This is an optimization exercise on Yosys and OpenROAD, whose aim is small area, a short achievable clock period and few clock cycles, not a production implementation.
In this exercise RTL edits were held to simulation tests only and were not proved equivalent to the original.
The series may have gaps, and a smaller design here may also do less where the tests do not look.

**Run 1: final layout**

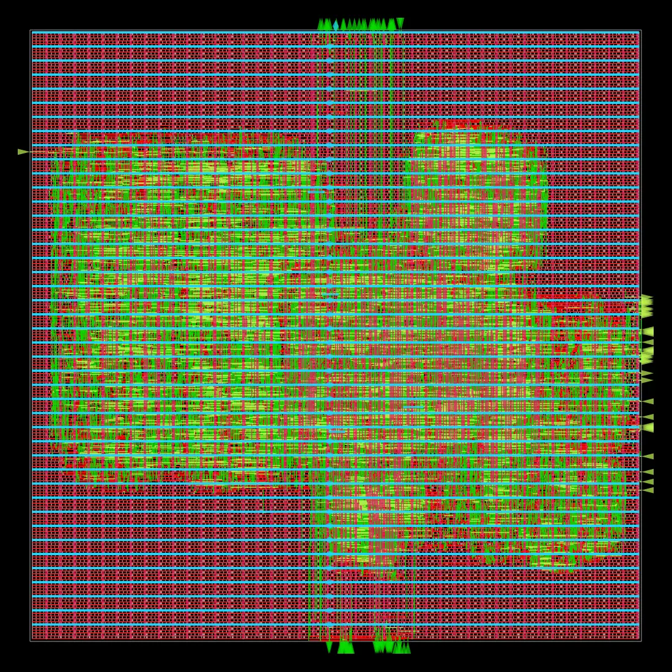
**Run 1: wires at chosen ports, followed through buffers**

Scale bar: 200 um.
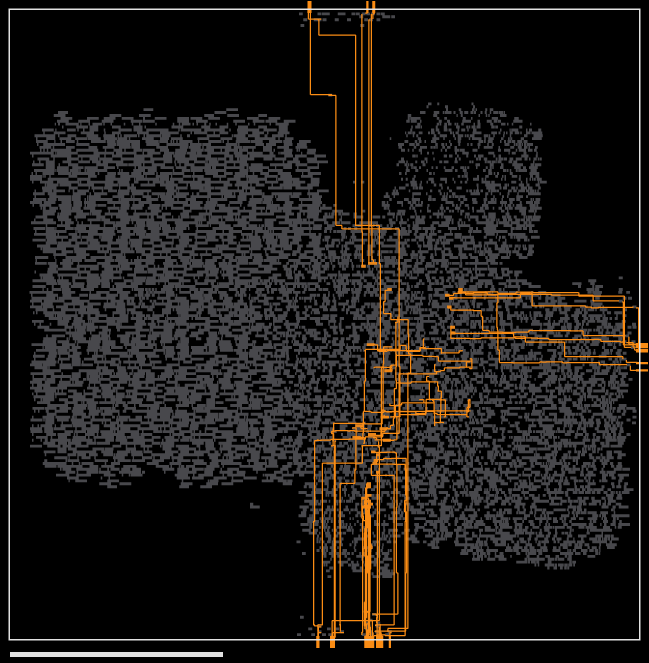
**Run 1: ports around the boundary**

Pins as bars across the die edge, other pins in grey.
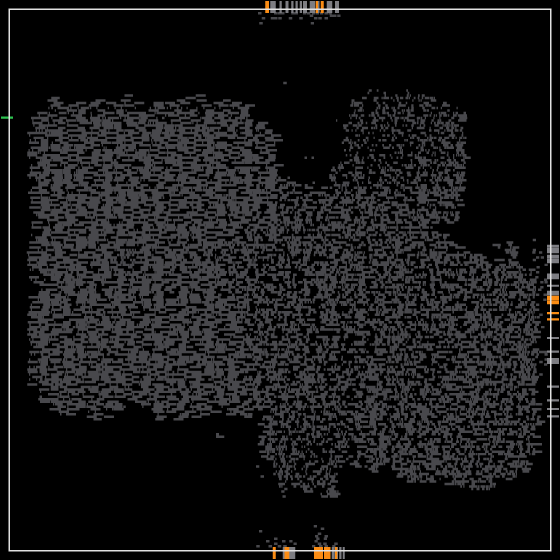
==> flow/design.v <==
module Registrador (
    input  wire        Clk,
    input  wire        Reset,
    input  wire        Load,
    input  wire [31:0] Entrada,
    output reg  [31:0] Saida
);
always @(posedge Clk) begin
    if (Reset)
        Saida <= 32'd0;
    else if (Load)
        Saida <= Entrada;
end
endmodule
module Instr_Reg (
    input  wire        Clk,
    input  wire        Reset,
    input  wire        Load_ir,
    input  wire [31:0] Entrada,
    output reg  [5:0]  Instr31_26,
    output reg  [4:0]  Instr25_21,
    output reg  [4:0]  Instr20_16,
    output reg  [15:0] Instr15_0
);
always @(posedge Clk) begin
    if (Reset) begin
        Instr31_26 <= 6'd0;
        Instr25_21 <= 5'd0;
        Instr20_16 <= 5'd0;
        Instr15_0  <= 16'd0;
    end
    else if (Load_ir) begin
        Instr31_26 <= Entrada[31:26];
        Instr25_21 <= Entrada[25:21];
        Instr20_16 <= Entrada[20:16];
        Instr15_0  <= Entrada[15:0];
    end
end
endmodule
module Banco_reg (
    input  wire        Clk,
    input  wire        Reset,
    input  wire        RegWrite,
    input  wire [4:0]  ReadReg1,
    input  wire [4:0]  ReadReg2,
    input  wire [4:0]  WriteReg,
    input  wire [31:0] WriteData,
    output wire [31:0] ReadData1,
    output wire [31:0] ReadData2
);
reg [31:0] Cluster [0:31];
integer i;
assign ReadData1 = Cluster[ReadReg1];
assign ReadData2 = Cluster[ReadReg2];
always @(posedge Clk) begin
    if (Reset) begin
        for (i = 0; i < 32; i = i + 1)
            Cluster[i] <= 32'd0;
    end
    else if (RegWrite)
        Cluster[WriteReg] <= WriteData;
end
endmodule
module RegDesloc (
    input  wire        Clk,
    input  wire        Reset,
    input  wire [2:0]  Shift,
    input  wire [4:0]  N,
    input  wire [31:0] Entrada,
    output wire [31:0] Saida
);
reg [31:0] temp;
reg [4:0]  n_shift;
assign Saida = temp;
always @(posedge Clk) begin
    if (Reset)
        temp <= 32'd0;
    else begin
        case (Shift)
            3'b001: begin
                temp    <= Entrada;
                n_shift <= N;
            end
            3'b010: temp <= temp << n_shift;
            3'b011: temp <= temp >> n_shift;
            3'b100: temp <= $signed(temp) >>> n_shift;
            3'b101: temp <= (temp >> n_shift) | (temp << (6'd32 - {1'b0, n_shift}));
            3'b110: temp <= (temp << n_shift) | (temp >> (6'd32 - {1'b0, n_shift}));
            default: temp <= temp;
        endcase
    end
end
endmodule
module Ula32 (
    input  wire [31:0] A,
    input  wire [31:0] B,
    input  wire [2:0]  Seletor,
    output wire [31:0] S,
    output wire        Overflow,
    output wire        Negativo,
    output wire        z,
    output wire        Igual,
    output wire        Maior,
    output wire        Menor
);
wire [31:0] novo_B;
wire [31:0] carry_temp;
wire [31:0] soma_temp;
reg  [31:0] s_temp;
wire        overflow_temp;
wire        igual_temp;
assign novo_B = (Seletor == 3'b001) ? B :
                (Seletor == 3'b100) ? 32'd1 :
                                      ~B;
assign soma_temp[0]  = A[0] ^ novo_B[0] ^ Seletor[1];
assign carry_temp[0] = (Seletor[1] & (A[0] | novo_B[0])) | (A[0] & novo_B[0]);
genvar k;
generate
    for (k = 1; k < 32; k = k + 1) begin : g_carry
        assign soma_temp[k]  = A[k] ^ novo_B[k] ^ carry_temp[k-1];
        assign carry_temp[k] = (carry_temp[k-1] & (A[k] | novo_B[k])) | (A[k] & novo_B[k]);
    end
endgenerate
always @(*) begin
    case (Seletor)
        3'b000:  s_temp = A;
        3'b001:  s_temp = soma_temp;
        3'b010:  s_temp = soma_temp;
        3'b011:  s_temp = A & B;
        3'b110:  s_temp = A ^ B;
        3'b101:  s_temp = ~A;
        3'b100:  s_temp = soma_temp;
        default: s_temp = 32'd0;
    endcase
end
assign S             = s_temp;
assign Negativo      = s_temp[31];
assign z             = (s_temp == 32'd0);
assign overflow_temp = carry_temp[31] ^ carry_temp[30];
assign Overflow      = overflow_temp;
assign igual_temp    = (soma_temp == 32'd0) ? ~overflow_temp : 1'b0;
assign Igual         = igual_temp;
assign Maior         = ((~soma_temp[31] & ~overflow_temp) | (overflow_temp & ~A[31])) & ~igual_temp;
assign Menor         = (soma_temp[31] & ~overflow_temp) | (overflow_temp & A[31]);
endmodule
module Control_Unit (
    output reg        PCWrite,
    output reg  [2:0] PCSource,
    output reg        MemWrRd,
    output reg  [2:0] MemAdrsSrc,
    output reg  [1:0] WDControl,
    output reg        IRWrite,
    output reg        MDWrite,
    output reg  [1:0] MDControl,
    output reg  [1:0] WriteIn,
    output reg  [2:0] WriteDataSrc,
    output reg        RegWrite,
    output reg        ABWrite,
    output reg  [2:0] ALUControl,
    output reg  [1:0] ALUSrcA,
    output reg  [1:0] ALUSrcB,
    output reg        ALUOutWrite,
    output reg        EPCWrite,
    output reg  [2:0] ShiftControl,
    output reg        ShiftEntry,
    output reg        DivMultTempWrite,
    output reg        DivMultEntry,
    output reg  [1:0] Div,
    output reg  [1:0] Mult,
    output reg        DivorMult,
    output reg        WriteHi,
    output reg        WriteLo,
    input  wire       Clock,
    input  wire       Reset,
    input  wire       MulttoControl,
    input  wire [1:0] DivtoControl,
    input  wire [5:0] Funct,
    input  wire [5:0] Opcode,
    input  wire       Z,
    input  wire       N,
    input  wire       O,
    input  wire       ET,
    input  wire       GT,
    input  wire       LT
);
    parameter RESET1 = 7'd0;
    parameter RESET2 = 7'd1;
    parameter BUSCA1 = 7'd2;
    parameter BUSCA2 = 7'd3;
    parameter INSTRUCAOWRITE = 7'd4;
    parameter LEITURA1 = 7'd5;
    parameter LEITURA2 = 7'd6;
    parameter ESCREVE1 = 7'd7;
    parameter ESCREVE2 = 7'd8;
    parameter AND = 7'd9;
    parameter ADD = 7'd10;
    parameter SUB = 7'd11;
    parameter ADDIS = 7'd12;
    parameter JR = 7'd13;
    parameter J = 7'd14;
    parameter JAL1 = 7'd15;
    parameter JAL2 = 7'd16;
    parameter MFHI = 7'd17;
    parameter MFLO = 7'd18;
    parameter SLT = 7'd19;
    parameter BREAK = 7'd20;
    parameter RTE = 7'd21;
    parameter LUI = 7'd22;
    parameter SLTI = 7'd23;
    parameter BRANCHS = 7'd24;
    parameter DESVIO = 7'd25;
    parameter OFFSOMARS = 7'd26;
    parameter MEMTOMDR1 = 7'd27;
    parameter MEMTOMDR2 = 7'd28;
    parameter ADDM = 7'd29;
    parameter LB = 7'd30;
    parameter LH = 7'd31;
    parameter LW = 7'd32;
    parameter SB = 7'd33;
    parameter SH = 7'd34;
    parameter SW = 7'd35;
    parameter SHIFTSHAMT = 7'd36;
    parameter SHIFTREG = 7'd37;
    parameter SHIFTDIREITA = 7'd38;
    parameter SHIFTARITMETICO = 7'd39;
    parameter SHIFTESQUERDA = 7'd40;
    parameter SHIFTRESULT = 7'd41;
    parameter OVERFLOW = 7'd42;
    parameter OVERFLOW2 = 7'd43;
    parameter OVERFLOW3 = 7'd44;
    parameter OVERFLOW4 = 7'd45;
    parameter INEXISTENTE = 7'd46;
    parameter INEXISTENTE2 = 7'd47;
    parameter INEXISTENTE3 = 7'd48;
    parameter INEXISTENTE4 = 7'd49;
    parameter MULT1 = 7'd50;
    parameter MULT2 = 7'd51;
    parameter MULT3 = 7'd52;
    parameter DIV1 = 7'd53;
    parameter DIV2 = 7'd54;
    parameter DIV3 = 7'd55;
    parameter DIVM1 = 7'd56;
    parameter DIVM2 = 7'd57;
    parameter DIVM3 = 7'd58;
    parameter DIVM4 = 7'd59;
    parameter DIVM5 = 7'd60;
    parameter DIVZERO = 7'd61;
    parameter DIVZERO2 = 7'd62;
    parameter DIVZERO3 = 7'd63;
    parameter DIVZERO4 = 7'd64;
    reg [6:0] State;
    reg [1:0] Counter;
    always @(posedge Clock) begin
        if (Reset) begin
            State <= RESET1;
            Counter <= 2'b00;
            PCWrite <= 0;
            PCSource <= 3'b000;
            MemWrRd <= 0;
            MemAdrsSrc <= 3'b000;
            WDControl <= 2'b00;
            IRWrite <= 0;
            MDWrite <= 0;
            MDControl <= 2'b00;
            WriteIn <= 2'b00;
            WriteDataSrc <= 3'b000;
            RegWrite <= 0;
            ABWrite <= 0;
            ALUControl <= 3'b000;
            ALUSrcA <= 2'b00;
            ALUSrcB <= 2'b00;
            ALUOutWrite <= 0;
            EPCWrite <= 0;
            ShiftControl <= 3'b000;
            ShiftEntry <= 0;
            DivMultTempWrite <= 0;
            DivMultEntry <= 0;
            Div <= 2'b00;
            Mult <= 2'b00;
            DivorMult <= 0;
            WriteHi <= 0;
            WriteLo <= 0;
        end
        else if (State == RESET1) begin
            State <= RESET2;
            Counter <= 2'b00;
            PCWrite <= 0;
            PCSource <= 3'b000;
            MemWrRd <= 0;
            MemAdrsSrc <= 3'b000;
            WDControl <= 2'b00;
            IRWrite <= 0;
            MDWrite <= 0;
            MDControl <= 2'b00;
            WriteIn <= 2'b00;
            WriteDataSrc <= 3'b000;
            RegWrite <= 0;
            ABWrite <= 0;
            ALUControl <= 3'b000;
            ALUSrcA <= 2'b00;
            ALUSrcB <= 2'b00;
            ALUOutWrite <= 0;
            EPCWrite <= 0;
            ShiftControl <= 3'b000;
            ShiftEntry <= 0;
            DivMultTempWrite <= 0;
            DivMultEntry <= 0;
            Div <= 2'b00;
            Mult <= 2'b00;
            DivorMult <= 0;
            WriteHi <= 0;
            WriteLo <= 0;
        end
        else if (State == RESET2) begin
            WriteIn <= 2'b10;
            WriteDataSrc <= 3'b110;
            RegWrite <= 1;
            State <= BUSCA1;
        end
        else if (State == BUSCA1) begin
            PCWrite <= 1;
            PCSource <= 3'b001;
            MemWrRd <= 0;
            MemAdrsSrc <= 3'b000;
            WDControl <= 2'b00;
            IRWrite <= 0;
            MDWrite <= 0;
            MDControl <= 2'b00;
            WriteIn <= 2'b00;
            WriteDataSrc <= 3'b000;
            RegWrite <= 0;
            ABWrite <= 0;
            ALUControl <= 3'b001;
            ALUSrcA <= 2'b00;
            ALUSrcB <= 2'b01;
            ALUOutWrite <= 0;
            EPCWrite <= 0;
            ShiftControl <= 3'b000;
            ShiftEntry <= 0;
            DivMultTempWrite <= 0;
            DivMultEntry <= 0;
            Div <= 2'b00;
            Mult <= 2'b00;
            DivorMult <= 0;
            WriteHi <= 0;
            WriteLo <= 0;
            Counter <= 2'b00;
            State <= BUSCA2;
        end
        else if (State == BUSCA2) begin
            PCWrite <= 0;
            PCSource <= 3'b000;
            MemWrRd <= 0;
            MemAdrsSrc <= 3'b000;
            ALUControl <= 3'b000;
            ALUSrcA <= 2'b00;
            ALUSrcB <= 2'b00;
            State <= INSTRUCAOWRITE;
        end
        else if (State == INSTRUCAOWRITE) begin
            MemWrRd <= 0;
            MemAdrsSrc <= 3'b000;
            IRWrite <= 1;
            State <= LEITURA1;
        end
        else if (State == LEITURA1) begin
            IRWrite <= 0;
            ABWrite <= 1;
            ALUControl <= 3'b001;
            ALUSrcA <= 2'b00;
            ALUSrcB <= 2'b11;
            ALUOutWrite <= 1;
            State <= LEITURA2;
        end
        else if (State == LEITURA2) begin
            ABWrite <= 0;
            ALUControl <= 3'b000;
            ALUSrcA <= 2'b00;
            ALUSrcB <= 2'b00;
            ALUOutWrite <= 0;
            Counter <= 2'b00;
            if (Opcode == 6'h0) begin
                if (Funct == 6'h0 || Funct == 6'h2 ||
                    Funct == 6'h3)
                    State <= SHIFTSHAMT;
                else if (Funct == 6'h4 || Funct == 6'h7)
                    State <= SHIFTREG;
                else if (Funct == 6'h5)
                    State <= DIVM1;
                else if (Funct == 6'h8)
                    State <= JR;
                else if (Funct == 6'hd)
                    State <= BREAK;
                else if (Funct == 6'h10)
                    State <= MFHI;
                else if (Funct == 6'h12)
                    State <= MFLO;
                else if (Funct == 6'h13)
                    State <= RTE;
                else if (Funct == 6'h18)
                    State <= MULT1;
                else if (Funct == 6'h1a)
                    State <= DIV1; 
                else if (Funct == 6'h20)
                    State <= ADD;
                else if (Funct == 6'h22)
                    State <= SUB;
                else if (Funct == 6'h24)
                    State <= AND;
                else if (Funct == 6'h2a)
                    State <= SLT;
                else 
                    State <= INEXISTENTE;
            end
            else if (Opcode == 6'h2)
                State <= J;
            else if (Opcode == 6'h3)
                State <= JAL1;
            else if (Opcode == 6'h4 || Opcode == 6'h5 ||
                     Opcode == 6'h6 || Opcode == 6'h7)
                State <= BRANCHS;
            else if (Opcode == 6'h8 || Opcode == 6'h9)
                State <= ADDIS;
            else if (Opcode == 6'ha)
                State <= SLTI;
            else if (Opcode == 6'hf)
                    State <= LUI;
            else if (Opcode == 6'h1  || Opcode == 6'h20 ||
                     Opcode == 6'h21 || Opcode == 6'h23 ||
                     Opcode == 6'h28 || Opcode == 6'h29 ||
                     Opcode == 6'h2b)
                State <= OFFSOMARS;
            else
                State <= INEXISTENTE;
        end
        else if (State == ESCREVE1) begin
            WriteIn <= 2'b01;
            WriteDataSrc <= 3'b000;
            RegWrite <= 1;
            ALUControl <= 3'b000;
            ALUSrcA <= 2'b00;
            ALUSrcB <= 2'b00;
            ALUOutWrite <= 0;
            Counter <= 2'b00;
            State <= BUSCA1;
        end
        else if (State == ESCREVE2) begin
            WriteIn <= 2'b00;
            WriteDataSrc <= 3'b000;
            RegWrite <= 1;
            ALUControl <= 3'b000;
            ALUSrcA <= 2'b00;
            ALUSrcB <= 2'b00;
            ALUOutWrite <= 0;
            Counter <= 2'b00;
            State <= BUSCA1;
        end
        else if (State == AND) begin
            ALUControl <= 3'b011;
            ALUSrcA <= 2'b01;
            ALUSrcB <= 2'b00;
            ALUOutWrite <= 1;
            State <= ESCREVE1;
        end
        else if (State == ADD) begin
            ALUControl <= 3'b001;
            ALUSrcA <= 2'b01;
            ALUSrcB <= 2'b00;
            ALUOutWrite <= 1;
            if (Counter == 2'b01) begin 
                if (O == 1)
                    State <= OVERFLOW;
                else
                    State <= ESCREVE1;
            end
            else
                Counter <= Counter + 1;
        end
        else if (State == SUB) begin
            ALUControl <= 3'b010;
            ALUSrcA <= 2'b01;
            ALUSrcB <= 2'b00;
            ALUOutWrite <= 1;
            if (Counter == 2'b01) begin 
                if (O == 1)
                    State <= OVERFLOW;
                else
                    State <= ESCREVE1;
            end
            else
                Counter <= Counter + 1;
        end
        else if (State == ADDIS) begin
            ALUControl <= 3'b001;
            ALUSrcA <= 2'b01;
            ALUSrcB <= 2'b10;
            ALUOutWrite <= 1;
            if (Counter == 2'b01) begin 
                if (Opcode == 6'h8 && O == 1)
                    State <= OVERFLOW;
                else
                    State <= ESCREVE2;
            end
            else
                Counter <= Counter + 1;
        end
        else if (State == JR) begin
            PCWrite <= 1;
            PCSource <= 3'b001;
            ALUControl <= 3'b000;
            ALUSrcA <= 2'b01;
            State <= BUSCA1;
        end
        else if (State == J) begin
            PCWrite <= 1;
            PCSource <= 3'b000;
            State <= BUSCA1;
        end
        else if (State == JAL1) begin
            ALUControl <= 3'b000;
            ALUSrcA <= 2'b00;
            ALUOutWrite <= 1;
            State <= JAL2;
        end
        else if (State == JAL2) begin
            PCWrite <= 1;
            PCSource <= 3'b000;
            WriteIn <= 2'b11;
            WriteDataSrc <= 3'b000;
            RegWrite <= 1;
            ALUControl <= 3'b000;
            ALUSrcA <= 2'b00;
            ALUOutWrite <= 0;
            State <= BUSCA1;
        end
        else if (State == MFHI) begin
            WriteIn <= 2'b01;
            WriteDataSrc <= 3'b100;
            RegWrite <= 1;
            State <= BUSCA1;
        end
        else if (State == MFLO) begin
            WriteIn <= 2'b01;
            WriteDataSrc <= 3'b011;
            RegWrite <= 1;
            State <= BUSCA1;
        end
        else if (State == SLT) begin
            WriteIn <= 2'b01;
            WriteDataSrc <= 3'b111;
            RegWrite <= 1;
            ALUControl <= 3'b111;
            ALUSrcA <= 2'b01;
            ALUSrcB <= 2'b00;
            State <= BUSCA1;
        end
        else if (State == BREAK) begin
            PCWrite <= 1;
            PCSource <= 3'b001;
            ALUControl <= 3'b010;
            ALUSrcA <= 2'b00;
            ALUSrcB <= 2'b01;
            State <= BUSCA1;
        end
        else if (State == RTE) begin
            PCWrite <= 1;
            PCSource <= 3'b010;
            State <= BUSCA1;
        end
        else if (State == LUI) begin
            WriteIn <= 2'b00;
            WriteDataSrc <= 3'b010;
            RegWrite <= 1;
            State <= BUSCA1;
        end
        else if (State == SLTI) begin
            WriteIn <= 2'b00;
            WriteDataSrc <= 3'b111;
            RegWrite <= 1;
            ALUControl <= 3'b111; 
            ALUSrcA <= 2'b01;
            ALUSrcB <= 2'b10;
            State <= BUSCA1;
        end
        else if (State == BRANCHS) begin
            ALUControl <= 3'b111;
            ALUSrcA <= 2'b01;
            ALUSrcB <= 2'b00;
            if (Counter == 2'b01) begin 
                if ((Opcode == 6'h4 && ET == 0) ||
                    (Opcode == 6'h5 && ET == 1) ||
                    (Opcode == 6'h6 && GT == 1) ||
                    (Opcode == 6'h7 && GT == 0))
                    State <= BUSCA1;
                else if ((Opcode == 6'h4 && ET == 1) ||
                    (Opcode == 6'h5 && ET == 0) ||
                    (Opcode == 6'h6 && (ET == 1 || LT == 1)) ||
                    (Opcode == 6'h7 && GT == 1))
                    State <= DESVIO;
            end
            else
                Counter <= Counter + 1;
        end
        else if (State == DESVIO) begin
            PCWrite <= 1;
            PCSource <= 3'b011;
            ALUControl <= 3'b000;
            ALUSrcA <= 2'b00;
            ALUSrcB <= 2'b00;
            Counter <= 2'b00;
            State <= BUSCA1;
        end
        else if (State == OFFSOMARS) begin
            ALUControl <= 3'b001;
            ALUSrcA <= 2'b01;
            ALUSrcB <= 2'b10;
            ALUOutWrite <= 1;
            State <= MEMTOMDR1;
        end
        else if (State == MEMTOMDR1) begin
            MemWrRd <= 0;
            MemAdrsSrc <= 3'b001;
            ALUControl <= 3'b000;
            ALUSrcA <= 2'b00;
            ALUSrcB <= 2'b00;
            ALUOutWrite <= 0;
            if (Counter == 2'b00) begin
                Counter <= Counter + 1;
            end
            else if (Counter == 2'b01) begin
                Counter <= 2'b00;
                State <= MEMTOMDR2;
            end
        end
        else if (State == MEMTOMDR2) begin
            MemWrRd <= 0;
            MemAdrsSrc <= 3'b001;
            MDWrite <= 1;
            Counter <= 2'b00;
            if (Opcode == 6'h1)
                State <= ADDM;
            else if (Opcode == 6'h20)
                State <= LB;
            else if (Opcode == 6'h21)
                State <= LH;
            else if (Opcode == 6'h23)
                State <= LW;
            else if (Opcode == 6'h28)
                State <= SB;
            else if (Opcode == 6'h29)
                State <= SH;
            else if (Opcode == 6'h2b)
                State <= SW;
        end
        else if (State == ADDM) begin
            ALUControl <= 3'b001;
            ALUSrcA <= 2'b10;
            ALUSrcB <= 2'b00;
            ALUOutWrite <= 1;
            MemWrRd <= 0;
            MemAdrsSrc <= 3'b000;
            MDWrite <= 0;
            if (Counter == 2'b01) begin 
                if (O == 1)
                    State <= OVERFLOW;
                else
                    State <= ESCREVE2;
            end
            else
                Counter <= Counter + 1;
        end
        else if (State == LB) begin
            MDControl <= 2'b10;
            WriteIn <= 2'b00;
            WriteDataSrc <= 3'b001;
            RegWrite <= 1;
            MemWrRd <= 0;
            MemAdrsSrc <= 3'b000;
            MDWrite <= 0;
            State <= BUSCA1;
        end
        else if (State == LH) begin
            MDControl <= 2'b01;
            WriteIn <= 2'b00;
            WriteDataSrc <= 3'b001;
            RegWrite <= 1;
            MemWrRd <= 0;
            MemAdrsSrc <= 3'b000;
            MDWrite <= 0;
            State <= BUSCA1;
        end
        else if (State == LW) begin
            MDControl <= 2'b00;
            WriteIn <= 2'b00;
            WriteDataSrc <= 3'b001;
            RegWrite <= 1;
            MemWrRd <= 0;
            MemAdrsSrc <= 3'b000;
            MDWrite <= 0;
            State <= BUSCA1;
        end
        else if (State == SB) begin
            MemWrRd <= 1;
            MemAdrsSrc <= 3'b001;
            WDControl <= 2'b10;
            State <= BUSCA1;
        end
        else if (State == SH) begin
            MemWrRd <= 1;
            MemAdrsSrc <= 3'b001;
            WDControl <= 2'b01;
            State <= BUSCA1;
        end
        else if (State == SW) begin
            MemWrRd <= 1;
            MemAdrsSrc <= 3'b001;
            WDControl <= 2'b00;
            State <= BUSCA1;
        end
        else if (State == SHIFTSHAMT) begin
            ShiftControl <= 3'b001;
            ShiftEntry <= 0;
            if (Funct == 6'h2)
                State <= SHIFTDIREITA;
            else if (Funct == 6'h3)
                State <= SHIFTARITMETICO;
            else if (Funct == 6'h0)
                State <= SHIFTESQUERDA;
        end
        else if (State == SHIFTREG) begin
            ShiftControl <= 3'b001;
            ShiftEntry <= 1;
            if (Funct == 6'h4)
                State <= SHIFTESQUERDA;
            else if (Funct == 6'h7)
                State <= SHIFTARITMETICO;
        end
        else if (State == SHIFTDIREITA) begin
            ShiftControl <= 3'b011;
            ShiftEntry <= 0;
            State <= SHIFTRESULT;
        end
        else if (State == SHIFTARITMETICO) begin
            ShiftControl <= 3'b100;
            ShiftEntry <= 0;
            State <= SHIFTRESULT;
        end
        else if (State == SHIFTESQUERDA) begin
            ShiftControl <= 3'b010;
            ShiftEntry <= 0;
            State <= SHIFTRESULT;
        end
        else if (State == SHIFTRESULT) begin
            WriteIn <= 2'b01;
            WriteDataSrc <= 3'b101;
            RegWrite <= 1;
            ShiftControl <= 3'b000;
            State <= BUSCA1;
        end
        else if (State == OVERFLOW) begin
            ALUControl <= 3'b010;
            ALUSrcA <= 2'b00;
            ALUSrcB <= 2'b01;
            EPCWrite <= 1;
            MemWrRd <= 0;
            MemAdrsSrc <= 3'b011;
            ALUOutWrite <= 0;
            State <= OVERFLOW2;
        end
        else if (State == OVERFLOW2) begin
            MemWrRd <= 0;
            MemAdrsSrc <= 3'b011;
            ALUControl <= 3'b000;
            ALUSrcA <= 2'b00;
            ALUSrcB <= 2'b00;
            EPCWrite <= 0;
            State <= OVERFLOW3;
        end
        else if (State == OVERFLOW3) begin
            MemWrRd <= 0;
            MemAdrsSrc <= 3'b011;
            MDWrite <= 1;
            State <= OVERFLOW4;
        end
        else if (State == OVERFLOW4) begin
            PCWrite <= 1;
            PCSource <= 3'b100;
            MDControl <= 2'b10;
            MemWrRd <= 0;
            MemAdrsSrc <= 3'b000;
            MDWrite <= 0;
            State <= BUSCA1;
        end
        else if (State == INEXISTENTE) begin
            ALUControl <= 3'b010;
            ALUSrcA <= 2'b00;
            ALUSrcB <= 2'b01;
            EPCWrite <= 1;
            MemWrRd <= 0;
            MemAdrsSrc <= 3'b010;
            ALUOutWrite <= 0;
            State <= INEXISTENTE2;
        end
        else if (State == INEXISTENTE2) begin
            MemWrRd <= 0;
            MemAdrsSrc <= 3'b010;
            ALUControl <= 3'b000;
            ALUSrcA <= 2'b00;
            ALUSrcB <= 2'b00;
            EPCWrite <= 0;
            State <= INEXISTENTE3;
        end
        else if (State == INEXISTENTE3) begin
            MemWrRd <= 0;
            MemAdrsSrc <= 3'b010;
            MDWrite <= 1;
            State <= INEXISTENTE4;
        end
        else if (State == INEXISTENTE4) begin
            PCWrite <= 1;
            PCSource <= 3'b100;
            MDControl <= 2'b10;
            MemWrRd <= 0;
            MemAdrsSrc <= 3'b000;
            MDWrite <= 0;
            State <= BUSCA1;
        end
        else if (State == MULT1) begin
            DivMultEntry <= 0;
            Mult <= 2'b01;
            State <= MULT2;
        end
        else if (State == MULT2) begin
            Mult <= 2'b10;
            DivMultEntry <= 0;
            if (MulttoControl == 1)
                State <= MULT3;
        end
        else if (State == MULT3) begin
            DivorMult <= 1;
            WriteHi <= 1;
            WriteLo <= 1;
            Mult <= 2'b00;
            State <= BUSCA1;
        end
        else if (State == DIV1) begin
            DivMultEntry <= 0;
            Div <= 2'b01;
            State <= DIV2;
        end
        else if (State == DIV2) begin
            Div <= 2'b10;
            DivMultEntry <= 0;
            if (DivtoControl == 2'b01)
                State <= DIV3;
            else if (DivtoControl == 2'b10)
                State <= DIVZERO;
        end
        else if (State == DIV3) begin
            DivorMult <= 0;
            WriteHi <= 1;
            WriteLo <= 1;
            Div <= 2'b00;
            State <= BUSCA1;
        end
        else if (State == DIVM1) begin
            MemAdrsSrc <= 3'b110;
            MemWrRd <= 0;
            if (Counter == 2'b01) begin 
                State <= DIVM2;
            end
            else begin
                Counter <= Counter + 1;
            end
        end
        else if (State == DIVM2) begin
            MemAdrsSrc <= 3'b101;
            MemWrRd <= 0;
            MDWrite <= 1;
            Counter <= 2'b00;
            State <= DIVM3;
        end
        else if (State == DIVM3) begin
            MemAdrsSrc <= 3'b101;
            MemWrRd <= 0;
            DivMultTempWrite <= 1;
            MDWrite <= 0;
            State <= DIVM4;
        end
        else if (State == DIVM4) begin
            MemAdrsSrc <= 3'b101;
            MemWrRd <= 0;
            MDWrite <= 1;
            DivMultTempWrite <= 0;
            State <= DIVM5;
        end
        else if (State == DIVM5) begin
            DivMultEntry <= 1;
            Div <= 2'b01;
            MemAdrsSrc <= 3'b000;
            MemWrRd <= 0;
            MDWrite <= 0;
            State <= DIV2;
        end
        else if (State == DIVZERO) begin
            ALUControl <= 3'b010;
            ALUSrcA <= 2'b00;
            ALUSrcB <= 2'b01;
            EPCWrite <= 1;
            MemWrRd <= 0;
            MemAdrsSrc <= 3'b100;
            Div <= 2'b00;
            State <= DIVZERO2;  
        end
        else if (State == DIVZERO2) begin
            MemWrRd <= 0;
            MemAdrsSrc <= 3'b100;
            ALUControl <= 3'b000;
            ALUSrcA <= 2'b00;
            ALUSrcB <= 2'b00;
            EPCWrite <= 0;
            State <= DIVZERO3;  
        end
        else if (State == DIVZERO3) begin
            MemWrRd <= 0;
            MemAdrsSrc <= 3'b100;
            MDWrite <= 1;
            State <= DIVZERO4;  
        end
        else if (State == DIVZERO4) begin
            PCWrite <= 1;
            PCSource <= 3'b100;
            MDControl <= 2'b10;
            MemWrRd <= 0;
            MemAdrsSrc <= 3'b000;
            MDWrite <= 0;
            State <= BUSCA1;  
        end
    end
endmodule
module Div(
    output reg [31:0] Hi,
    output reg [31:0] Lo,
    output reg [1:0]  DivtoControl,
    input wire        Clock,
    input wire        Reset,
    input wire [1:0]  State,
    input wire [31:0] Dividend,
    input wire [31:0] Divider
);
reg [63:0] Resto;
reg [31:0] Divider_reg;
reg [5:0] Counter;
reg Dividend_Sinal;
reg Divider_Sinal;
reg [31:0] Temp;
reg [1:0]  c_DivtoControl;
reg [63:0] c_Resto;
reg [31:0] c_Divider_reg;
reg [5:0]  c_Counter;
reg        c_Dividend_Sinal;
reg        c_Divider_Sinal;
always @(posedge Clock) begin
    c_DivtoControl = DivtoControl;
    c_Resto = Resto;
    c_Divider_reg = Divider_reg;
    c_Counter = Counter;
    c_Dividend_Sinal = Dividend_Sinal;
    c_Divider_Sinal = Divider_Sinal;
    if (Reset) begin
        c_Resto = 64'd0;
        c_Divider_reg = 32'd0;
        c_Counter = 6'd0;
        c_DivtoControl = 2'b00;
        c_Dividend_Sinal = 0;
        c_Divider_Sinal = 0;
    end
    else if (State == 2'b00) begin
        c_Counter = 6'd0;
        c_DivtoControl = 2'b00;
        c_Dividend_Sinal = 0;
        c_Divider_Sinal = 0;
    end
    else if (State == 2'b01) begin
        if (Dividend[31] == 1) begin
            c_Resto = {32'd0, ((~Dividend) + 32'd1)};
            c_Dividend_Sinal = 1;
        end
        else begin
            c_Resto = {32'd0, Dividend};
            c_Dividend_Sinal = 0;
        end
        if (Divider[31] == 1) begin
            c_Divider_reg = (~Divider) + 1;
            c_Divider_Sinal = 1;
        end
        else begin
            c_Divider_reg = Divider;
            c_Divider_Sinal = 0;
        end
        if (c_Divider_reg == 0)
            c_DivtoControl = 2'b10;
    end
    else if (State == 2'b10) begin
        if (c_Counter <= 32) begin
            Temp = c_Resto[63:32] - c_Divider_reg;
            if (Temp[31] == 1) begin
                c_Resto[63:32] = c_Resto[63:32];
                c_Resto = {c_Resto[62:0], 1'b0};
            end
            else begin
                c_Resto[63:32] = Temp;
                c_Resto = {c_Resto[62:0], 1'b1};
            end
            c_Counter = c_Counter + 1;
        end
        if (c_Counter >= 33) begin
            if (c_DivtoControl != 2'b01) begin
                if (c_Dividend_Sinal == c_Divider_Sinal) begin
                    c_Resto[31:0] = c_Resto[31:0];
                end
                else begin
                    c_Resto[31:0] = (~c_Resto[31:0]) + 1;
                end
                if (c_Resto[63:32] != 0) begin
                    c_Resto[63:32] = {1'b0, c_Resto[63:33]};
                    if (c_Dividend_Sinal == 0)
                        c_Resto[63:32] = c_Resto[63:32];
                    else 
                        c_Resto[63:32] = (~c_Resto[63:32]) + 1;
                end
            end
            c_DivtoControl = 2'b01;
        end
    end
    DivtoControl <= c_DivtoControl;
    Resto <= c_Resto;
    Divider_reg <= c_Divider_reg;
    Counter <= c_Counter;
    Dividend_Sinal <= c_Dividend_Sinal;
    Divider_Sinal <= c_Divider_Sinal;
end
always @(*) begin
        Hi = Resto[63:32];
        Lo = Resto[31:0];
    end
endmodule
module Extend_1to32 (
    output wire [31:0] O,
    input  wire        I
);
assign O = {31'd0, I};
endmodule
module MD_Control (
    output wire [31:0] O,
    input  wire [31:0] I,
    input  wire [1:0]  Selector
);
    assign O = (Selector == 2'b00) ?                I:  
               (Selector == 2'b01) ? {16'd0, I[15:0]}:  
               (Selector == 2'b10) ?  {24'd0, I[7:0]}:  
                                                32'bx;
endmodule
module MUX_2to1 (
    output wire [31:0] O,
    input  wire [31:0] I0,
    input  wire [31:0] I1,
    input  wire        Select
);
assign O = (Select == 1'b0) ? I0: I1;
endmodule
module MUX_ALUSrcA (
    output wire [31:0] O,
    input  wire [31:0] I0,
    input  wire [31:0] I1,
    input  wire [31:0] I2,
    input  wire [1:0]  Select
);
assign O = (Select == 2'b00) ? I0:  
           (Select == 2'b01) ? I1:  
           (Select == 2'b10) ? I2:  
                            32'bx;
endmodule
module MUX_ALUSrcB (
    output wire [31:0] O,
    input  wire [31:0] I0,
    input  wire [31:0] I2,
    input  wire [31:0] I3,
    input  wire [1:0]  Select
);
assign O = (Select == 2'b00) ? I0:     
           (Select == 2'b01) ? 32'd4:  
           (Select == 2'b10) ? I2:     
                               I3;     
endmodule
module MUX_MemAdrsSrc (
    output wire [31:0] O,
    input  wire [31:0] I0,
    input  wire [31:0] I1,
    input  wire [31:0] I5,
    input  wire [31:0] I6,
    input  wire [2:0]  Select
);
assign O = (Select == 3'b000) ? I0:       
           (Select == 3'b001) ? I1:       
           (Select == 3'b010) ? 32'd253:  
           (Select == 3'b011) ? 32'd254:  
           (Select == 3'b100) ? 32'd255:  
           (Select == 3'b101) ? I5:       
           (Select == 3'b110) ? I6:       
                             32'bx;
endmodule
module MUX_PCSource (
    output wire [31:0] O,
    input  wire [31:0] I0,
    input  wire [31:0] I1,
    input  wire [31:0] I2,
    input  wire [31:0] I3,
    input  wire [31:0] I4,
    input  wire [2:0]  Select
);
assign O = (Select == 3'b000) ? I0:  
           (Select == 3'b001) ? I1:  
           (Select == 3'b010) ? I2:  
           (Select == 3'b011) ? I3:  
           (Select == 3'b100) ? I4:  
                             32'bx;
endmodule
module MUX_ShiftNumber (
    output wire [4:0] O,
    input  wire [4:0] I0,
    input  wire [4:0] I1,
    input  wire       Select
);
assign O = (Select == 1'b0) ? I0:  
                              I1;  
endmodule
module MUX_WriteDataSrc (
    output wire [31:0] O,
    input  wire [31:0] I0,
    input  wire [31:0] I1,
    input  wire [31:0] I2,
    input  wire [31:0] I3,
    input  wire [31:0] I4,
    input  wire [31:0] I5,
    input  wire [31:0] I7,
    input  wire [2:0]  Select
);
assign O = (Select == 3'b000) ? I0:        
           (Select == 3'b001) ? I1:       
           (Select == 3'b010) ? I2:       
           (Select == 3'b011) ? I3:       
           (Select == 3'b100) ? I4:       
           (Select == 3'b101) ? I5:       
           (Select == 3'b110) ? 32'd227:  
                                I7;       
endmodule
module MUX_WriteIn (
    output wire [4:0] O,
    input  wire [4:0] I0,
    input  wire [15:0] I1,
    input  wire [1:0] Select
);
assign O = (Select == 2'b00) ? I0:     
           (Select == 2'b01) ? I1[15:11]:     
           (Select == 2'b10) ? 5'd29:  
                               5'd31;  
endmodule
module Mult (
    output reg  [31:0] Hi,
    output reg  [31:0] Lo,
    output reg         MulttoControl,
    input  wire        Clock,
    input  wire        Reset,
    input  wire [1:0]  State,
    input  wire [31:0] Multiplying,
    input  wire [31:0] Multiplier
);
    reg [5:0]  Counter;
    reg [31:0] Multiplying_reg;
    reg [63:0] Product;
    reg        Operation;
    reg        Product_signal;
    reg        c_MulttoControl;
    reg [5:0]  c_Counter;
    reg [31:0] c_Multiplying_reg;
    reg [63:0] c_Product;
    reg        c_Operation;
    reg        c_Product_signal;
always @(posedge Clock) begin
    c_MulttoControl = MulttoControl;
    c_Counter = Counter;
    c_Multiplying_reg = Multiplying_reg;
    c_Product = Product;
    c_Operation = Operation;
    c_Product_signal = Product_signal;
    if (Reset) begin
        c_MulttoControl = 0;
        c_Counter = 6'd0;
        c_Multiplying_reg = 32'd0;
        c_Product = 64'd0;
    end
    else if (State == 2'b00) begin
        c_MulttoControl = 0;
        c_Counter = 6'd0;
    end
    else if (State == 2'b01) begin
        c_Multiplying_reg = Multiplying;
        c_MulttoControl = 0;
        c_Counter = 6'd0;
        if (Multiplying[31] == Multiplier[31])
            c_Product_signal = 0;
        else
            c_Product_signal = 1;
        if (Multiplier[31] == 0) begin
            c_Operation = 0;
            c_Product = {32'd0, Multiplier};
        end
        else begin 
            c_Operation = 1;
            c_Product = {32'd0, ((~Multiplier) + 32'd1)};
        end
    end
    else if (State == 2'b10) begin
        if (c_Counter <= 31) begin
            if (c_Product[0] == 1) begin
                if (c_Operation == 0)
                    c_Product[63:32] = c_Product[63:32] + c_Multiplying_reg;
                else 
                    c_Product[63:32] = c_Product[63:32] - c_Multiplying_reg;
            end
            if (c_Product[63:32] == 0)
                c_Product = {1'b0, c_Product[63:1]};
            else
                c_Product = {c_Product_signal, c_Product[63:1]};
            c_Counter = c_Counter + 1;
        end
        if (c_Counter >= 32) begin
            c_MulttoControl = 1;
        end
    end
    MulttoControl <= c_MulttoControl;
    Counter <= c_Counter;
    Multiplying_reg <= c_Multiplying_reg;
    Product <= c_Product;
    Operation <= c_Operation;
    Product_signal <= c_Product_signal;
end
always @(*) begin
    Hi = Product[63:32];
    Lo = Product[31:0];
end
endmodule
module ShiftLeft16 (
    output wire [31:0] O,
    input  wire [15:0] I
);
assign O = {I[15:0], 16'd0};
endmodule
module ShiftLeft2_32bits (
    output wire [31:0] O,
    input  wire [31:0] I
);
assign O = I << 2;
endmodule
module ShiftLeft_26to28 (
    output wire [27:0] O,
    input  wire [25:0] I
);
assign O = {I[25:0], 2'b00};
endmodule
module SignExtend_16to32 (
    output wire [31:0] O,
    input  wire [15:0] I
);
assign O = (I[15] == 1) ? {16'b1111111111111111, I[15:0]}:
                          {16'b0000000000000000, I[15:0]};
endmodule
module WD_Control (
    output wire [31:0] O,
    input  wire [31:0] I,
    input  wire [31:0] Data,
    input  wire [1:0]  Selector
);
    assign O = (Selector == 2'b00) ?                      I:  
               (Selector == 2'b01) ? {Data[31:16], I[15:0]}:  
               (Selector == 2'b10) ?   {Data[31:8], I[7:0]}:  
                                                      32'bx;
endmodule
module CPU (
    input  wire        clock,
    input  wire        reset,
    output wire [31:0] mem_addr,
    output wire        mem_wr,
    output wire [31:0] mem_wdata,
    input  wire [31:0] mem_rdata
);
    wire Z;
    wire N;
    wire O;
    wire ET;
    wire GT;
    wire LT;
    wire PCWrite;
    wire MemWrRd;
    wire IRWrite;
    wire RegWrite;
    wire ABWrite;
    wire MDWrite;
    wire ShiftEntry;
    wire DivMultTempWrite;
    wire DivMultEntry;
    wire DivorMult;
    wire WriteHi;
    wire WriteLo;
    wire [1:0] ALUSrcA;
    wire [1:0] ALUSrcB;
    wire [1:0] WriteIn;
    wire [1:0] MDControl;
    wire [1:0] WDControl;
    wire [1:0] Div;
    wire [1:0] Mult;
    wire [2:0] PCSource;
    wire [2:0] MemAdrsSrc;
    wire [2:0] ALUControl;
    wire [2:0] WriteDataSrc;
    wire [2:0] ShiftControl;
    wire MulttoControl;
    wire [1:0] DivtoControl;
    wire ALUOutWrite;
    wire EPCWrite;
    wire [31:0] M_PCSource_out;
    wire [31:0] JumpAdrs;
    wire [31:0] ALU;
    wire [31:0] EPC;
    wire [31:0] ALU_out;
    wire [31:0] MDControl_out;
    wire [31:0] MuxMem_out;
    wire [31:0] PC_out;
    wire [31:0] A;
    wire [31:0] B;
    wire [31:0] WDControl_out;
    wire [31:0] MemData_out;
    wire [31:0] MemDataReg_out;
    wire [5:0] Opcode;
    wire [4:0] Instr25_21;
    wire [4:0] Instr20_16;
    wire [15:0] Instr15_0;
    wire [4:0] M_WriteIn_out;
    wire [31:0] SL16_out;
    wire [31:0] Extd_1to32_out;
    wire [31:0] ShiftReg_out;
    wire [31:0] M_WriteData_out;
    wire [31:0] BReg_to_A;
    wire [31:0] BReg_to_B;
    wire [31:0] MuxA_out;
    wire [31:0] MuxB_out;
    wire [31:0] Extend_16to32_out;
    wire [31:0] SL2_out;
    wire [25:0] Instrucoes_25to0;
    wire [27:0] Shift_26to28_out;
    wire [4:0] MUX_Shift_N_out;
    wire [31:0] MUX_Shift_Entry_out;
    wire [31:0] DivMultTempReg_out;
    wire [31:0] MUX_DivMult_Entry1_out;
    wire [31:0] MUX_DivMult_Entry2_out;
    wire [31:0] Div_out_hi;
    wire [31:0] Div_out_lo;
    wire [31:0] Mult_out_hi;
    wire [31:0] Mult_out_lo;
    wire [31:0] MUX_DivMult_Out1_out;
    wire [31:0] MUX_DivMult_Out2_out;
    wire [31:0] Hi;
    wire [31:0] Lo;
    assign Instrucoes_25to0 = {Instr25_21, Instr20_16, Instr15_0};
    assign JumpAdrs = {PC_out[31:28], Shift_26to28_out};
    MUX_PCSource M_PCSource_(
        M_PCSource_out,
        JumpAdrs,
        ALU,
        EPC,
        ALU_out,
        MDControl_out,
        PCSource
    );
    Registrador PC_(
        clock,
        reset,
        PCWrite,
        M_PCSource_out,
        PC_out
    );
    MUX_MemAdrsSrc MuxMem_ (
        MuxMem_out,
        PC_out,
        ALU_out,
        A,
        B,
        MemAdrsSrc
    );
    assign mem_addr    = MuxMem_out;
    assign mem_wr      = MemWrRd;
    assign mem_wdata   = WDControl_out;
    assign MemData_out = mem_rdata;
    Instr_Reg IR_(
        clock,
        reset,
        IRWrite,
        MemData_out,
        Opcode,
        Instr25_21,
        Instr20_16,
        Instr15_0
    );
    MUX_WriteIn M_WriteIn_(
        M_WriteIn_out,
        Instr20_16,
        Instr15_0,
        WriteIn
    );
    ShiftLeft16 SL16_(
        SL16_out,
        Instr15_0
    );
    Extend_1to32 Extd_1to32_(
        Extd_1to32_out,
        LT
    );
    MUX_WriteDataSrc M_WriteData_(
        M_WriteData_out,
        ALU_out,
        MDControl_out,
        SL16_out,
        Lo,
        Hi,
        ShiftReg_out,
        Extd_1to32_out,
        WriteDataSrc
    );
    Banco_reg BReg_(
        clock,
        reset,
        RegWrite,
        Instr25_21,
        Instr20_16,
        M_WriteIn_out,
        M_WriteData_out,
        BReg_to_A,
        BReg_to_B
    );
    Registrador A_(
        clock,
        reset,
        ABWrite,
        BReg_to_A,
        A
    );
    Registrador B_(
        clock,
        reset,
        ABWrite,
        BReg_to_B,
        B
    );
    MUX_ALUSrcA MuxA_(
        MuxA_out,
        PC_out,
        A,
        MemDataReg_out,
        ALUSrcA
    );
    SignExtend_16to32 Extend_16to32_(
        Extend_16to32_out,
        Instr15_0
    );
    ShiftLeft2_32bits SL2_(
        SL2_out,
        Extend_16to32_out
    );
    MUX_ALUSrcB MuxB_(
        MuxB_out,
        B,
        Extend_16to32_out,
        SL2_out,
        ALUSrcB
    );
    Ula32 ALU_(
        MuxA_out,
        MuxB_out,
        ALUControl,
        ALU,
        O,
        N,
        Z,
        ET,
        GT,
        LT
    );
    Registrador EPC_(
        clock,
        reset,
        EPCWrite,
        ALU,
        EPC
    );
    Registrador ALU_out_(
        clock,
        reset,
        ALUOutWrite,
        ALU,
        ALU_out
    );
    ShiftLeft_26to28 Shift_26to28_(
        Shift_26to28_out,
        Instrucoes_25to0
    );
    Registrador MemDataReg_(
        clock,
        reset,
        MDWrite,
        MemData_out,
        MemDataReg_out
    );
    MD_Control MemDataControl_(
        MDControl_out,
        MemDataReg_out,
        MDControl
    );
    WD_Control WriteDataControl_(
        WDControl_out,
        B,
        MemDataReg_out,
        WDControl
    );
    MUX_ShiftNumber MUX_Shift_N_(
        MUX_Shift_N_out,
        Instr15_0[10:6],
        B[4:0],
        ShiftEntry
    );
    MUX_2to1 MUX_Shift_Entry_(
        MUX_Shift_Entry_out,
        B,
        A,
        ShiftEntry
    );
    RegDesloc ShiftReg_(
        clock,
        reset,
        ShiftControl,
        MUX_Shift_N_out,
        MUX_Shift_Entry_out,
        ShiftReg_out
    );
    Registrador DivMultTempReg_(
        clock,
        reset,
        DivMultTempWrite,
        MemDataReg_out,
        DivMultTempReg_out
    );
    MUX_2to1 MUX_DivMult_Entry1_(
        MUX_DivMult_Entry1_out,
        A,
        MemDataReg_out,
        DivMultEntry
    );
    MUX_2to1 MUX_DivMult_Entry2_(
        MUX_DivMult_Entry2_out,
        B,
        DivMultTempReg_out,
        DivMultEntry
    );
    Mult Mult_(
        Mult_out_hi,
        Mult_out_lo,
        MulttoControl,
        clock,
        reset,
        Mult,
        MUX_DivMult_Entry1_out,
        MUX_DivMult_Entry2_out
    );
    Div Div_(
        Div_out_hi,
        Div_out_lo,
        DivtoControl,
        clock,
        reset,
        Div,
        MUX_DivMult_Entry1_out,
        MUX_DivMult_Entry2_out
    );
    MUX_2to1 MUX_DivMult_Out1_(
        MUX_DivMult_Out1_out,
        Div_out_hi,
        Mult_out_hi,
        DivorMult
    );
    MUX_2to1 MUX_DivMult_Out2_(
        MUX_DivMult_Out2_out,
        Div_out_lo,
        Mult_out_lo,
        DivorMult
    );
    Registrador Hi_(
        clock,
        reset,
        WriteHi,
        MUX_DivMult_Out1_out,
        Hi
    );
    Registrador Lo_(
        clock,
        reset,
        WriteLo,
        MUX_DivMult_Out2_out,
        Lo
    );
    Control_Unit Control_(
        PCWrite,
        PCSource,
        MemWrRd,
        MemAdrsSrc,
        WDControl,
        IRWrite,
        MDWrite,
        MDControl,
        WriteIn,
        WriteDataSrc,
        RegWrite,
        ABWrite,
        ALUControl,
        ALUSrcA,
        ALUSrcB,
        ALUOutWrite,
        EPCWrite,
        ShiftControl,
        ShiftEntry,
        DivMultTempWrite,
        DivMultEntry,
        Div,
        Mult,
        DivorMult,
        WriteHi,
        WriteLo,
        clock,
        reset,
        MulttoControl,
        DivtoControl,
        Instr15_0[5:0],
        Opcode,
        Z,
        N,
        O,
        ET,
        GT,
        LT
    );
endmodule
==> flow/run.sh <==
#!/bin/bash
# synth_recipe.tcl (not shown) runs the flow's synth.tcl, then flattens the netlist and writes it again
# the make line also repeats each setting of config.mk as NAME=value (left out here)
make -C /OpenROAD-flow-scripts/flow DESIGN_CONFIG=/design/flow/config.mk WORK_HOME=/design/flow/orfs CLKGATE_MAP_FILE= SYNTH_SCRIPT=/design/flow/synth_recipe.tcl finish
==> flow/config.mk <==
export PLATFORM = sky130hd
export DESIGN_NAME = CPU
export DESIGN_NICKNAME = CPU
export VERILOG_FILES = /design/flow/design.v
export SDC_FILE = /design/flow/constraint.sdc
export NUM_CORES = 4
export LEC_CHECK = 0
export CAP_MARGIN = 20
export CORE_MARGIN = 2
export CORE_UTILIZATION = 30
export SLEW_MARGIN = 20
==> flow/constraint.sdc <==
create_clock -name core_clock -period 17.0 [get_ports {clock}]
set_input_delay 3.4000 -clock core_clock [delete_from_list [all_inputs] [get_ports {clock}]]
set_output_delay 3.4000 -clock core_clock [all_outputs]
set_load 0.01 [all_outputs]
==> impl_metrics.env, run 1 <==
export IMPL_grt_max_degree=143
export IMPL_clkbuf_count=235
export IMPL_syn_inst=10200
export IMPL_coreArea_um2=342000
export IMPL_ys_types=98
export IMPL_die_area_um2=348000
export IMPL_syn_cell_area_um2=103000
export IMPL_routedWlPerCell_um=29.9
export IMPL_regMostFlops="BReg_.Cluster"
export IMPL_hold_ws_ns=0.456
export IMPL_status="finished clean"
export IMPL_num_rows=215
export IMPL_buffer_area_share_pct=3.23
export IMPL_cap_viol_max_count=0
export IMPL_route_detailed_drc=0
export IMPL_hold_violations=0
export IMPL_pre_cts_slack_ns=0.937
export IMPL_synth_async_reset_ratio_pct=0
export IMPL_period_share_pct=95.6
export IMPL_post_synth_top_area_fraction_pct=30.1
export IMPL_signal_buffers=441
export IMPL_place_congestion=1.02
export IMPL_clk_latency_ns=0.91
export IMPL_fillers=34500
export IMPL_synth_top_area_cell="edfxtp_1"
export IMPL_grt_overflow=0
export IMPL_skew_ns=0.104
export IMPL_cp_max_fo=17
export IMPL_slew_viol_final=0
export IMPL_grt_use_met3_pct=5.25
export IMPL_clkSinkCount=1643
export IMPL_min_path_cells=2
export IMPL_critPathCaptureType="flop"
export IMPL_critPathRequiredTime_ns=17.80
export IMPL_routed_via_density=6.01
export IMPL_reg2reg_depth=54
export IMPL_hp_class="flop to flop"
export IMPL_synthSimpleGateAreaFrac_pct=14.5
export IMPL_hold_buffers=0
export IMPL_clock_tree_area_fraction_pct=5.04
export IMPL_postLayoutCellArea_um2=115000
export IMPL_reg2reg_from="Control_.ALUControl[0]"
export IMPL_multi_input_area_um2=55900
export IMPL_arrival_ns=17.04
export IMPL_nFlopsAndLatches=1643
export IMPL_r2r_slack_ns=0.75
export IMPL_yosysSeqAreaShare_pct=42.0
export IMPL_mostFrequentLayoutCell="nor2_1"
export IMPL_synth_compound_area_share_pct=13.4
export IMPL_synth_nets=10300
export IMPL_cp_common_cell="fa_1"
export IMPL_inv_count=121
export IMPL_place_inst=14100
export IMPL_post_cts_resized=0
export IMPL_met2_usage_pct=36.3
export IMPL_worst_slew_pin_slew_ns=1.32
export IMPL_start_util_pct=30.1
export IMPL_regArea_um2=43300
export IMPL_rsz0062_at_grt="no"
export IMPL_htreeDepth=4
export IMPL_largest_cell_class="multi-input gates"
export IMPL_crit_path_start="Control_.ALUControl[0]"
export IMPL_areaGrowthSynthToFinish_pct=11.6
export IMPL_slew_headroom_pct=11.2
export IMPL_synth_main_ff_cell="edfxtp_1"
export IMPL_clk_pin_slew_ns=0.07
export IMPL_fin_ws_ns=0.754
export IMPL_wl_met1_um=164000
export IMPL_critPathLaunchType="flop"
export IMPL_layout_common_cells="nor2_1, edfxtp_1, mux4_2, mux2i_1, dfxtp_1"
export IMPL_dp_hpwl_um=292000
export IMPL_multi_input_area_share_pct=48.7
export IMPL_ys_top_cells_by_count="nor2_1, edfxtp_1, clkbuf_1"
export IMPL_drive_gt1_share_pct=16.2
export IMPL_root_buffer="clkbuf_16"
export IMPL_nWellTaps=4557
export IMPL_synthXorXnorAreaFrac_pct=1.61
export IMPL_seq_share_pct=37.7
export IMPL_synth_area_top_cells="edfxtp_1, mux4_2, dfxtp_1"
export IMPL_wl_met3_um=50000
export IMPL_placed_cell_area_um2=109000
export IMPL_fmax_ghz=0.0616
export IMPL_yosys_area_share_adder_pct=2.08
export IMPL_whs_endpoint="Control_.MemWrRd"
export IMPL_top_layer_used="met5"
export IMPL_largest_reg_flops=1024
export IMPL_crit_family="adder cells"
export IMPL_slowest_stage="fa_1"
export IMPL_multi_input_cells=7382
export IMPL_crit_end="Control_.State[1]"
export IMPL_cts_made_buffers=182
export IMPL_synth_edf_count=1031
export IMPL_worstReg2RegEnd="Control_.State[1]"
export IMPL_grtUsageMet1_pct=31.8
export IMPL_synthMuxAreaShare_pct=22.2
export IMPL_layout_cells_non_filler=14500
export IMPL_cts_tree="built"
export IMPL_antenna_found_initial=18
export IMPL_vias=87000
export IMPL_critical_path_class="flop to flop"
export IMPL_synth_top_family_by_area="multiplexers"
export IMPL_setup_viol=0
export IMPL_grt_pass1_vias=80100
export IMPL_dr_pass1_iters=6
export IMPL_cts_setup_buffers=0
export IMPL_wl_um=433000
export IMPL_nets=9955
export IMPL_ant_nets=0
export IMPL_cts_max_path_buffers=4
export IMPL_cp_slowest_stage_delay_ns=0.51
export IMPL_busiest_layer="met2"
export IMPL_hp_start="Control_.MemWrRd"
export IMPL_yosysWarnings=8
export IMPL_wl_met2_um=189000
export IMPL_synth_area_per_cell_um2=10.1
export IMPL_cp_depth=54
export IMPL_critPathBufInv=7
export IMPL_drt_iter0_markers=13000
export IMPL_grt_use_total_pct=24.1
Testbench counts for the RTL of run 1, summed over its fixed seeds: cycles 153,464.
About 'final layout':
I/O pin total: 99
final core utilization: 33.6%
chip height: 590 um

About 'wires at chosen ports, followed through buffers':
[orange] mem_wdata | direction: output | end cells: 32 | buffers: 40 | wire: 8,600 um
input/output buffers: 98

About 'ports around the boundary':
[green] clock | pins: 1 | direction: input | edge: left
[orange] mem_wdata | pins: 32 | direction: output | edge: 20 bottom, 7 right, 5 top
Chip Width: 590 um

**Run 1: placement density heat map**

Scale bar: 200 um. 29 x 29 tiles, from dark blue (low) to red (high), 0 to 100% covered.
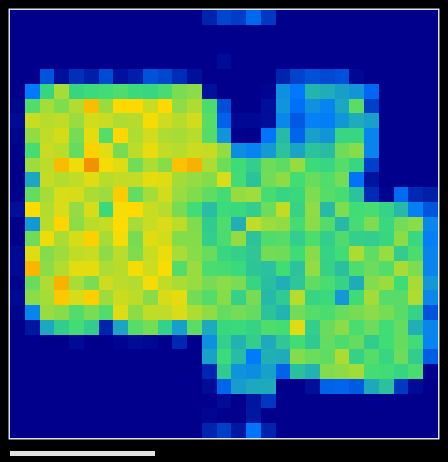

--- run 2 (changed files replaced; the others as in run 1) ---
==> flow/design.v <==
module CPU (
    input  wire        clock,
    input  wire        reset,
    output wire [31:0] mem_addr,
    output wire        mem_wr,
    output wire [31:0] mem_wdata,
    input  wire [31:0] mem_rdata
);
    localparam K_NONE = 2'd0, K_FETCH = 2'd1, K_DATA = 2'd2;
    reg [31:0] ba, bwd;
    reg        bw;
    reg [1:0]  k0, k1, k2;      
    assign mem_addr  = ba;
    assign mem_wr    = bw;
    assign mem_wdata = bwd;
    wire arr_fetch = (k2 == K_FETCH);
    wire arr_data  = (k2 == K_DATA);
    reg [31:0] fpc;             
    reg [31:0] ir, bufr;
    reg        irv, bufv;
    reg [31:0] pc;              
    localparam S_RUN  = 3'd0, S_MEM = 3'd1, S_ADDM = 3'd2, S_DM1 = 3'd3,
               S_DM2  = 3'd4, S_DM3 = 3'd5, S_MD   = 3'd6, S_TRAP = 3'd7;
    reg [2:0]  est;
    reg [3:0]  cnt;
    reg        is_div, fix, sq, sr, prev;
    reg [31:0] hi, lo, md, epc;
    reg [1:0]  hx;              
    wire [5:0]  op  = ir[31:26];
    wire [4:0]  rs  = ir[25:21];
    wire [4:0]  rt  = ir[20:16];
    wire [4:0]  rd  = ir[15:11];
    wire [4:0]  sha = ir[10:6];
    wire [5:0]  fn  = ir[5:0];
    wire [15:0] imm = ir[15:0];
    wire [31:0] simm = {{16{imm[15]}}, imm};
    wire isR     = (op == 6'h00);
    wire i_sll   = isR & (fn == 6'h00);
    wire i_srl   = isR & (fn == 6'h02);
    wire i_sra   = isR & (fn == 6'h03);
    wire i_sllv  = isR & (fn == 6'h04);
    wire i_divm  = isR & (fn == 6'h05);
    wire i_srav  = isR & (fn == 6'h07);
    wire i_jr    = isR & (fn == 6'h08);
    wire i_brk   = isR & (fn == 6'h0d);
    wire i_mfhi  = isR & (fn == 6'h10);
    wire i_mflo  = isR & (fn == 6'h12);
    wire i_rte   = isR & (fn == 6'h13);
    wire i_mult  = isR & (fn == 6'h18);
    wire i_div   = isR & (fn == 6'h1a);
    wire i_add   = isR & (fn == 6'h20);
    wire i_sub   = isR & (fn == 6'h22);
    wire i_and   = isR & (fn == 6'h24);
    wire i_slt   = isR & (fn == 6'h2a);
    wire i_addm  = (op == 6'h01);
    wire i_j     = (op == 6'h02);
    wire i_jal   = (op == 6'h03);
    wire i_beq   = (op == 6'h04);
    wire i_bne   = (op == 6'h05);
    wire i_ble   = (op == 6'h06);
    wire i_bgt   = (op == 6'h07);
    wire i_addi  = (op == 6'h08);
    wire i_addiu = (op == 6'h09);
    wire i_slti  = (op == 6'h0a);
    wire i_lui   = (op == 6'h0f);
    wire i_lb    = (op == 6'h20);
    wire i_lh    = (op == 6'h21);
    wire i_lw    = (op == 6'h23);
    wire i_sb    = (op == 6'h28);
    wire i_sh    = (op == 6'h29);
    wire i_sw    = (op == 6'h2b);
    wire i_shift  = i_sll | i_srl | i_sra | i_sllv | i_srav;
    wire i_branch = i_beq | i_bne | i_ble | i_bgt;
    wire i_load   = i_lb | i_lh | i_lw;
    wire i_rmw    = i_sb | i_sh;
    wire r_valid  = i_shift | i_divm | i_jr | i_brk | i_mfhi | i_mflo | i_rte |
                    i_mult | i_div | i_add | i_sub | i_and | i_slt;
    wire i_undef  = ~(r_valid | i_addm | i_j | i_jal | i_branch | i_addi |
                      i_addiu | i_slti | i_lui | i_load | i_rmw | i_sw);
    wire [31:0] rf [0:31];
    reg         wen;
    reg  [4:0]  wa;
    reg  [31:0] wd;
    genvar gi;
    generate
        for (gi = 0; gi < 32; gi = gi + 1) begin : g_rf
            reg [31:0] q;
            wire we_i = reset | (wen & (wa == gi));
            wire [31:0] d_i = reset ? ((gi == 29) ? 32'd227 : 32'd0) : wd;
            always @(posedge clock)
                if (we_i) q <= d_i;
            assign rf[gi] = q;
        end
    endgenerate
    wire [31:0] rsv = rf[rs];
    wire [31:0] rtv = rf[rt];
    wire        in_addm = (est == S_ADDM);
    wire [31:0] opa  = in_addm ? md : rsv;
    wire [31:0] opb  = (isR | i_branch | in_addm) ? rtv : simm;
    wire        dosub = i_sub | i_slt | i_slti | i_branch;
    wire [31:0] bb   = dosub ? ~opb : opb;
    wire [31:0] sum  = opa + bb + {31'd0, dosub};
    wire        ovf  = (opa[31] == bb[31]) & (sum[31] != opa[31]);
    wire        lt   = (opa[31] ^ opb[31]) ? opa[31] : sum[31];
    wire        eq   = (rsv == rtv);
    function [31:0] rev32(input [31:0] x);
        integer k;
        begin
            for (k = 0; k < 32; k = k + 1) rev32[k] = x[31 - k];
        end
    endfunction
    wire        sh_var  = i_sllv | i_srav;
    wire        sh_left = i_sll | i_sllv;
    wire        sh_ar   = i_sra | i_srav;
    wire [31:0] sh_in   = sh_var ? rsv : rtv;
    wire [4:0]  sh_amt  = sh_var ? rtv[4:0] : sha;
    wire [31:0] sh_x    = sh_left ? rev32(sh_in) : sh_in;
    wire [32:0] sh_y    = $signed({sh_ar & sh_x[31], sh_x}) >>> sh_amt;
    wire [31:0] shres   = sh_left ? rev32(sh_y[31:0]) : sh_y[31:0];
    wire [31:0] pc4  = pc + 32'd4;
    wire [31:0] btgt = pc4 + {simm[29:0], 2'b00};
    wire        taken = (i_beq & eq) | (i_bne & ~eq) | (i_ble & (lt | eq)) |
                        (i_bgt & ~(lt | eq));
    wire [31:0] ldata = i_lb ? {24'd0, mem_rdata[7:0]} :
                        i_lh ? {16'd0, mem_rdata[15:0]} : mem_rdata;
    wire [11:0] smc_d   = sum[11:0] - pc4[11:0];
    wire        smc_hit = (smc_d < 12'd16) | (smc_d > 12'd4092);
    wire [2:0]  bd = {lo[1:0], prev};
    wire [33:0] mde = {{2{md[31]}}, md};
    reg  [33:0] badd;
    always @(*) begin
        case (bd)
            3'b001, 3'b010: badd = mde;
            3'b011:         badd = mde << 1;
            3'b100:         badd = ~(mde << 1);
            3'b101, 3'b110: badd = ~mde;
            default:        badd = 34'd0;
        endcase
    end
    wire        bneg = bd[2] & ~(bd[1] & bd[0]);
    wire [33:0] macc = {hx, hi} + badd + {33'd0, bneg};
    wire [31:0] t1  = {hi[30:0], lo[31]};
    wire [32:0] d1  = {1'b0, t1} - {1'b0, md};
    wire        q1  = ~d1[32];
    wire [31:0] r1  = q1 ? d1[31:0] : t1;
    wire [31:0] t2  = {r1[30:0], lo[30]};
    wire [32:0] d2  = {1'b0, t2} - {1'b0, md};
    wire        q2  = ~d2[32];
    wire [31:0] r2  = q2 ? d2[31:0] : t2;
    wire [31:0] dv_a = (est == S_DM3) ? md : rsv;
    wire [31:0] dv_b = (est == S_DM3) ? mem_rdata : rtv;
    wire [31:0] abs_a = dv_a[31] ? (~dv_a + 32'd1) : dv_a;
    wire [31:0] abs_b = dv_b[31] ? (~dv_b + 32'd1) : dv_b;
    wire        b_zero = (dv_b == 32'd0);
    reg         pop;            
    reg         redir;          
    reg  [31:0] rtgt;
    reg         ereq;           
    reg         ereq_wr;
    reg  [31:0] ereq_a, ereq_d;
    reg  [2:0]  est_n;
    reg         trap;
    reg  [31:0] tvec;
    reg         md_start, dv_start, md_step, md_fix, md_cap;
    reg         epc_we;
    always @(*) begin
        pop = 1'b0; redir = 1'b0; rtgt = pc4;
        ereq = 1'b0; ereq_wr = 1'b0; ereq_a = sum; ereq_d = rtv;
        est_n = est; trap = 1'b0; tvec = 32'd253;
        wen = 1'b0; wa = isR ? rd : rt; wd = sum;
        md_start = 1'b0; dv_start = 1'b0; md_step = 1'b0; md_fix = 1'b0;
        md_cap = 1'b0; epc_we = 1'b0;
        if (irv) begin
            case (est)
            S_RUN: begin
                if (i_undef) begin
                    trap = 1'b1; tvec = 32'd253;
                end else if (i_add | i_sub | i_addi) begin
                    if (ovf) begin trap = 1'b1; tvec = 32'd254; end
                    else begin wen = 1'b1; pop = 1'b1; end
                end else if (i_addiu) begin
                    wen = 1'b1; pop = 1'b1;
                end else if (i_and) begin
                    wd = rsv & rtv; wen = 1'b1; pop = 1'b1;
                end else if (i_slt | i_slti) begin
                    wd = {31'd0, lt}; wen = 1'b1; pop = 1'b1;
                end else if (i_shift) begin
                    wd = shres; wen = 1'b1; pop = 1'b1;
                end else if (i_lui) begin
                    wd = {imm, 16'd0}; wen = 1'b1; pop = 1'b1;
                end else if (i_mfhi) begin
                    wd = hi; wen = 1'b1; pop = 1'b1;
                end else if (i_mflo) begin
                    wd = lo; wen = 1'b1; pop = 1'b1;
                end else if (i_j) begin
                    redir = 1'b1; rtgt = {pc4[31:28], ir[25:0], 2'b00};
                end else if (i_jal) begin
                    redir = 1'b1; rtgt = {pc4[31:28], ir[25:0], 2'b00};
                    wd = pc4; wa = 5'd31; wen = 1'b1;
                end else if (i_jr) begin
                    redir = 1'b1; rtgt = rsv;
                end else if (i_rte) begin
                    redir = 1'b1; rtgt = epc;
                end else if (i_brk) begin
                    redir = 1'b1; rtgt = pc;
                end else if (i_branch) begin
                    if (taken) begin redir = 1'b1; rtgt = btgt; end
                    else pop = 1'b1;
                end else if (i_sw) begin
                    ereq = 1'b1; ereq_wr = 1'b1; ereq_a = sum; ereq_d = rtv;
                    if (smc_hit) redir = 1'b1; else pop = 1'b1;
                end else if (i_load | i_rmw | i_addm) begin
                    ereq = 1'b1; ereq_a = sum; est_n = S_MEM;
                end else if (i_divm) begin
                    ereq = 1'b1; ereq_a = rsv; est_n = S_DM1;
                end else if (i_mult) begin
                    md_start = 1'b1; est_n = S_MD;
                end else if (i_div) begin
                    if (b_zero) begin trap = 1'b1; tvec = 32'd255; end
                    else begin dv_start = 1'b1; est_n = S_MD; end
                end
            end
            S_MEM: begin
                if (arr_data) begin
                    if (i_load) begin
                        wd = ldata; wen = 1'b1; pop = 1'b1; est_n = S_RUN;
                    end else if (i_addm) begin
                        md_cap = 1'b1; est_n = S_ADDM;
                    end else begin
                        ereq = 1'b1; ereq_wr = 1'b1; ereq_a = sum;
                        ereq_d = i_sb ? {mem_rdata[31:8], rtv[7:0]}
                                      : {mem_rdata[31:16], rtv[15:0]};
                        if (smc_hit) redir = 1'b1; else pop = 1'b1;
                        est_n = S_RUN;
                    end
                end
            end
            S_ADDM: begin
                if (ovf) begin trap = 1'b1; tvec = 32'd254; end
                else begin wa = rt; wen = 1'b1; pop = 1'b1; est_n = S_RUN; end
            end
            S_DM1: begin
                ereq = 1'b1; ereq_a = rtv; est_n = S_DM2;
            end
            S_DM2: begin
                if (arr_data) begin md_cap = 1'b1; est_n = S_DM3; end
            end
            S_DM3: begin
                if (arr_data) begin
                    if (b_zero) begin trap = 1'b1; tvec = 32'd255; end
                    else begin dv_start = 1'b1; est_n = S_MD; end
                end
            end
            S_MD: begin
                if (fix) begin
                    md_fix = 1'b1; pop = 1'b1; est_n = S_RUN;
                end else begin
                    md_step = 1'b1;
                    if (cnt == 4'd15 && !is_div) begin pop = 1'b1; est_n = S_RUN; end
                end
            end
            S_TRAP: begin
                if (arr_data) begin
                    redir = 1'b1; rtgt = {24'd0, mem_rdata[7:0]}; est_n = S_RUN;
                end
            end
            endcase
        end
        if (trap) begin
            ereq = 1'b1; ereq_a = tvec; epc_we = 1'b1; est_n = S_TRAP;
            wen = 1'b0; pop = 1'b0;
        end
        if (redir) pop = 1'b0;
    end
    wire        drop     = arr_fetch & irv & bufv & ~pop & ~redir;
    wire        accept   = arr_fetch & ~redir & ~drop;
    wire        flushf   = redir | drop;         
    wire [31:0] fnext    = redir ? rtgt : (drop ? pc + 32'd8 : fpc);
    always @(posedge clock) begin
        if (reset) begin
            ba <= 32'd0; bw <= 1'b0; bwd <= 32'd0;
            k0 <= K_FETCH; k1 <= K_NONE; k2 <= K_NONE;
            fpc <= 32'd4;
            irv <= 1'b0; bufv <= 1'b0; pc <= 32'd0;
            est <= S_RUN; cnt <= 4'd0;
            is_div <= 1'b0; fix <= 1'b0; sq <= 1'b0; sr <= 1'b0; prev <= 1'b0;
            hi <= 32'd0; lo <= 32'd0; hx <= 2'd0; md <= 32'd0; epc <= 32'd0;
        end else begin
            k2 <= (flushf && k1 == K_FETCH) ? K_NONE : k1;
            k1 <= (flushf && k0 == K_FETCH) ? K_NONE : k0;
            if (ereq) begin
                ba <= ereq_a; bw <= ereq_wr; bwd <= ereq_d;
                k0 <= ereq_wr ? K_NONE : K_DATA;
                fpc <= fnext;
            end else begin
                ba <= fnext; bw <= 1'b0;
                k0 <= K_FETCH;
                fpc <= fnext + 32'd4;
            end
            if (redir) begin
                irv <= 1'b0; bufv <= 1'b0; pc <= rtgt;
            end else begin
                if (pop) pc <= pc4;
                if (pop | ~irv) begin
                    if (bufv) begin
                        ir <= bufr;
                        if (accept) bufr <= mem_rdata;
                        else bufv <= 1'b0;
                    end else begin
                        irv <= accept;
                        if (accept) ir <= mem_rdata;
                    end
                end else if (accept) begin
                    bufr <= mem_rdata; bufv <= 1'b1;
                end
            end
            est <= est_n;
            if (epc_we) epc <= pc;
            if (md_cap) md <= mem_rdata;
            if (md_start) begin
                hi <= 32'd0; hx <= 2'd0; lo <= rtv; md <= rsv; prev <= 1'b0;
                cnt <= 4'd0; is_div <= 1'b0; fix <= 1'b0;
            end
            if (dv_start) begin
                hi <= 32'd0; lo <= abs_a; md <= abs_b;
                sq <= dv_a[31] ^ dv_b[31]; sr <= dv_a[31];
                cnt <= 4'd0; is_div <= 1'b1; fix <= 1'b0;
            end
            if (md_step) begin
                cnt <= cnt + 4'd1;
                if (is_div) begin
                    hi <= r2; lo <= {lo[29:0], q1, q2};
                    if (cnt == 4'd15) fix <= 1'b1;
                end else begin
                    {hx, hi} <= {macc[33], macc[33], macc[33:2]};
                    lo <= {macc[1:0], lo[31:2]};
                    prev <= lo[1];
                end
            end
            if (md_fix) begin
                fix <= 1'b0;
                if (sr) hi <= ~hi + 32'd1;
                if (sq) lo <= ~lo + 32'd1;
            end
        end
    end
endmodule
**Run 2: placement density heat map**

Scale bar: 200 um. 27 x 27 tiles, from dark blue (low) to red (high), 0 to 100% covered.
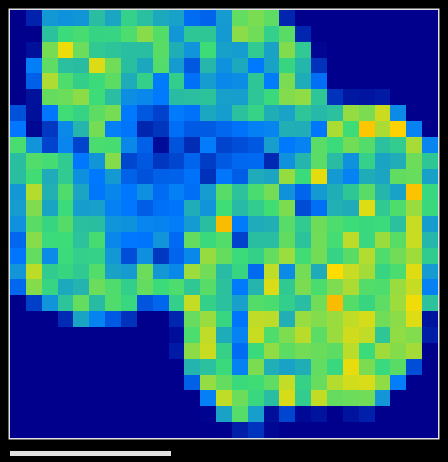
mean over tiles: 32%
nearly empty tiles: 23%
emptiest ninth of the die: lower left
final core utilization: 34.7%
Core ar.: 279,000 um2
Initial Utilization: 30.1%

**Run 2: final layout**

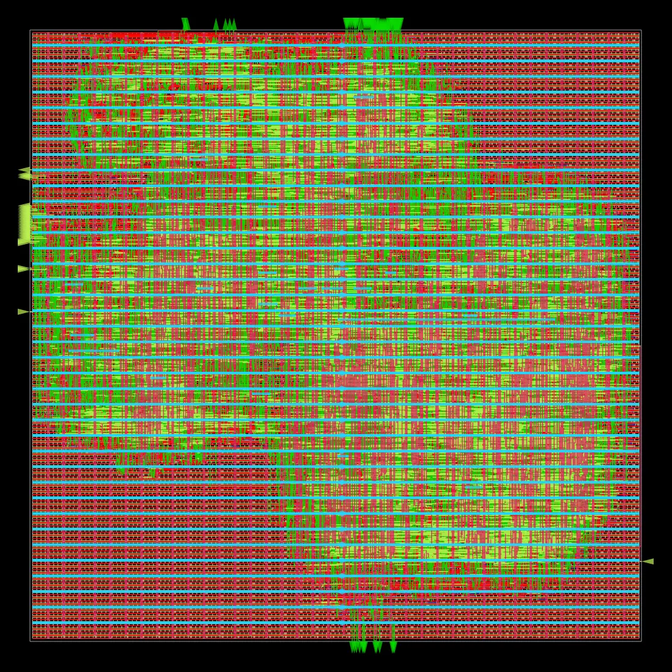
chip height: 533 um
die area: 284,000 um2

**Run 2: wires at chosen ports, followed through buffers**

Scale bar: 200 um.
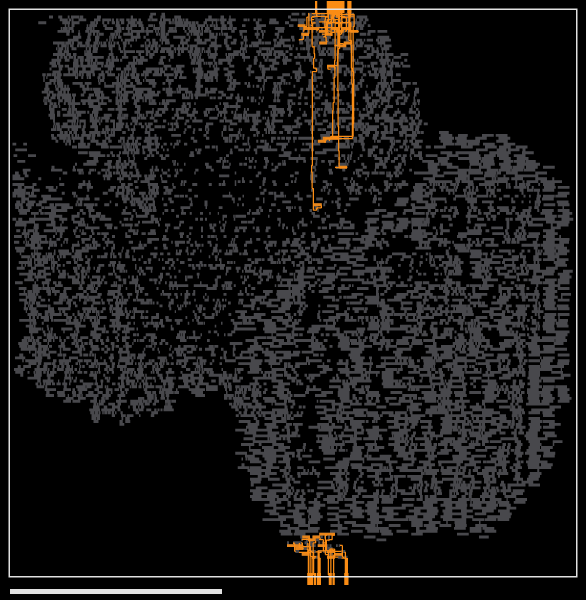
[orange] mem_wdata | direction: output | end cells: 32 | buffers: 32 | wire: 1,950 um

==> run 2 against run 1 <==
Largest cell class unchanged. Critical endpoint is now fpc[30]. Cell area decreased by 16%. Cell count shrank 13%. Non-clock buffer count increased by 94. Worst setup slack improved by 3.9 ns.
==> impl_metrics.env, run 2 <==
export IMPL_num_rows=194
export IMPL_crit_family="simple AND/OR/NAND/NOR gates"
export IMPL_multi_input_cells=6472
export IMPL_cts_setup_buffers=0
export IMPL_critPathCaptureType="flop"
export IMPL_place_inst=12300
export IMPL_nets=8950
export IMPL_reg2reg_depth=37
export IMPL_slew_headroom_pct=14.2
export IMPL_yosysSeqAreaShare_pct=45.6
export IMPL_multi_input_area_um2=43500
export IMPL_period_share_pct=72.8
export IMPL_antenna_found_initial=73
export IMPL_syn_inst=8658
export IMPL_nFlopsAndLatches=1367
export IMPL_ant_nets=0
export IMPL_synth_edf_count=1088
export IMPL_dieWidth_um=533
export IMPL_top_layer_used="met5"
export IMPL_wl_met1_um=197000
export IMPL_num_antenna_cells=83
export IMPL_inv_count=158
export IMPL_clock_tree_area_fraction_pct=5.35
export IMPL_slew_viol_final=0
export IMPL_synth_area_top_cells="edfxtp_1, dfxtp_1, a22oi_1"
export IMPL_min_path_cells=1
export IMPL_synth_seq_cells=1367
export IMPL_grt_pass1_wl_um=712000
export IMPL_layout_common_cells="edfxtp_1, nand2_1, nor2_1, a21oi_1, a22oi_1"
export IMPL_busiest_layer="met2"
export IMPL_crit_end="fpc[30]"
export IMPL_clk_latency_ns=0.91
export IMPL_slowest_stage="edfxtp_1"
export IMPL_hold_violations=0
export IMPL_hold_ws_ns=0.457
export IMPL_hold_buffers=0
export IMPL_post_cts_resized=0
export IMPL_fillers=27900
export IMPL_critical_path_class="flop to flop"
export IMPL_rsz0062_at_grt="no"
export IMPL_grt_use_total_pct=36.4
export IMPL_arrival_ns=13.08
export IMPL_postLayoutCellArea_um2=96600
export IMPL_critPathRequiredTime_ns=17.70
export IMPL_cp_slowest_stage_delay_ns=0.77
export IMPL_clk_pin_slew_ns=0.06
export IMPL_synthMuxAreaShare_pct=4.80
export IMPL_vias=88200
export IMPL_route_detailed_drc=0
export IMPL_cap_viol_max_count=0
export IMPL_skew_ns=0.109
export IMPL_nWellTaps=3724
export IMPL_multi_input_area_share_pct=45.0
export IMPL_grt_max_degree=74
export IMPL_clkSinkCount=1367
export IMPL_root_buffer="clkbuf_16"
export IMPL_synth_async_reset_ratio_pct=0
export IMPL_synth_compound_area_share_pct=23.4
export IMPL_synth_nets=8910
export IMPL_ys_top_cells_by_count="edfxtp_1, nor2_1, nand2_1"
export IMPL_grtUsageMet1_pct=45.8
export IMPL_pre_cts_slack_ns=5.25
export IMPL_r2r_slack_ns=4.62
export IMPL_wl_um=542000
export IMPL_cp_common_cell="o21ai_0"
export IMPL_io_pins=99
export IMPL_hp_start="k1[0]"
export IMPL_synth_most_common_cell="edfxtp_1"
export IMPL_place_congestion=1.07
export IMPL_critPathBufInv=4
export IMPL_io_buffers=98
export IMPL_grt_use_met3_pct=15.2
export IMPL_syn_cell_area_um2=83900
export IMPL_placed_cell_area_um2=91200
export IMPL_ys_types=108
export IMPL_worstReg2RegEnd="fpc[30]"
export IMPL_status="finished clean"
export IMPL_htreeDepth=4
export IMPL_grt_overflow=0
export IMPL_fmax_ghz=0.0808
export IMPL_cts_tree="built"
export IMPL_largest_cell_class="multi-input gates"
export IMPL_synth_main_ff_cell="edfxtp_1"
export IMPL_cts_max_path_buffers=4
export IMPL_layout_cells_non_filler=12600
export IMPL_final_min_clock_period_ns=12.38
export IMPL_clkbuf_count=197
export IMPL_post_synth_top_area_fraction_pct=38.9
export IMPL_critPathLaunchType="flop"
export IMPL_regArea_um2=38300
export IMPL_drt_iter0_markers=18300
export IMPL_fin_ws_ns=4.62
export IMPL_yosysWarnings=1
export IMPL_regMostFlops="g_rf.q"
export IMPL_synth_top_area_cell="edfxtp_1"
export IMPL_crit_path_start="ir[23]"
export IMPL_met2_usage_pct=49.4
export IMPL_areaGrowthSynthToFinish_pct=15.2
export IMPL_yosys_area_share_adder_pct=3.37
export IMPL_setup_tns_ns=0
export IMPL_cp_depth=37
export IMPL_synthXorXnorAreaFrac_pct=3.81
export IMPL_synth_area_per_cell_um2=9.69
export IMPL_routedWlPerCell_um=43.0
export IMPL_synth_top_family_by_area="compound AO/OA/AOI/OAI gates"
export IMPL_grt_pass1_vias=78900
export IMPL_wl_met2_um=211000
export IMPL_whs_endpoint="k2[0]"
export IMPL_buffer_area_share_pct=4.42
export IMPL_cts_made_buffers=164
export IMPL_mostFrequentLayoutCell="edfxtp_1"
export IMPL_drive_gt1_share_pct=11.6
export IMPL_seq_share_pct=39.6
export IMPL_setup_viol=0
export IMPL_routed_via_density=6.98
export IMPL_hp_class="flop to flop"
export IMPL_synthSimpleGateAreaFrac_pct=15.2
export IMPL_dp_hpwl_um=361000
export IMPL_cp_max_fo=23
export IMPL_dr_pass1_iters=11
export IMPL_wl_met3_um=84800
export IMPL_worst_slew_pin_slew_ns=1.29
export IMPL_signal_buffers=535
export IMPL_largest_reg_flops=1024
export IMPL_reg2reg_from="ir[23]"
Testbench counts for the RTL of run 2, summed over its fixed seeds: cycles 41,782.
**Run 2: register map, names as in the netlist**

Other sequential cells in the stronger grey, the rest of the logic in the fainter grey.
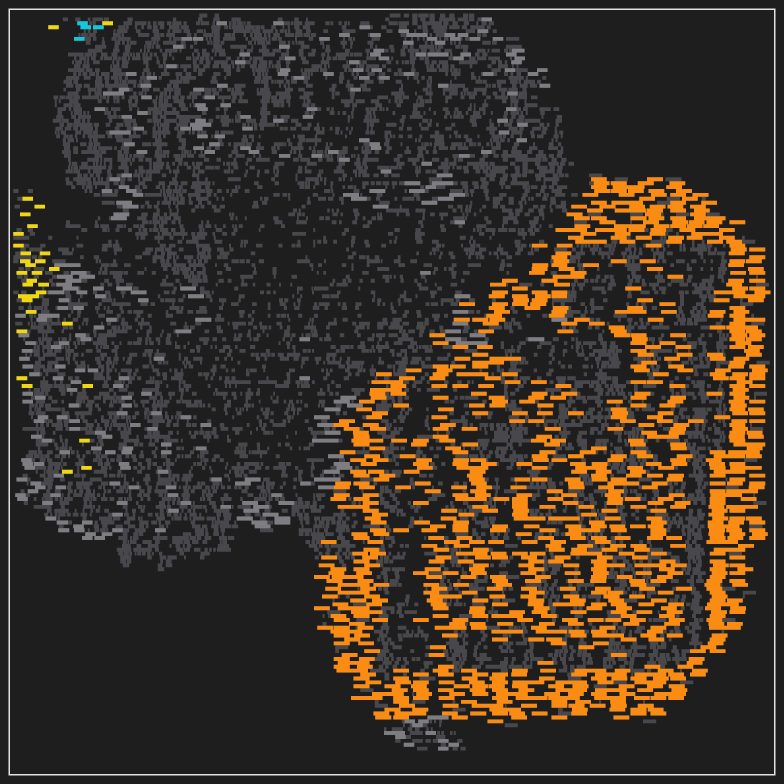

==> run 3: a larger rewrite; changed files in full <==
==> flow/design.v <==
module CPU (
    input  wire        clock,
    input  wire        reset,
    output wire [31:0] mem_addr,
    output wire        mem_wr,
    output wire [31:0] mem_wdata,
    input  wire [31:0] mem_rdata
);
    localparam K_NONE = 2'd0, K_FETCH = 2'd1, K_DATA = 2'd2;
    reg [31:0] ba, bwd;
    reg        bw;
    reg [1:0]  k0, k1, k2;      
    assign mem_addr  = ba;
    assign mem_wr    = bw;
    assign mem_wdata = bwd;
    wire arr_fetch = (k2 == K_FETCH);
    wire arr_data  = (k2 == K_DATA);
    reg [31:0] fa;              
    reg        fa_inc;
    reg [31:0] ir, bufr;
    reg [31:0] rs_oh, rt_oh;    
    reg        irv, bufv;
    reg [31:0] pc;              
    localparam S_RUN  = 3'd0, S_MEM = 3'd1, S_ADDM = 3'd2, S_DM1 = 3'd3,
               S_DM2  = 3'd4, S_DM3 = 3'd5, S_MD   = 3'd6, S_TRAP = 3'd7;
    reg [2:0]  est;
    reg [4:0]  cnt;
    reg        is_div, fix, sq, sr, prev;
    reg        ldp;             
    reg [4:0]  ld_rt;
    reg [1:0]  ld_k;            
    reg [31:0] hi, lo, md, epc;
    reg [1:0]  hx;              
    wire [5:0]  op  = ir[31:26];
    wire [4:0]  rs  = ir[25:21];
    wire [4:0]  rt  = ir[20:16];
    wire [4:0]  rd  = ir[15:11];
    wire [4:0]  sha = ir[10:6];
    wire [5:0]  fn  = ir[5:0];
    wire [15:0] imm = ir[15:0];
    wire [31:0] simm = {{16{imm[15]}}, imm};
    wire isR     = (op == 6'h00);
    wire i_sll   = isR & (fn == 6'h00);
    wire i_srl   = isR & (fn == 6'h02);
    wire i_sra   = isR & (fn == 6'h03);
    wire i_sllv  = isR & (fn == 6'h04);
    wire i_divm  = isR & (fn == 6'h05);
    wire i_srav  = isR & (fn == 6'h07);
    wire i_jr    = isR & (fn == 6'h08);
    wire i_brk   = isR & (fn == 6'h0d);
    wire i_mfhi  = isR & (fn == 6'h10);
    wire i_mflo  = isR & (fn == 6'h12);
    wire i_rte   = isR & (fn == 6'h13);
    wire i_mult  = isR & (fn == 6'h18);
    wire i_div   = isR & (fn == 6'h1a);
    wire i_add   = isR & (fn == 6'h20);
    wire i_sub   = isR & (fn == 6'h22);
    wire i_and   = isR & (fn == 6'h24);
    wire i_slt   = isR & (fn == 6'h2a);
    wire i_addm  = (op == 6'h01);
    wire i_j     = (op == 6'h02);
    wire i_jal   = (op == 6'h03);
    wire i_beq   = (op == 6'h04);
    wire i_bne   = (op == 6'h05);
    wire i_ble   = (op == 6'h06);
    wire i_bgt   = (op == 6'h07);
    wire i_addi  = (op == 6'h08);
    wire i_addiu = (op == 6'h09);
    wire i_slti  = (op == 6'h0a);
    wire i_lui   = (op == 6'h0f);
    wire i_lb    = (op == 6'h20);
    wire i_lh    = (op == 6'h21);
    wire i_lw    = (op == 6'h23);
    wire i_sb    = (op == 6'h28);
    wire i_sh    = (op == 6'h29);
    wire i_sw    = (op == 6'h2b);
    wire i_shift  = i_sll | i_srl | i_sra | i_sllv | i_srav;
    wire i_branch = i_beq | i_bne | i_ble | i_bgt;
    wire i_load   = i_lb | i_lh | i_lw;
    wire i_rmw    = i_sb | i_sh;
    wire r_valid  = i_shift | i_divm | i_jr | i_brk | i_mfhi | i_mflo | i_rte |
                    i_mult | i_div | i_add | i_sub | i_and | i_slt;
    wire i_undef  = ~(r_valid | i_addm | i_j | i_jal | i_branch | i_addi |
                      i_addiu | i_slti | i_lui | i_load | i_rmw | i_sw);
    wire [31:0] rf [0:31];
    reg         wen;
    reg  [4:0]  wa;
    reg  [31:0] wd;
    genvar gi;
    generate
        for (gi = 0; gi < 32; gi = gi + 1) begin : g_rf
            reg [31:0] q;
            wire we_i = reset | (wen & (wa == gi));
            wire [31:0] d_i = reset ? ((gi == 29) ? 32'd227 : 32'd0) : wd;
            always @(posedge clock)
                if (we_i) q <= d_i;
            assign rf[gi] = q;
        end
    endgenerate
    reg [31:0] rsv, rtv;
    integer ri;
    always @(*) begin
        rsv = 32'd0; rtv = 32'd0;
        for (ri = 0; ri < 32; ri = ri + 1) begin
            rsv = rsv | ({32{rs_oh[ri]}} & rf[ri]);
            rtv = rtv | ({32{rt_oh[ri]}} & rf[ri]);
        end
    end
    wire        in_addm = (est == S_ADDM);
    wire [31:0] opa  = in_addm ? md : rsv;
    wire [31:0] opb  = (isR | i_branch | in_addm) ? rtv : simm;
    wire        dosub = i_sub | i_slt | i_slti | i_branch;
    wire [31:0] bb   = dosub ? ~opb : opb;
    wire [31:0] sum  = opa + bb + {31'd0, dosub};
    wire        ovf  = (opa[31] == bb[31]) & (sum[31] != opa[31]);
    wire        lt   = (opa[31] ^ opb[31]) ? opa[31] : sum[31];
    wire        eq   = (rsv == rtv);
    function [31:0] rev32(input [31:0] x);
        integer k;
        begin
            for (k = 0; k < 32; k = k + 1) rev32[k] = x[31 - k];
        end
    endfunction
    wire        sh_var  = i_sllv | i_srav;
    wire        sh_left = i_sll | i_sllv;
    wire        sh_ar   = i_sra | i_srav;
    wire [31:0] sh_in   = sh_var ? rsv : rtv;
    wire [4:0]  sh_amt  = sh_var ? rtv[4:0] : sha;
    wire [31:0] sh_x    = sh_left ? rev32(sh_in) : sh_in;
    wire [32:0] sh_y    = $signed({sh_ar & sh_x[31], sh_x}) >>> sh_amt;
    wire [31:0] shres   = sh_left ? rev32(sh_y[31:0]) : sh_y[31:0];
    wire [31:0] pc4  = pc + 32'd4;
    wire [31:0] pc8  = pc + 32'd8;
    wire [31:0] btgt = pc4 + {simm[29:0], 2'b00};
    wire        taken = (i_beq & eq) | (i_bne & ~eq) | (i_ble & (lt | eq)) |
                        (i_bgt & ~(lt | eq));
    wire [31:0] ldata = ld_k[1] ? {24'd0, mem_rdata[7:0]} :
                        ld_k[0] ? {16'd0, mem_rdata[15:0]} : mem_rdata;
    wire        ld_arr = arr_data & ldp;
    wire        ld_hz  = ldp & ((rs == ld_rt) | (rt == ld_rt) | (rd == ld_rt) |
                                i_load | (i_jal & (ld_rt == 5'd31)));
    wire        egate  = irv & ~ld_arr & ~ld_hz;
    wire [11:0] smc_k   = simm[11:0] - pc4[11:0];
    wire [11:0] smc_d   = rsv[11:0] + smc_k;
    wire        smc_hit = (smc_d < 12'd16) | (smc_d > 12'd4092);
    wire [2:0]  bd = {lo[1:0], prev};
    wire [33:0] mde = {{2{md[31]}}, md};
    reg  [33:0] badd;
    always @(*) begin
        case (bd)
            3'b001, 3'b010: badd = mde;
            3'b011:         badd = mde << 1;
            3'b100:         badd = ~(mde << 1);
            3'b101, 3'b110: badd = ~mde;
            default:        badd = 34'd0;
        endcase
    end
    wire        bneg = bd[2] & ~(bd[1] & bd[0]);
    wire [33:0] macc = {hx, hi} + badd + {33'd0, bneg};
    wire        m_skip = (cnt <= 5'd12) & (prev ? (lo[7:0] == 8'hff) : (lo[7:0] == 8'h00));
    wire        hi_z   = (hi == 32'd0);
    wire        d_sk16 = hi_z & (lo[31:16] == 16'd0) & (cnt <= 5'd8);
    wire        d_sk8  = hi_z & (lo[31:24] == 8'd0) & (cnt <= 5'd12);
    wire [4:0]  cnt_n  = cnt + (is_div ? (d_sk16 ? 5'd8 : d_sk8 ? 5'd4 : 5'd1)
                                       : (m_skip ? 5'd4 : 5'd1));
    wire [31:0] t1  = {hi[30:0], lo[31]};
    wire [32:0] d1  = {1'b0, t1} - {1'b0, md};
    wire        q1  = ~d1[32];
    wire [31:0] r1  = q1 ? d1[31:0] : t1;
    wire [31:0] t2  = {r1[30:0], lo[30]};
    wire [32:0] d2  = {1'b0, t2} - {1'b0, md};
    wire        q2  = ~d2[32];
    wire [31:0] r2  = q2 ? d2[31:0] : t2;
    wire [31:0] dv_a = (est == S_DM3) ? md : rsv;
    wire [31:0] dv_b = (est == S_DM3) ? mem_rdata : rtv;
    wire [31:0] abs_a = dv_a[31] ? (~dv_a + 32'd1) : dv_a;
    wire [31:0] abs_b = dv_b[31] ? (~dv_b + 32'd1) : dv_b;
    wire        b_zero = (dv_b == 32'd0);
    reg         adv;
    always @(*) begin
        adv = 1'b0;
        if (egate) begin
            case (est)
            S_RUN:  adv = ~(i_rmw | i_addm | i_divm | i_mult | i_div);
            S_MEM:  adv = arr_data & ~i_addm;
            S_ADDM: adv = 1'b1;
            S_MD:   adv = fix | (~is_div & (cnt_n == 5'd16));
            default: adv = 1'b0;
            endcase
        end
    end
    reg         redir;          
    reg  [31:0] rtgt;
    reg         ereq;           
    reg         ereq_wr;
    reg  [31:0] ereq_a, ereq_d;
    reg  [2:0]  est_n;
    reg         trap;
    reg  [31:0] tvec;
    reg         md_start, dv_start, md_step, md_fix, md_cap;
    always @(*) begin
        redir = 1'b0; rtgt = pc4;
        ereq = 1'b0; ereq_wr = 1'b0; ereq_a = sum; ereq_d = rtv;
        est_n = est; trap = 1'b0; tvec = 32'd253;
        wen = 1'b0; wa = isR ? rd : rt; wd = sum;
        md_start = 1'b0; dv_start = 1'b0; md_step = 1'b0; md_fix = 1'b0;
        md_cap = 1'b0;
        if (ld_arr) begin
            wa = ld_rt; wd = ldata; wen = 1'b1;
        end
        if (egate) begin
            case (est)
            S_RUN: begin
                if (i_undef) begin
                    trap = 1'b1; tvec = 32'd253;
                end else if (i_add | i_sub | i_addi) begin
                    if (ovf) begin trap = 1'b1; tvec = 32'd254; end
                    else wen = 1'b1;
                end else if (i_addiu) begin
                    wen = 1'b1;
                end else if (i_and) begin
                    wd = rsv & rtv; wen = 1'b1;
                end else if (i_slt | i_slti) begin
                    wd = {31'd0, lt}; wen = 1'b1;
                end else if (i_shift) begin
                    wd = shres; wen = 1'b1;
                end else if (i_lui) begin
                    wd = {imm, 16'd0}; wen = 1'b1;
                end else if (i_mfhi) begin
                    wd = hi; wen = 1'b1;
                end else if (i_mflo) begin
                    wd = lo; wen = 1'b1;
                end else if (i_j) begin
                    redir = 1'b1; rtgt = {pc4[31:28], ir[25:0], 2'b00};
                end else if (i_jal) begin
                    redir = 1'b1; rtgt = {pc4[31:28], ir[25:0], 2'b00};
                    wd = pc4; wa = 5'd31; wen = 1'b1;
                end else if (i_jr) begin
                    redir = 1'b1; rtgt = rsv;
                end else if (i_rte) begin
                    redir = 1'b1; rtgt = epc;
                end else if (i_brk) begin
                    redir = 1'b1; rtgt = pc;
                end else if (i_branch) begin
                    if (taken) begin redir = 1'b1; rtgt = btgt; end
                end else if (i_sw) begin
                    ereq = 1'b1; ereq_wr = 1'b1; ereq_a = sum; ereq_d = rtv;
                    if (smc_hit) redir = 1'b1;
                end else if (i_load) begin
                    ereq = 1'b1; ereq_a = sum;
                end else if (i_rmw | i_addm) begin
                    ereq = 1'b1; ereq_a = sum; est_n = S_MEM;
                end else if (i_divm) begin
                    ereq = 1'b1; ereq_a = rsv; est_n = S_DM1;
                end else if (i_mult) begin
                    md_start = 1'b1; est_n = S_MD;
                end else if (i_div) begin
                    if (b_zero) begin trap = 1'b1; tvec = 32'd255; end
                    else begin dv_start = 1'b1; est_n = S_MD; end
                end
            end
            S_MEM: begin
                if (arr_data) begin
                    if (i_addm) begin
                        md_cap = 1'b1; est_n = S_ADDM;
                    end else begin
                        ereq = 1'b1; ereq_wr = 1'b1; ereq_a = sum;
                        ereq_d = i_sb ? {mem_rdata[31:8], rtv[7:0]}
                                      : {mem_rdata[31:16], rtv[15:0]};
                        if (smc_hit) redir = 1'b1;
                        est_n = S_RUN;
                    end
                end
            end
            S_ADDM: begin
                if (ovf) begin trap = 1'b1; tvec = 32'd254; end
                else begin wa = rt; wen = 1'b1; est_n = S_RUN; end
            end
            S_DM1: begin
                ereq = 1'b1; ereq_a = rtv; est_n = S_DM2;
            end
            S_DM2: begin
                if (arr_data) begin md_cap = 1'b1; est_n = S_DM3; end
            end
            S_DM3: begin
                if (arr_data) begin
                    if (b_zero) begin trap = 1'b1; tvec = 32'd255; end
                    else begin dv_start = 1'b1; est_n = S_MD; end
                end
            end
            S_MD: begin
                if (fix) begin
                    md_fix = 1'b1; est_n = S_RUN;
                end else begin
                    md_step = 1'b1;
                    if (cnt_n == 5'd16 && !is_div) est_n = S_RUN;
                end
            end
            default: ;
            endcase
        end
        if (trap) begin
            ereq = 1'b1; ereq_a = tvec; est_n = S_TRAP;
            wen = 1'b0;
        end
        if (est == S_TRAP && arr_data && !ldp) begin
            redir = 1'b1; rtgt = {24'd0, mem_rdata[7:0]}; est_n = S_RUN;
        end
    end
    wire        drop     = arr_fetch & irv & bufv & ~adv;
    wire        accept   = arr_fetch & ~redir & ~drop;
    wire        flushf   = redir | drop;         
    wire [31:0] fseq     = fa_inc ? fa + 32'd4 : fa;
    wire [31:0] fnext    = redir ? rtgt : (drop ? pc8 : fseq);
    function [31:0] oh5(input [4:0] x);
        begin
            oh5 = 32'd1 << x;
        end
    endfunction
    wire        ld_ir  = adv | ~irv;
    wire [31:0] ir_src = bufv ? bufr : mem_rdata;
    always @(posedge clock) begin
        if (reset) begin
            ba <= 32'd0; bw <= 1'b0; bwd <= 32'd0;
            k0 <= K_FETCH; k1 <= K_NONE; k2 <= K_NONE;
            fa <= 32'd0; fa_inc <= 1'b1;
            irv <= 1'b0; bufv <= 1'b0; pc <= 32'd0;
            est <= S_RUN; cnt <= 5'd0; ldp <= 1'b0;
            is_div <= 1'b0; fix <= 1'b0; sq <= 1'b0; sr <= 1'b0; prev <= 1'b0;
            hi <= 32'd0; lo <= 32'd0; hx <= 2'd0; md <= 32'd0; epc <= 32'd0;
        end else begin
            k2 <= (flushf && k1 == K_FETCH) ? K_NONE : k1;
            k1 <= (flushf && k0 == K_FETCH) ? K_NONE : k0;
            if (ereq) begin
                ba <= ereq_a; bw <= ereq_wr; bwd <= ereq_d;
                k0 <= ereq_wr ? K_NONE : K_DATA;
                fa <= fnext; fa_inc <= 1'b0;
            end else begin
                ba <= fnext; bw <= 1'b0;
                k0 <= K_FETCH;
                fa <= fnext; fa_inc <= 1'b1;
            end
            if (redir) begin
                irv <= 1'b0; bufv <= 1'b0; pc <= rtgt;
            end else begin
                if (adv) pc <= pc4;
                if (ld_ir) begin
                    if (bufv | accept) begin
                        ir <= ir_src;
                        rs_oh <= oh5(ir_src[25:21]);
                        rt_oh <= oh5(ir_src[20:16]);
                    end
                    if (bufv) begin
                        if (accept) bufr <= mem_rdata;
                        else bufv <= 1'b0;
                    end else begin
                        irv <= accept;
                    end
                end else if (accept) begin
                    bufr <= mem_rdata; bufv <= 1'b1;
                end
            end
            est <= est_n;
            if (trap) epc <= pc;
            if (ld_arr) ldp <= 1'b0;
            else if (egate && est == S_RUN && i_load) begin
                ldp <= 1'b1; ld_rt <= rt; ld_k <= {i_lb, i_lh};
            end
            if (md_cap) md <= mem_rdata;
            if (md_start) begin
                hi <= 32'd0; hx <= 2'd0; lo <= rtv; md <= rsv; prev <= 1'b0;
                cnt <= 5'd0; is_div <= 1'b0; fix <= 1'b0;
            end
            if (dv_start) begin
                hi <= 32'd0; lo <= abs_a; md <= abs_b;
                sq <= dv_a[31] ^ dv_b[31]; sr <= dv_a[31];
                cnt <= 5'd0; is_div <= 1'b1; fix <= 1'b0;
            end
            if (md_step) begin
                cnt <= cnt_n;
                if (is_div) begin
                    if (d_sk16) lo <= {lo[15:0], 16'd0};
                    else if (d_sk8) lo <= {lo[23:0], 8'd0};
                    else begin hi <= r2; lo <= {lo[29:0], q1, q2}; end
                    if (cnt_n == 5'd16) fix <= 1'b1;
                end else if (m_skip) begin
                    {hx, hi} <= {{8{hx[1]}}, hx, hi[31:8]};
                    lo <= {hi[7:0], lo[31:8]};
                    prev <= lo[7];
                end else begin
                    {hx, hi} <= {macc[33], macc[33], macc[33:2]};
                    lo <= {macc[1:0], lo[31:2]};
                    prev <= lo[1];
                end
            end
            if (md_fix) begin
                fix <= 1'b0;
                if (sr) hi <= ~hi + 32'd1;
                if (sq) lo <= ~lo + 32'd1;
            end
        end
    end
endmodule
**Run 3: register map, names as in the netlist**

Other sequential cells in the stronger grey, the rest of the logic in the fainter grey.
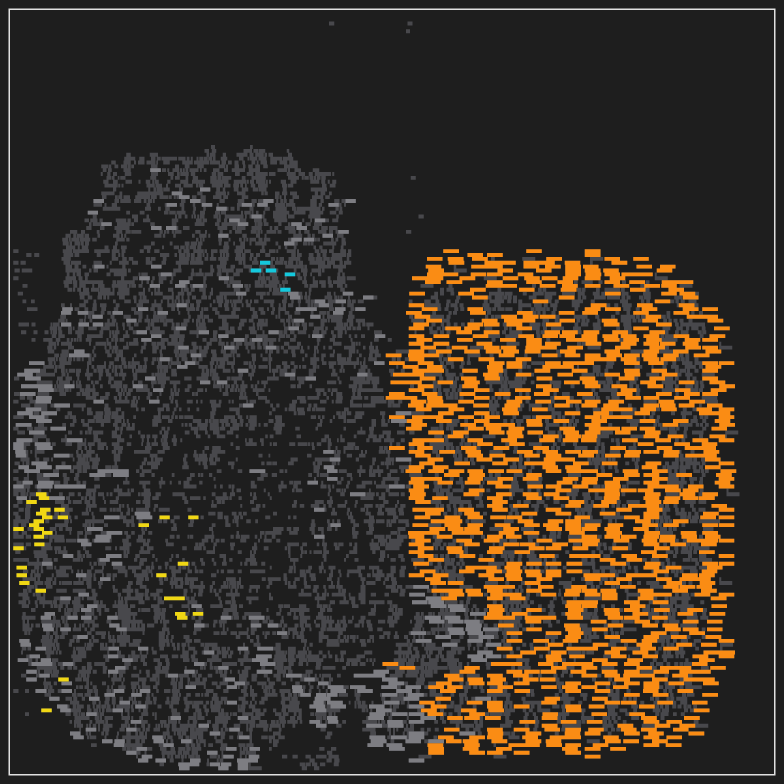
[cyan] cnt | flops: 5
[yellow] ba | flops: 32
[orange] g_rf.q | flops: 1,024
not coloured: 380
final core utilization: 34.5%
Seq area share: 41.2%

**Run 3: ports around the boundary**

Pins as bars across the die edge, other pins in grey.
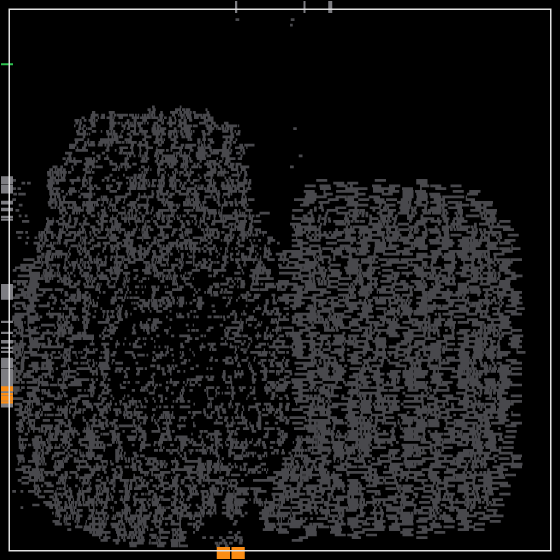
[green] clock | pins: 1 | direction: input | edge: left
[orange] mem_wdata | pins: 32 | direction: output | edge: 24 bottom, 8 left
all pins by edge: 70 left, 24 bottom, 5 top
chip height: 539 um
Chip Width: 539 um

==> run 3 against run 2 <==
Count of clock-buffer cells in the layout is 13 lower. Critical path depth down 15. Fmax grew 28%. Synthesized area grew 2.2%. Routed wire length fell by 11%. Still clean on timing, DRC and antenna. Worst setup slack improved by 2.7 ns. Synthesized cell count is 0.23% higher. Highest routed layer unchanged. Utilization down 0.15 points.
==> impl_metrics.env, run 3 <==
export IMPL_status="finished clean"
export IMPL_busiest_layer="met2"
export IMPL_synth_edf_count=1159
export IMPL_areaGrowthSynthToFinish_pct=14.6
export IMPL_synth_area_per_cell_um2=9.88
export IMPL_hp_class="flop to flop"
export IMPL_synthSimpleGateAreaFrac_pct=13.3
export IMPL_synthXorXnorAreaFrac_pct=4.16
export IMPL_cts_made_buffers=154
export IMPL_fillers=28400
export IMPL_worstReg2RegEnd="g_rf[25].q[9]"
export IMPL_layout_common_cells="edfxtp_1, a22oi_1, nand2_1, nor2_1, a21oi_1"
export IMPL_whs_endpoint="k2[0]"
export IMPL_wl_met3_um=76300
export IMPL_hold_ws_ns=0.459
export IMPL_clkbuf_count=184
export IMPL_ys_top_cells_by_count="edfxtp_1, a22oi_1, nand2_1"
export IMPL_ant_nets=0
export IMPL_num_antenna_cells=54
export IMPL_critPathLaunchType="flop"
export IMPL_nWellTaps=3762
export IMPL_critPathRequiredTime_ns=17.43
export IMPL_yosys_area_share_adder_pct=3.51
export IMPL_synth_compound_area_share_pct=24.6
export IMPL_pre_cts_slack_ns=7.73
export IMPL_reg2reg_depth=22
export IMPL_fmax_ghz=0.103
export IMPL_drive_gt1_share_pct=10.8
export IMPL_layout_cells_non_filler=12600
export IMPL_postLayoutCellArea_um2=98200
export IMPL_cts_setup_buffers=0
export IMPL_inv_count=213
export IMPL_synth_top_area_cell="edfxtp_1"
export IMPL_nFlopsAndLatches=1441
export IMPL_grtUsageMet1_pct=38.8
export IMPL_clock_tree_area_fraction_pct=5.30
export IMPL_wl_met1_um=171000
export IMPL_multi_input_cells=6340
export IMPL_root_buffer="clkbuf_16"
export IMPL_place_congestion=1.06
export IMPL_crit_path_start="ir[29]"
export IMPL_antenna_found_initial=45
export IMPL_multi_input_area_um2=42600
export IMPL_hold_violations=0
export IMPL_htreeDepth=4
export IMPL_critical_path_class="flop to flop"
export IMPL_regMostFlops="g_rf.q"
export IMPL_critPathCaptureType="flop"
export IMPL_drt_iter0_markers=17300
export IMPL_route_detailed_drc=0
export IMPL_clk_pin_slew_ns=0.07
export IMPL_yosysSeqAreaShare_pct=47.2
export IMPL_synth_seq_cells=1441
export IMPL_clkSinkCount=1441
export IMPL_crit_end="g_rf[25].q[9]"
export IMPL_arrival_ns=10.10
export IMPL_ys_types=105
export IMPL_routed_via_density=6.84
export IMPL_cp_common_cell="nor2_1"
export IMPL_grt_pass1_vias=79200
Testbench counts for the RTL of run 3, summed over its fixed seeds: cycles 35,587.
**Run 3: placement density heat map**

Scale bar: 200 um. 27 x 27 tiles, from dark blue (low) to red (high), 0 to 100% covered.
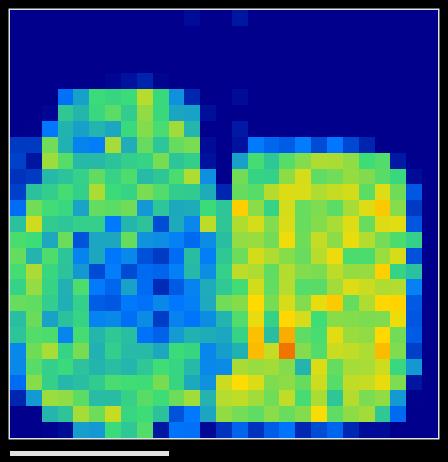
nearly empty tiles: 30%
mean over tiles: 32%
tiles over 75% full: 1.9%
fullest tile: 87%
Initial Utilization: 30.1%
Core ar.: 285,000 um2

**Run 3: final layout**

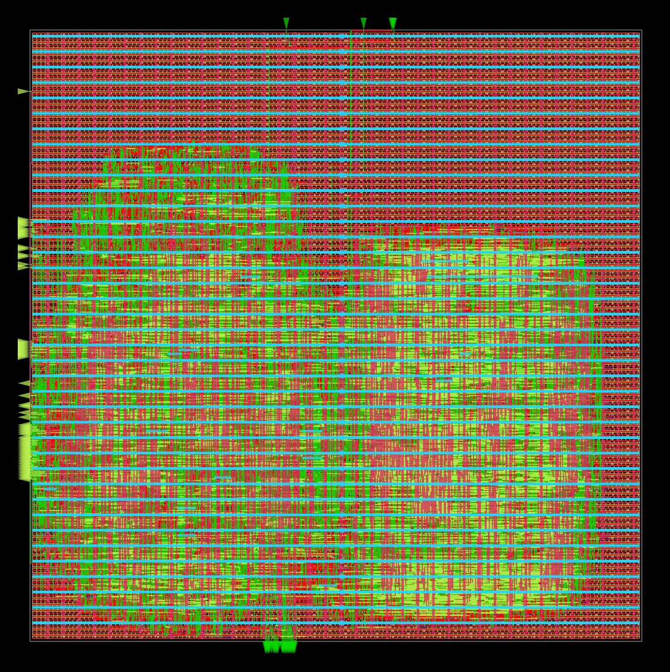

==> run 4: too many edits to list; what changed since run 3 <==
flow/design.v: 403 -> 545 lines; modules unchanged: 0
  CPU: edited, 403 -> 545 lines
**Run 4: final layout**

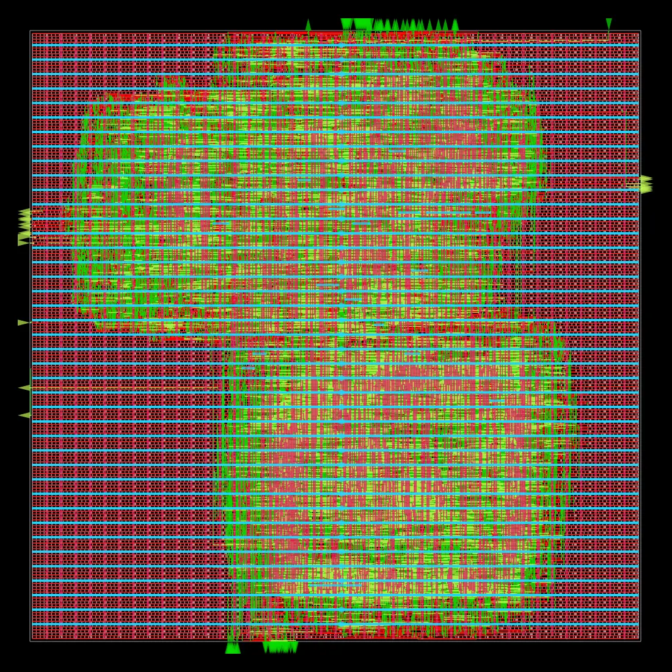
chip height: 574 um
Chip Width: 574 um
final core utilization: 34.3%
# rows: 209
Non-Filler Instances: 14.6k

**Run 4: placement density heat map**

Scale bar: 200 um. 29 x 29 tiles, from dark blue (low) to red (high), 0 to 100% covered.
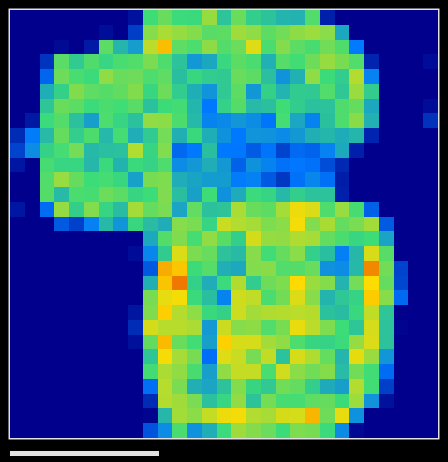
fullest tile: 86%
nearly empty tiles: 33%
densest ninth of the die: bottom centre
emptiest ninth of the die: lower left
Initial Utilization: 30.1%
Core ar.: 324,000 um2

==> run 4 against run 3 <==
Critical path type is now flop to output port. Critical endpoint is now mem_addr[24]. Die area increased by 14%. Cell count increased by 16%. Non-clock buffer count increased by 2.
==> impl_metrics.env, run 4 <==
export IMPL_critPathCaptureType="output port"
export IMPL_cp_slowest_stage_delay_ns=1.25
export IMPL_slew_viol_final=0
export IMPL_ys_top_cells_by_count="edfxtp_1, nand2_1, a22oi_1"
export IMPL_clk_latency_ns=0.93
export IMPL_slowest_stage="edfxtp_1"
export IMPL_critPathLaunchType="flop"
export IMPL_largest_reg_flops=1024
export IMPL_rsz0062_at_grt="no"
export IMPL_period_share_pct=55.1
export IMPL_crit_family="compound AO/OA/AOI/OAI gates"
export IMPL_synthXorXnorAreaFrac_pct=4.35
export IMPL_nWellTaps=4325
export IMPL_hold_violations=0
export IMPL_synth_main_ff_cell="edfxtp_1"
export IMPL_seq_share_pct=39.7
export IMPL_yosysSeqAreaShare_pct=45.3
export IMPL_hp_class="flop to flop"
export IMPL_hold_ws_ns=0.437
export IMPL_min_path_cells=2
export IMPL_worst_slew_pin_slew_ns=1.34
export IMPL_final_min_clock_period_ns=9.36
export IMPL_clkbuf_count=212
export IMPL_hp_start="k0[0]"
export IMPL_cp_max_fo=18
export IMPL_cp_depth=11
export IMPL_arrival_ns=5.96
export IMPL_num_antenna_cells=28
export IMPL_setup_tns_ns=0
export IMPL_fin_ws_ns=7.64
export IMPL_grt_use_met3_pct=12.7
export IMPL_drive_gt1_share_pct=9.67
export IMPL_cts_made_buffers=179
export IMPL_drt_iter0_markers=20100
export IMPL_reg2reg_depth=20
export IMPL_synth_most_common_cell="edfxtp_1"
export IMPL_multi_input_area_share_pct=45.0
export IMPL_grt_pass1_wl_um=738000
export IMPL_nFlopsAndLatches=1567
export IMPL_status="finished clean"
export IMPL_syn_cell_area_um2=97500
export IMPL_grtUsageMet1_pct=40.0
export IMPL_critPathRequiredTime_ns=13.60
export IMPL_met2_usage_pct=43.3
export IMPL_post_synth_top_area_fraction_pct=39.4
export IMPL_syn_inst=10100
export IMPL_grt_max_degree=83
export IMPL_cts_setup_buffers=0
export IMPL_buffer_area_share_pct=3.89
export IMPL_ys_types=99
export IMPL_yosysWarnings=1
export IMPL_reg2reg_from="rs_oh[25]"
export IMPL_root_buffer="clkbuf_16"
export IMPL_synth_area_top_cells="edfxtp_1, a22oi_1, dfxtp_1"
export IMPL_synthMuxAreaShare_pct=4.48
export IMPL_synth_area_per_cell_um2=9.64
export IMPL_hold_buffers=0
export IMPL_regArea_um2=44200
export IMPL_wl_um=549000
export IMPL_antenna_found_initial=33
export IMPL_worstReg2RegEnd="ba[12]"
export IMPL_critPathBufInv=3
export IMPL_clk_pin_slew_ns=0.06
export IMPL_nets=10500
export IMPL_synth_nets=10500
export IMPL_wl_met1_um=197000
export IMPL_synth_seq_cells=1567
export IMPL_grt_use_total_pct=31.8
export IMPL_multi_input_area_um2=50000
export IMPL_place_inst=14200
export IMPL_inv_count=311
export IMPL_grt_pass1_vias=88000
export IMPL_yosys_area_share_adder_pct=4.62
export IMPL_synthSimpleGateAreaFrac_pct=13.9
export IMPL_placed_cell_area_um2=105000
export IMPL_postLayoutCellArea_um2=111000
export IMPL_ant_nets=0
export IMPL_setup_viol=0
export IMPL_clkSinkCount=1567
export IMPL_skew_ns=0.107
export IMPL_cap_viol_max_count=0
export IMPL_crit_end="mem_addr[24]"
Testbench counts for the RTL of run 4, summed over its fixed seeds: cycles 34,861.
**Run 4: ports around the boundary**

Pins as bars across the die edge, other pins in grey.
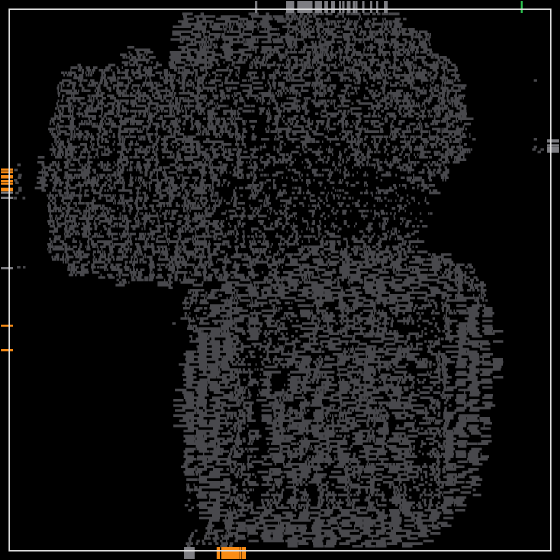
[green] clock | pins: 1 | direction: input | edge: top
[orange] mem_wdata | pins: 32 | direction: output | edge: 22 bottom, 10 left
all pins by edge: 48 top, 31 bottom, 13 left, 7 right

separate check: timing with driven ports:
Ports are ideal in the flow. The routed layouts listed here were re-timed in OpenROAD. Step 1 (the two cells are an assumption about what drives the block):
set clk [get_ports {clock}]
set_driving_cell -lib_cell sky130_fd_sc_hd__clkbuf_16 $clk
set_driving_cell -lib_cell sky130_fd_sc_hd__buf_2 [delete_from_list [all_inputs] $clk]
Step 2 adds t to the input delays and takes it off the output delays; t is the mean of the earliest and latest rising clock arrival at the registers after step 1. Input paths then give back, and output paths get back, about the clock's delay inside the block. Slacks: ideal ports / drivers / drivers and shift; pairs: ideal ports / drivers.
run	t (ns)	setup slack, ns	clock arrival spread, ns	worst slew at a driven data input, ns
run 1	0.975	0.754 / 0.754 / 0.754	0.107 / 0.106	0.20
run 2	0.956	4.619 / 4.619 / 4.619	0.109 / 0.109	0.05
run 3	0.957	7.328 / 7.328 / 7.328	0.085 / 0.085	0.16
run 4	0.996	7.638 / 7.523 / 8.367	0.107 / 0.107	0.13
After both steps setup and hold are still met in every run listed.
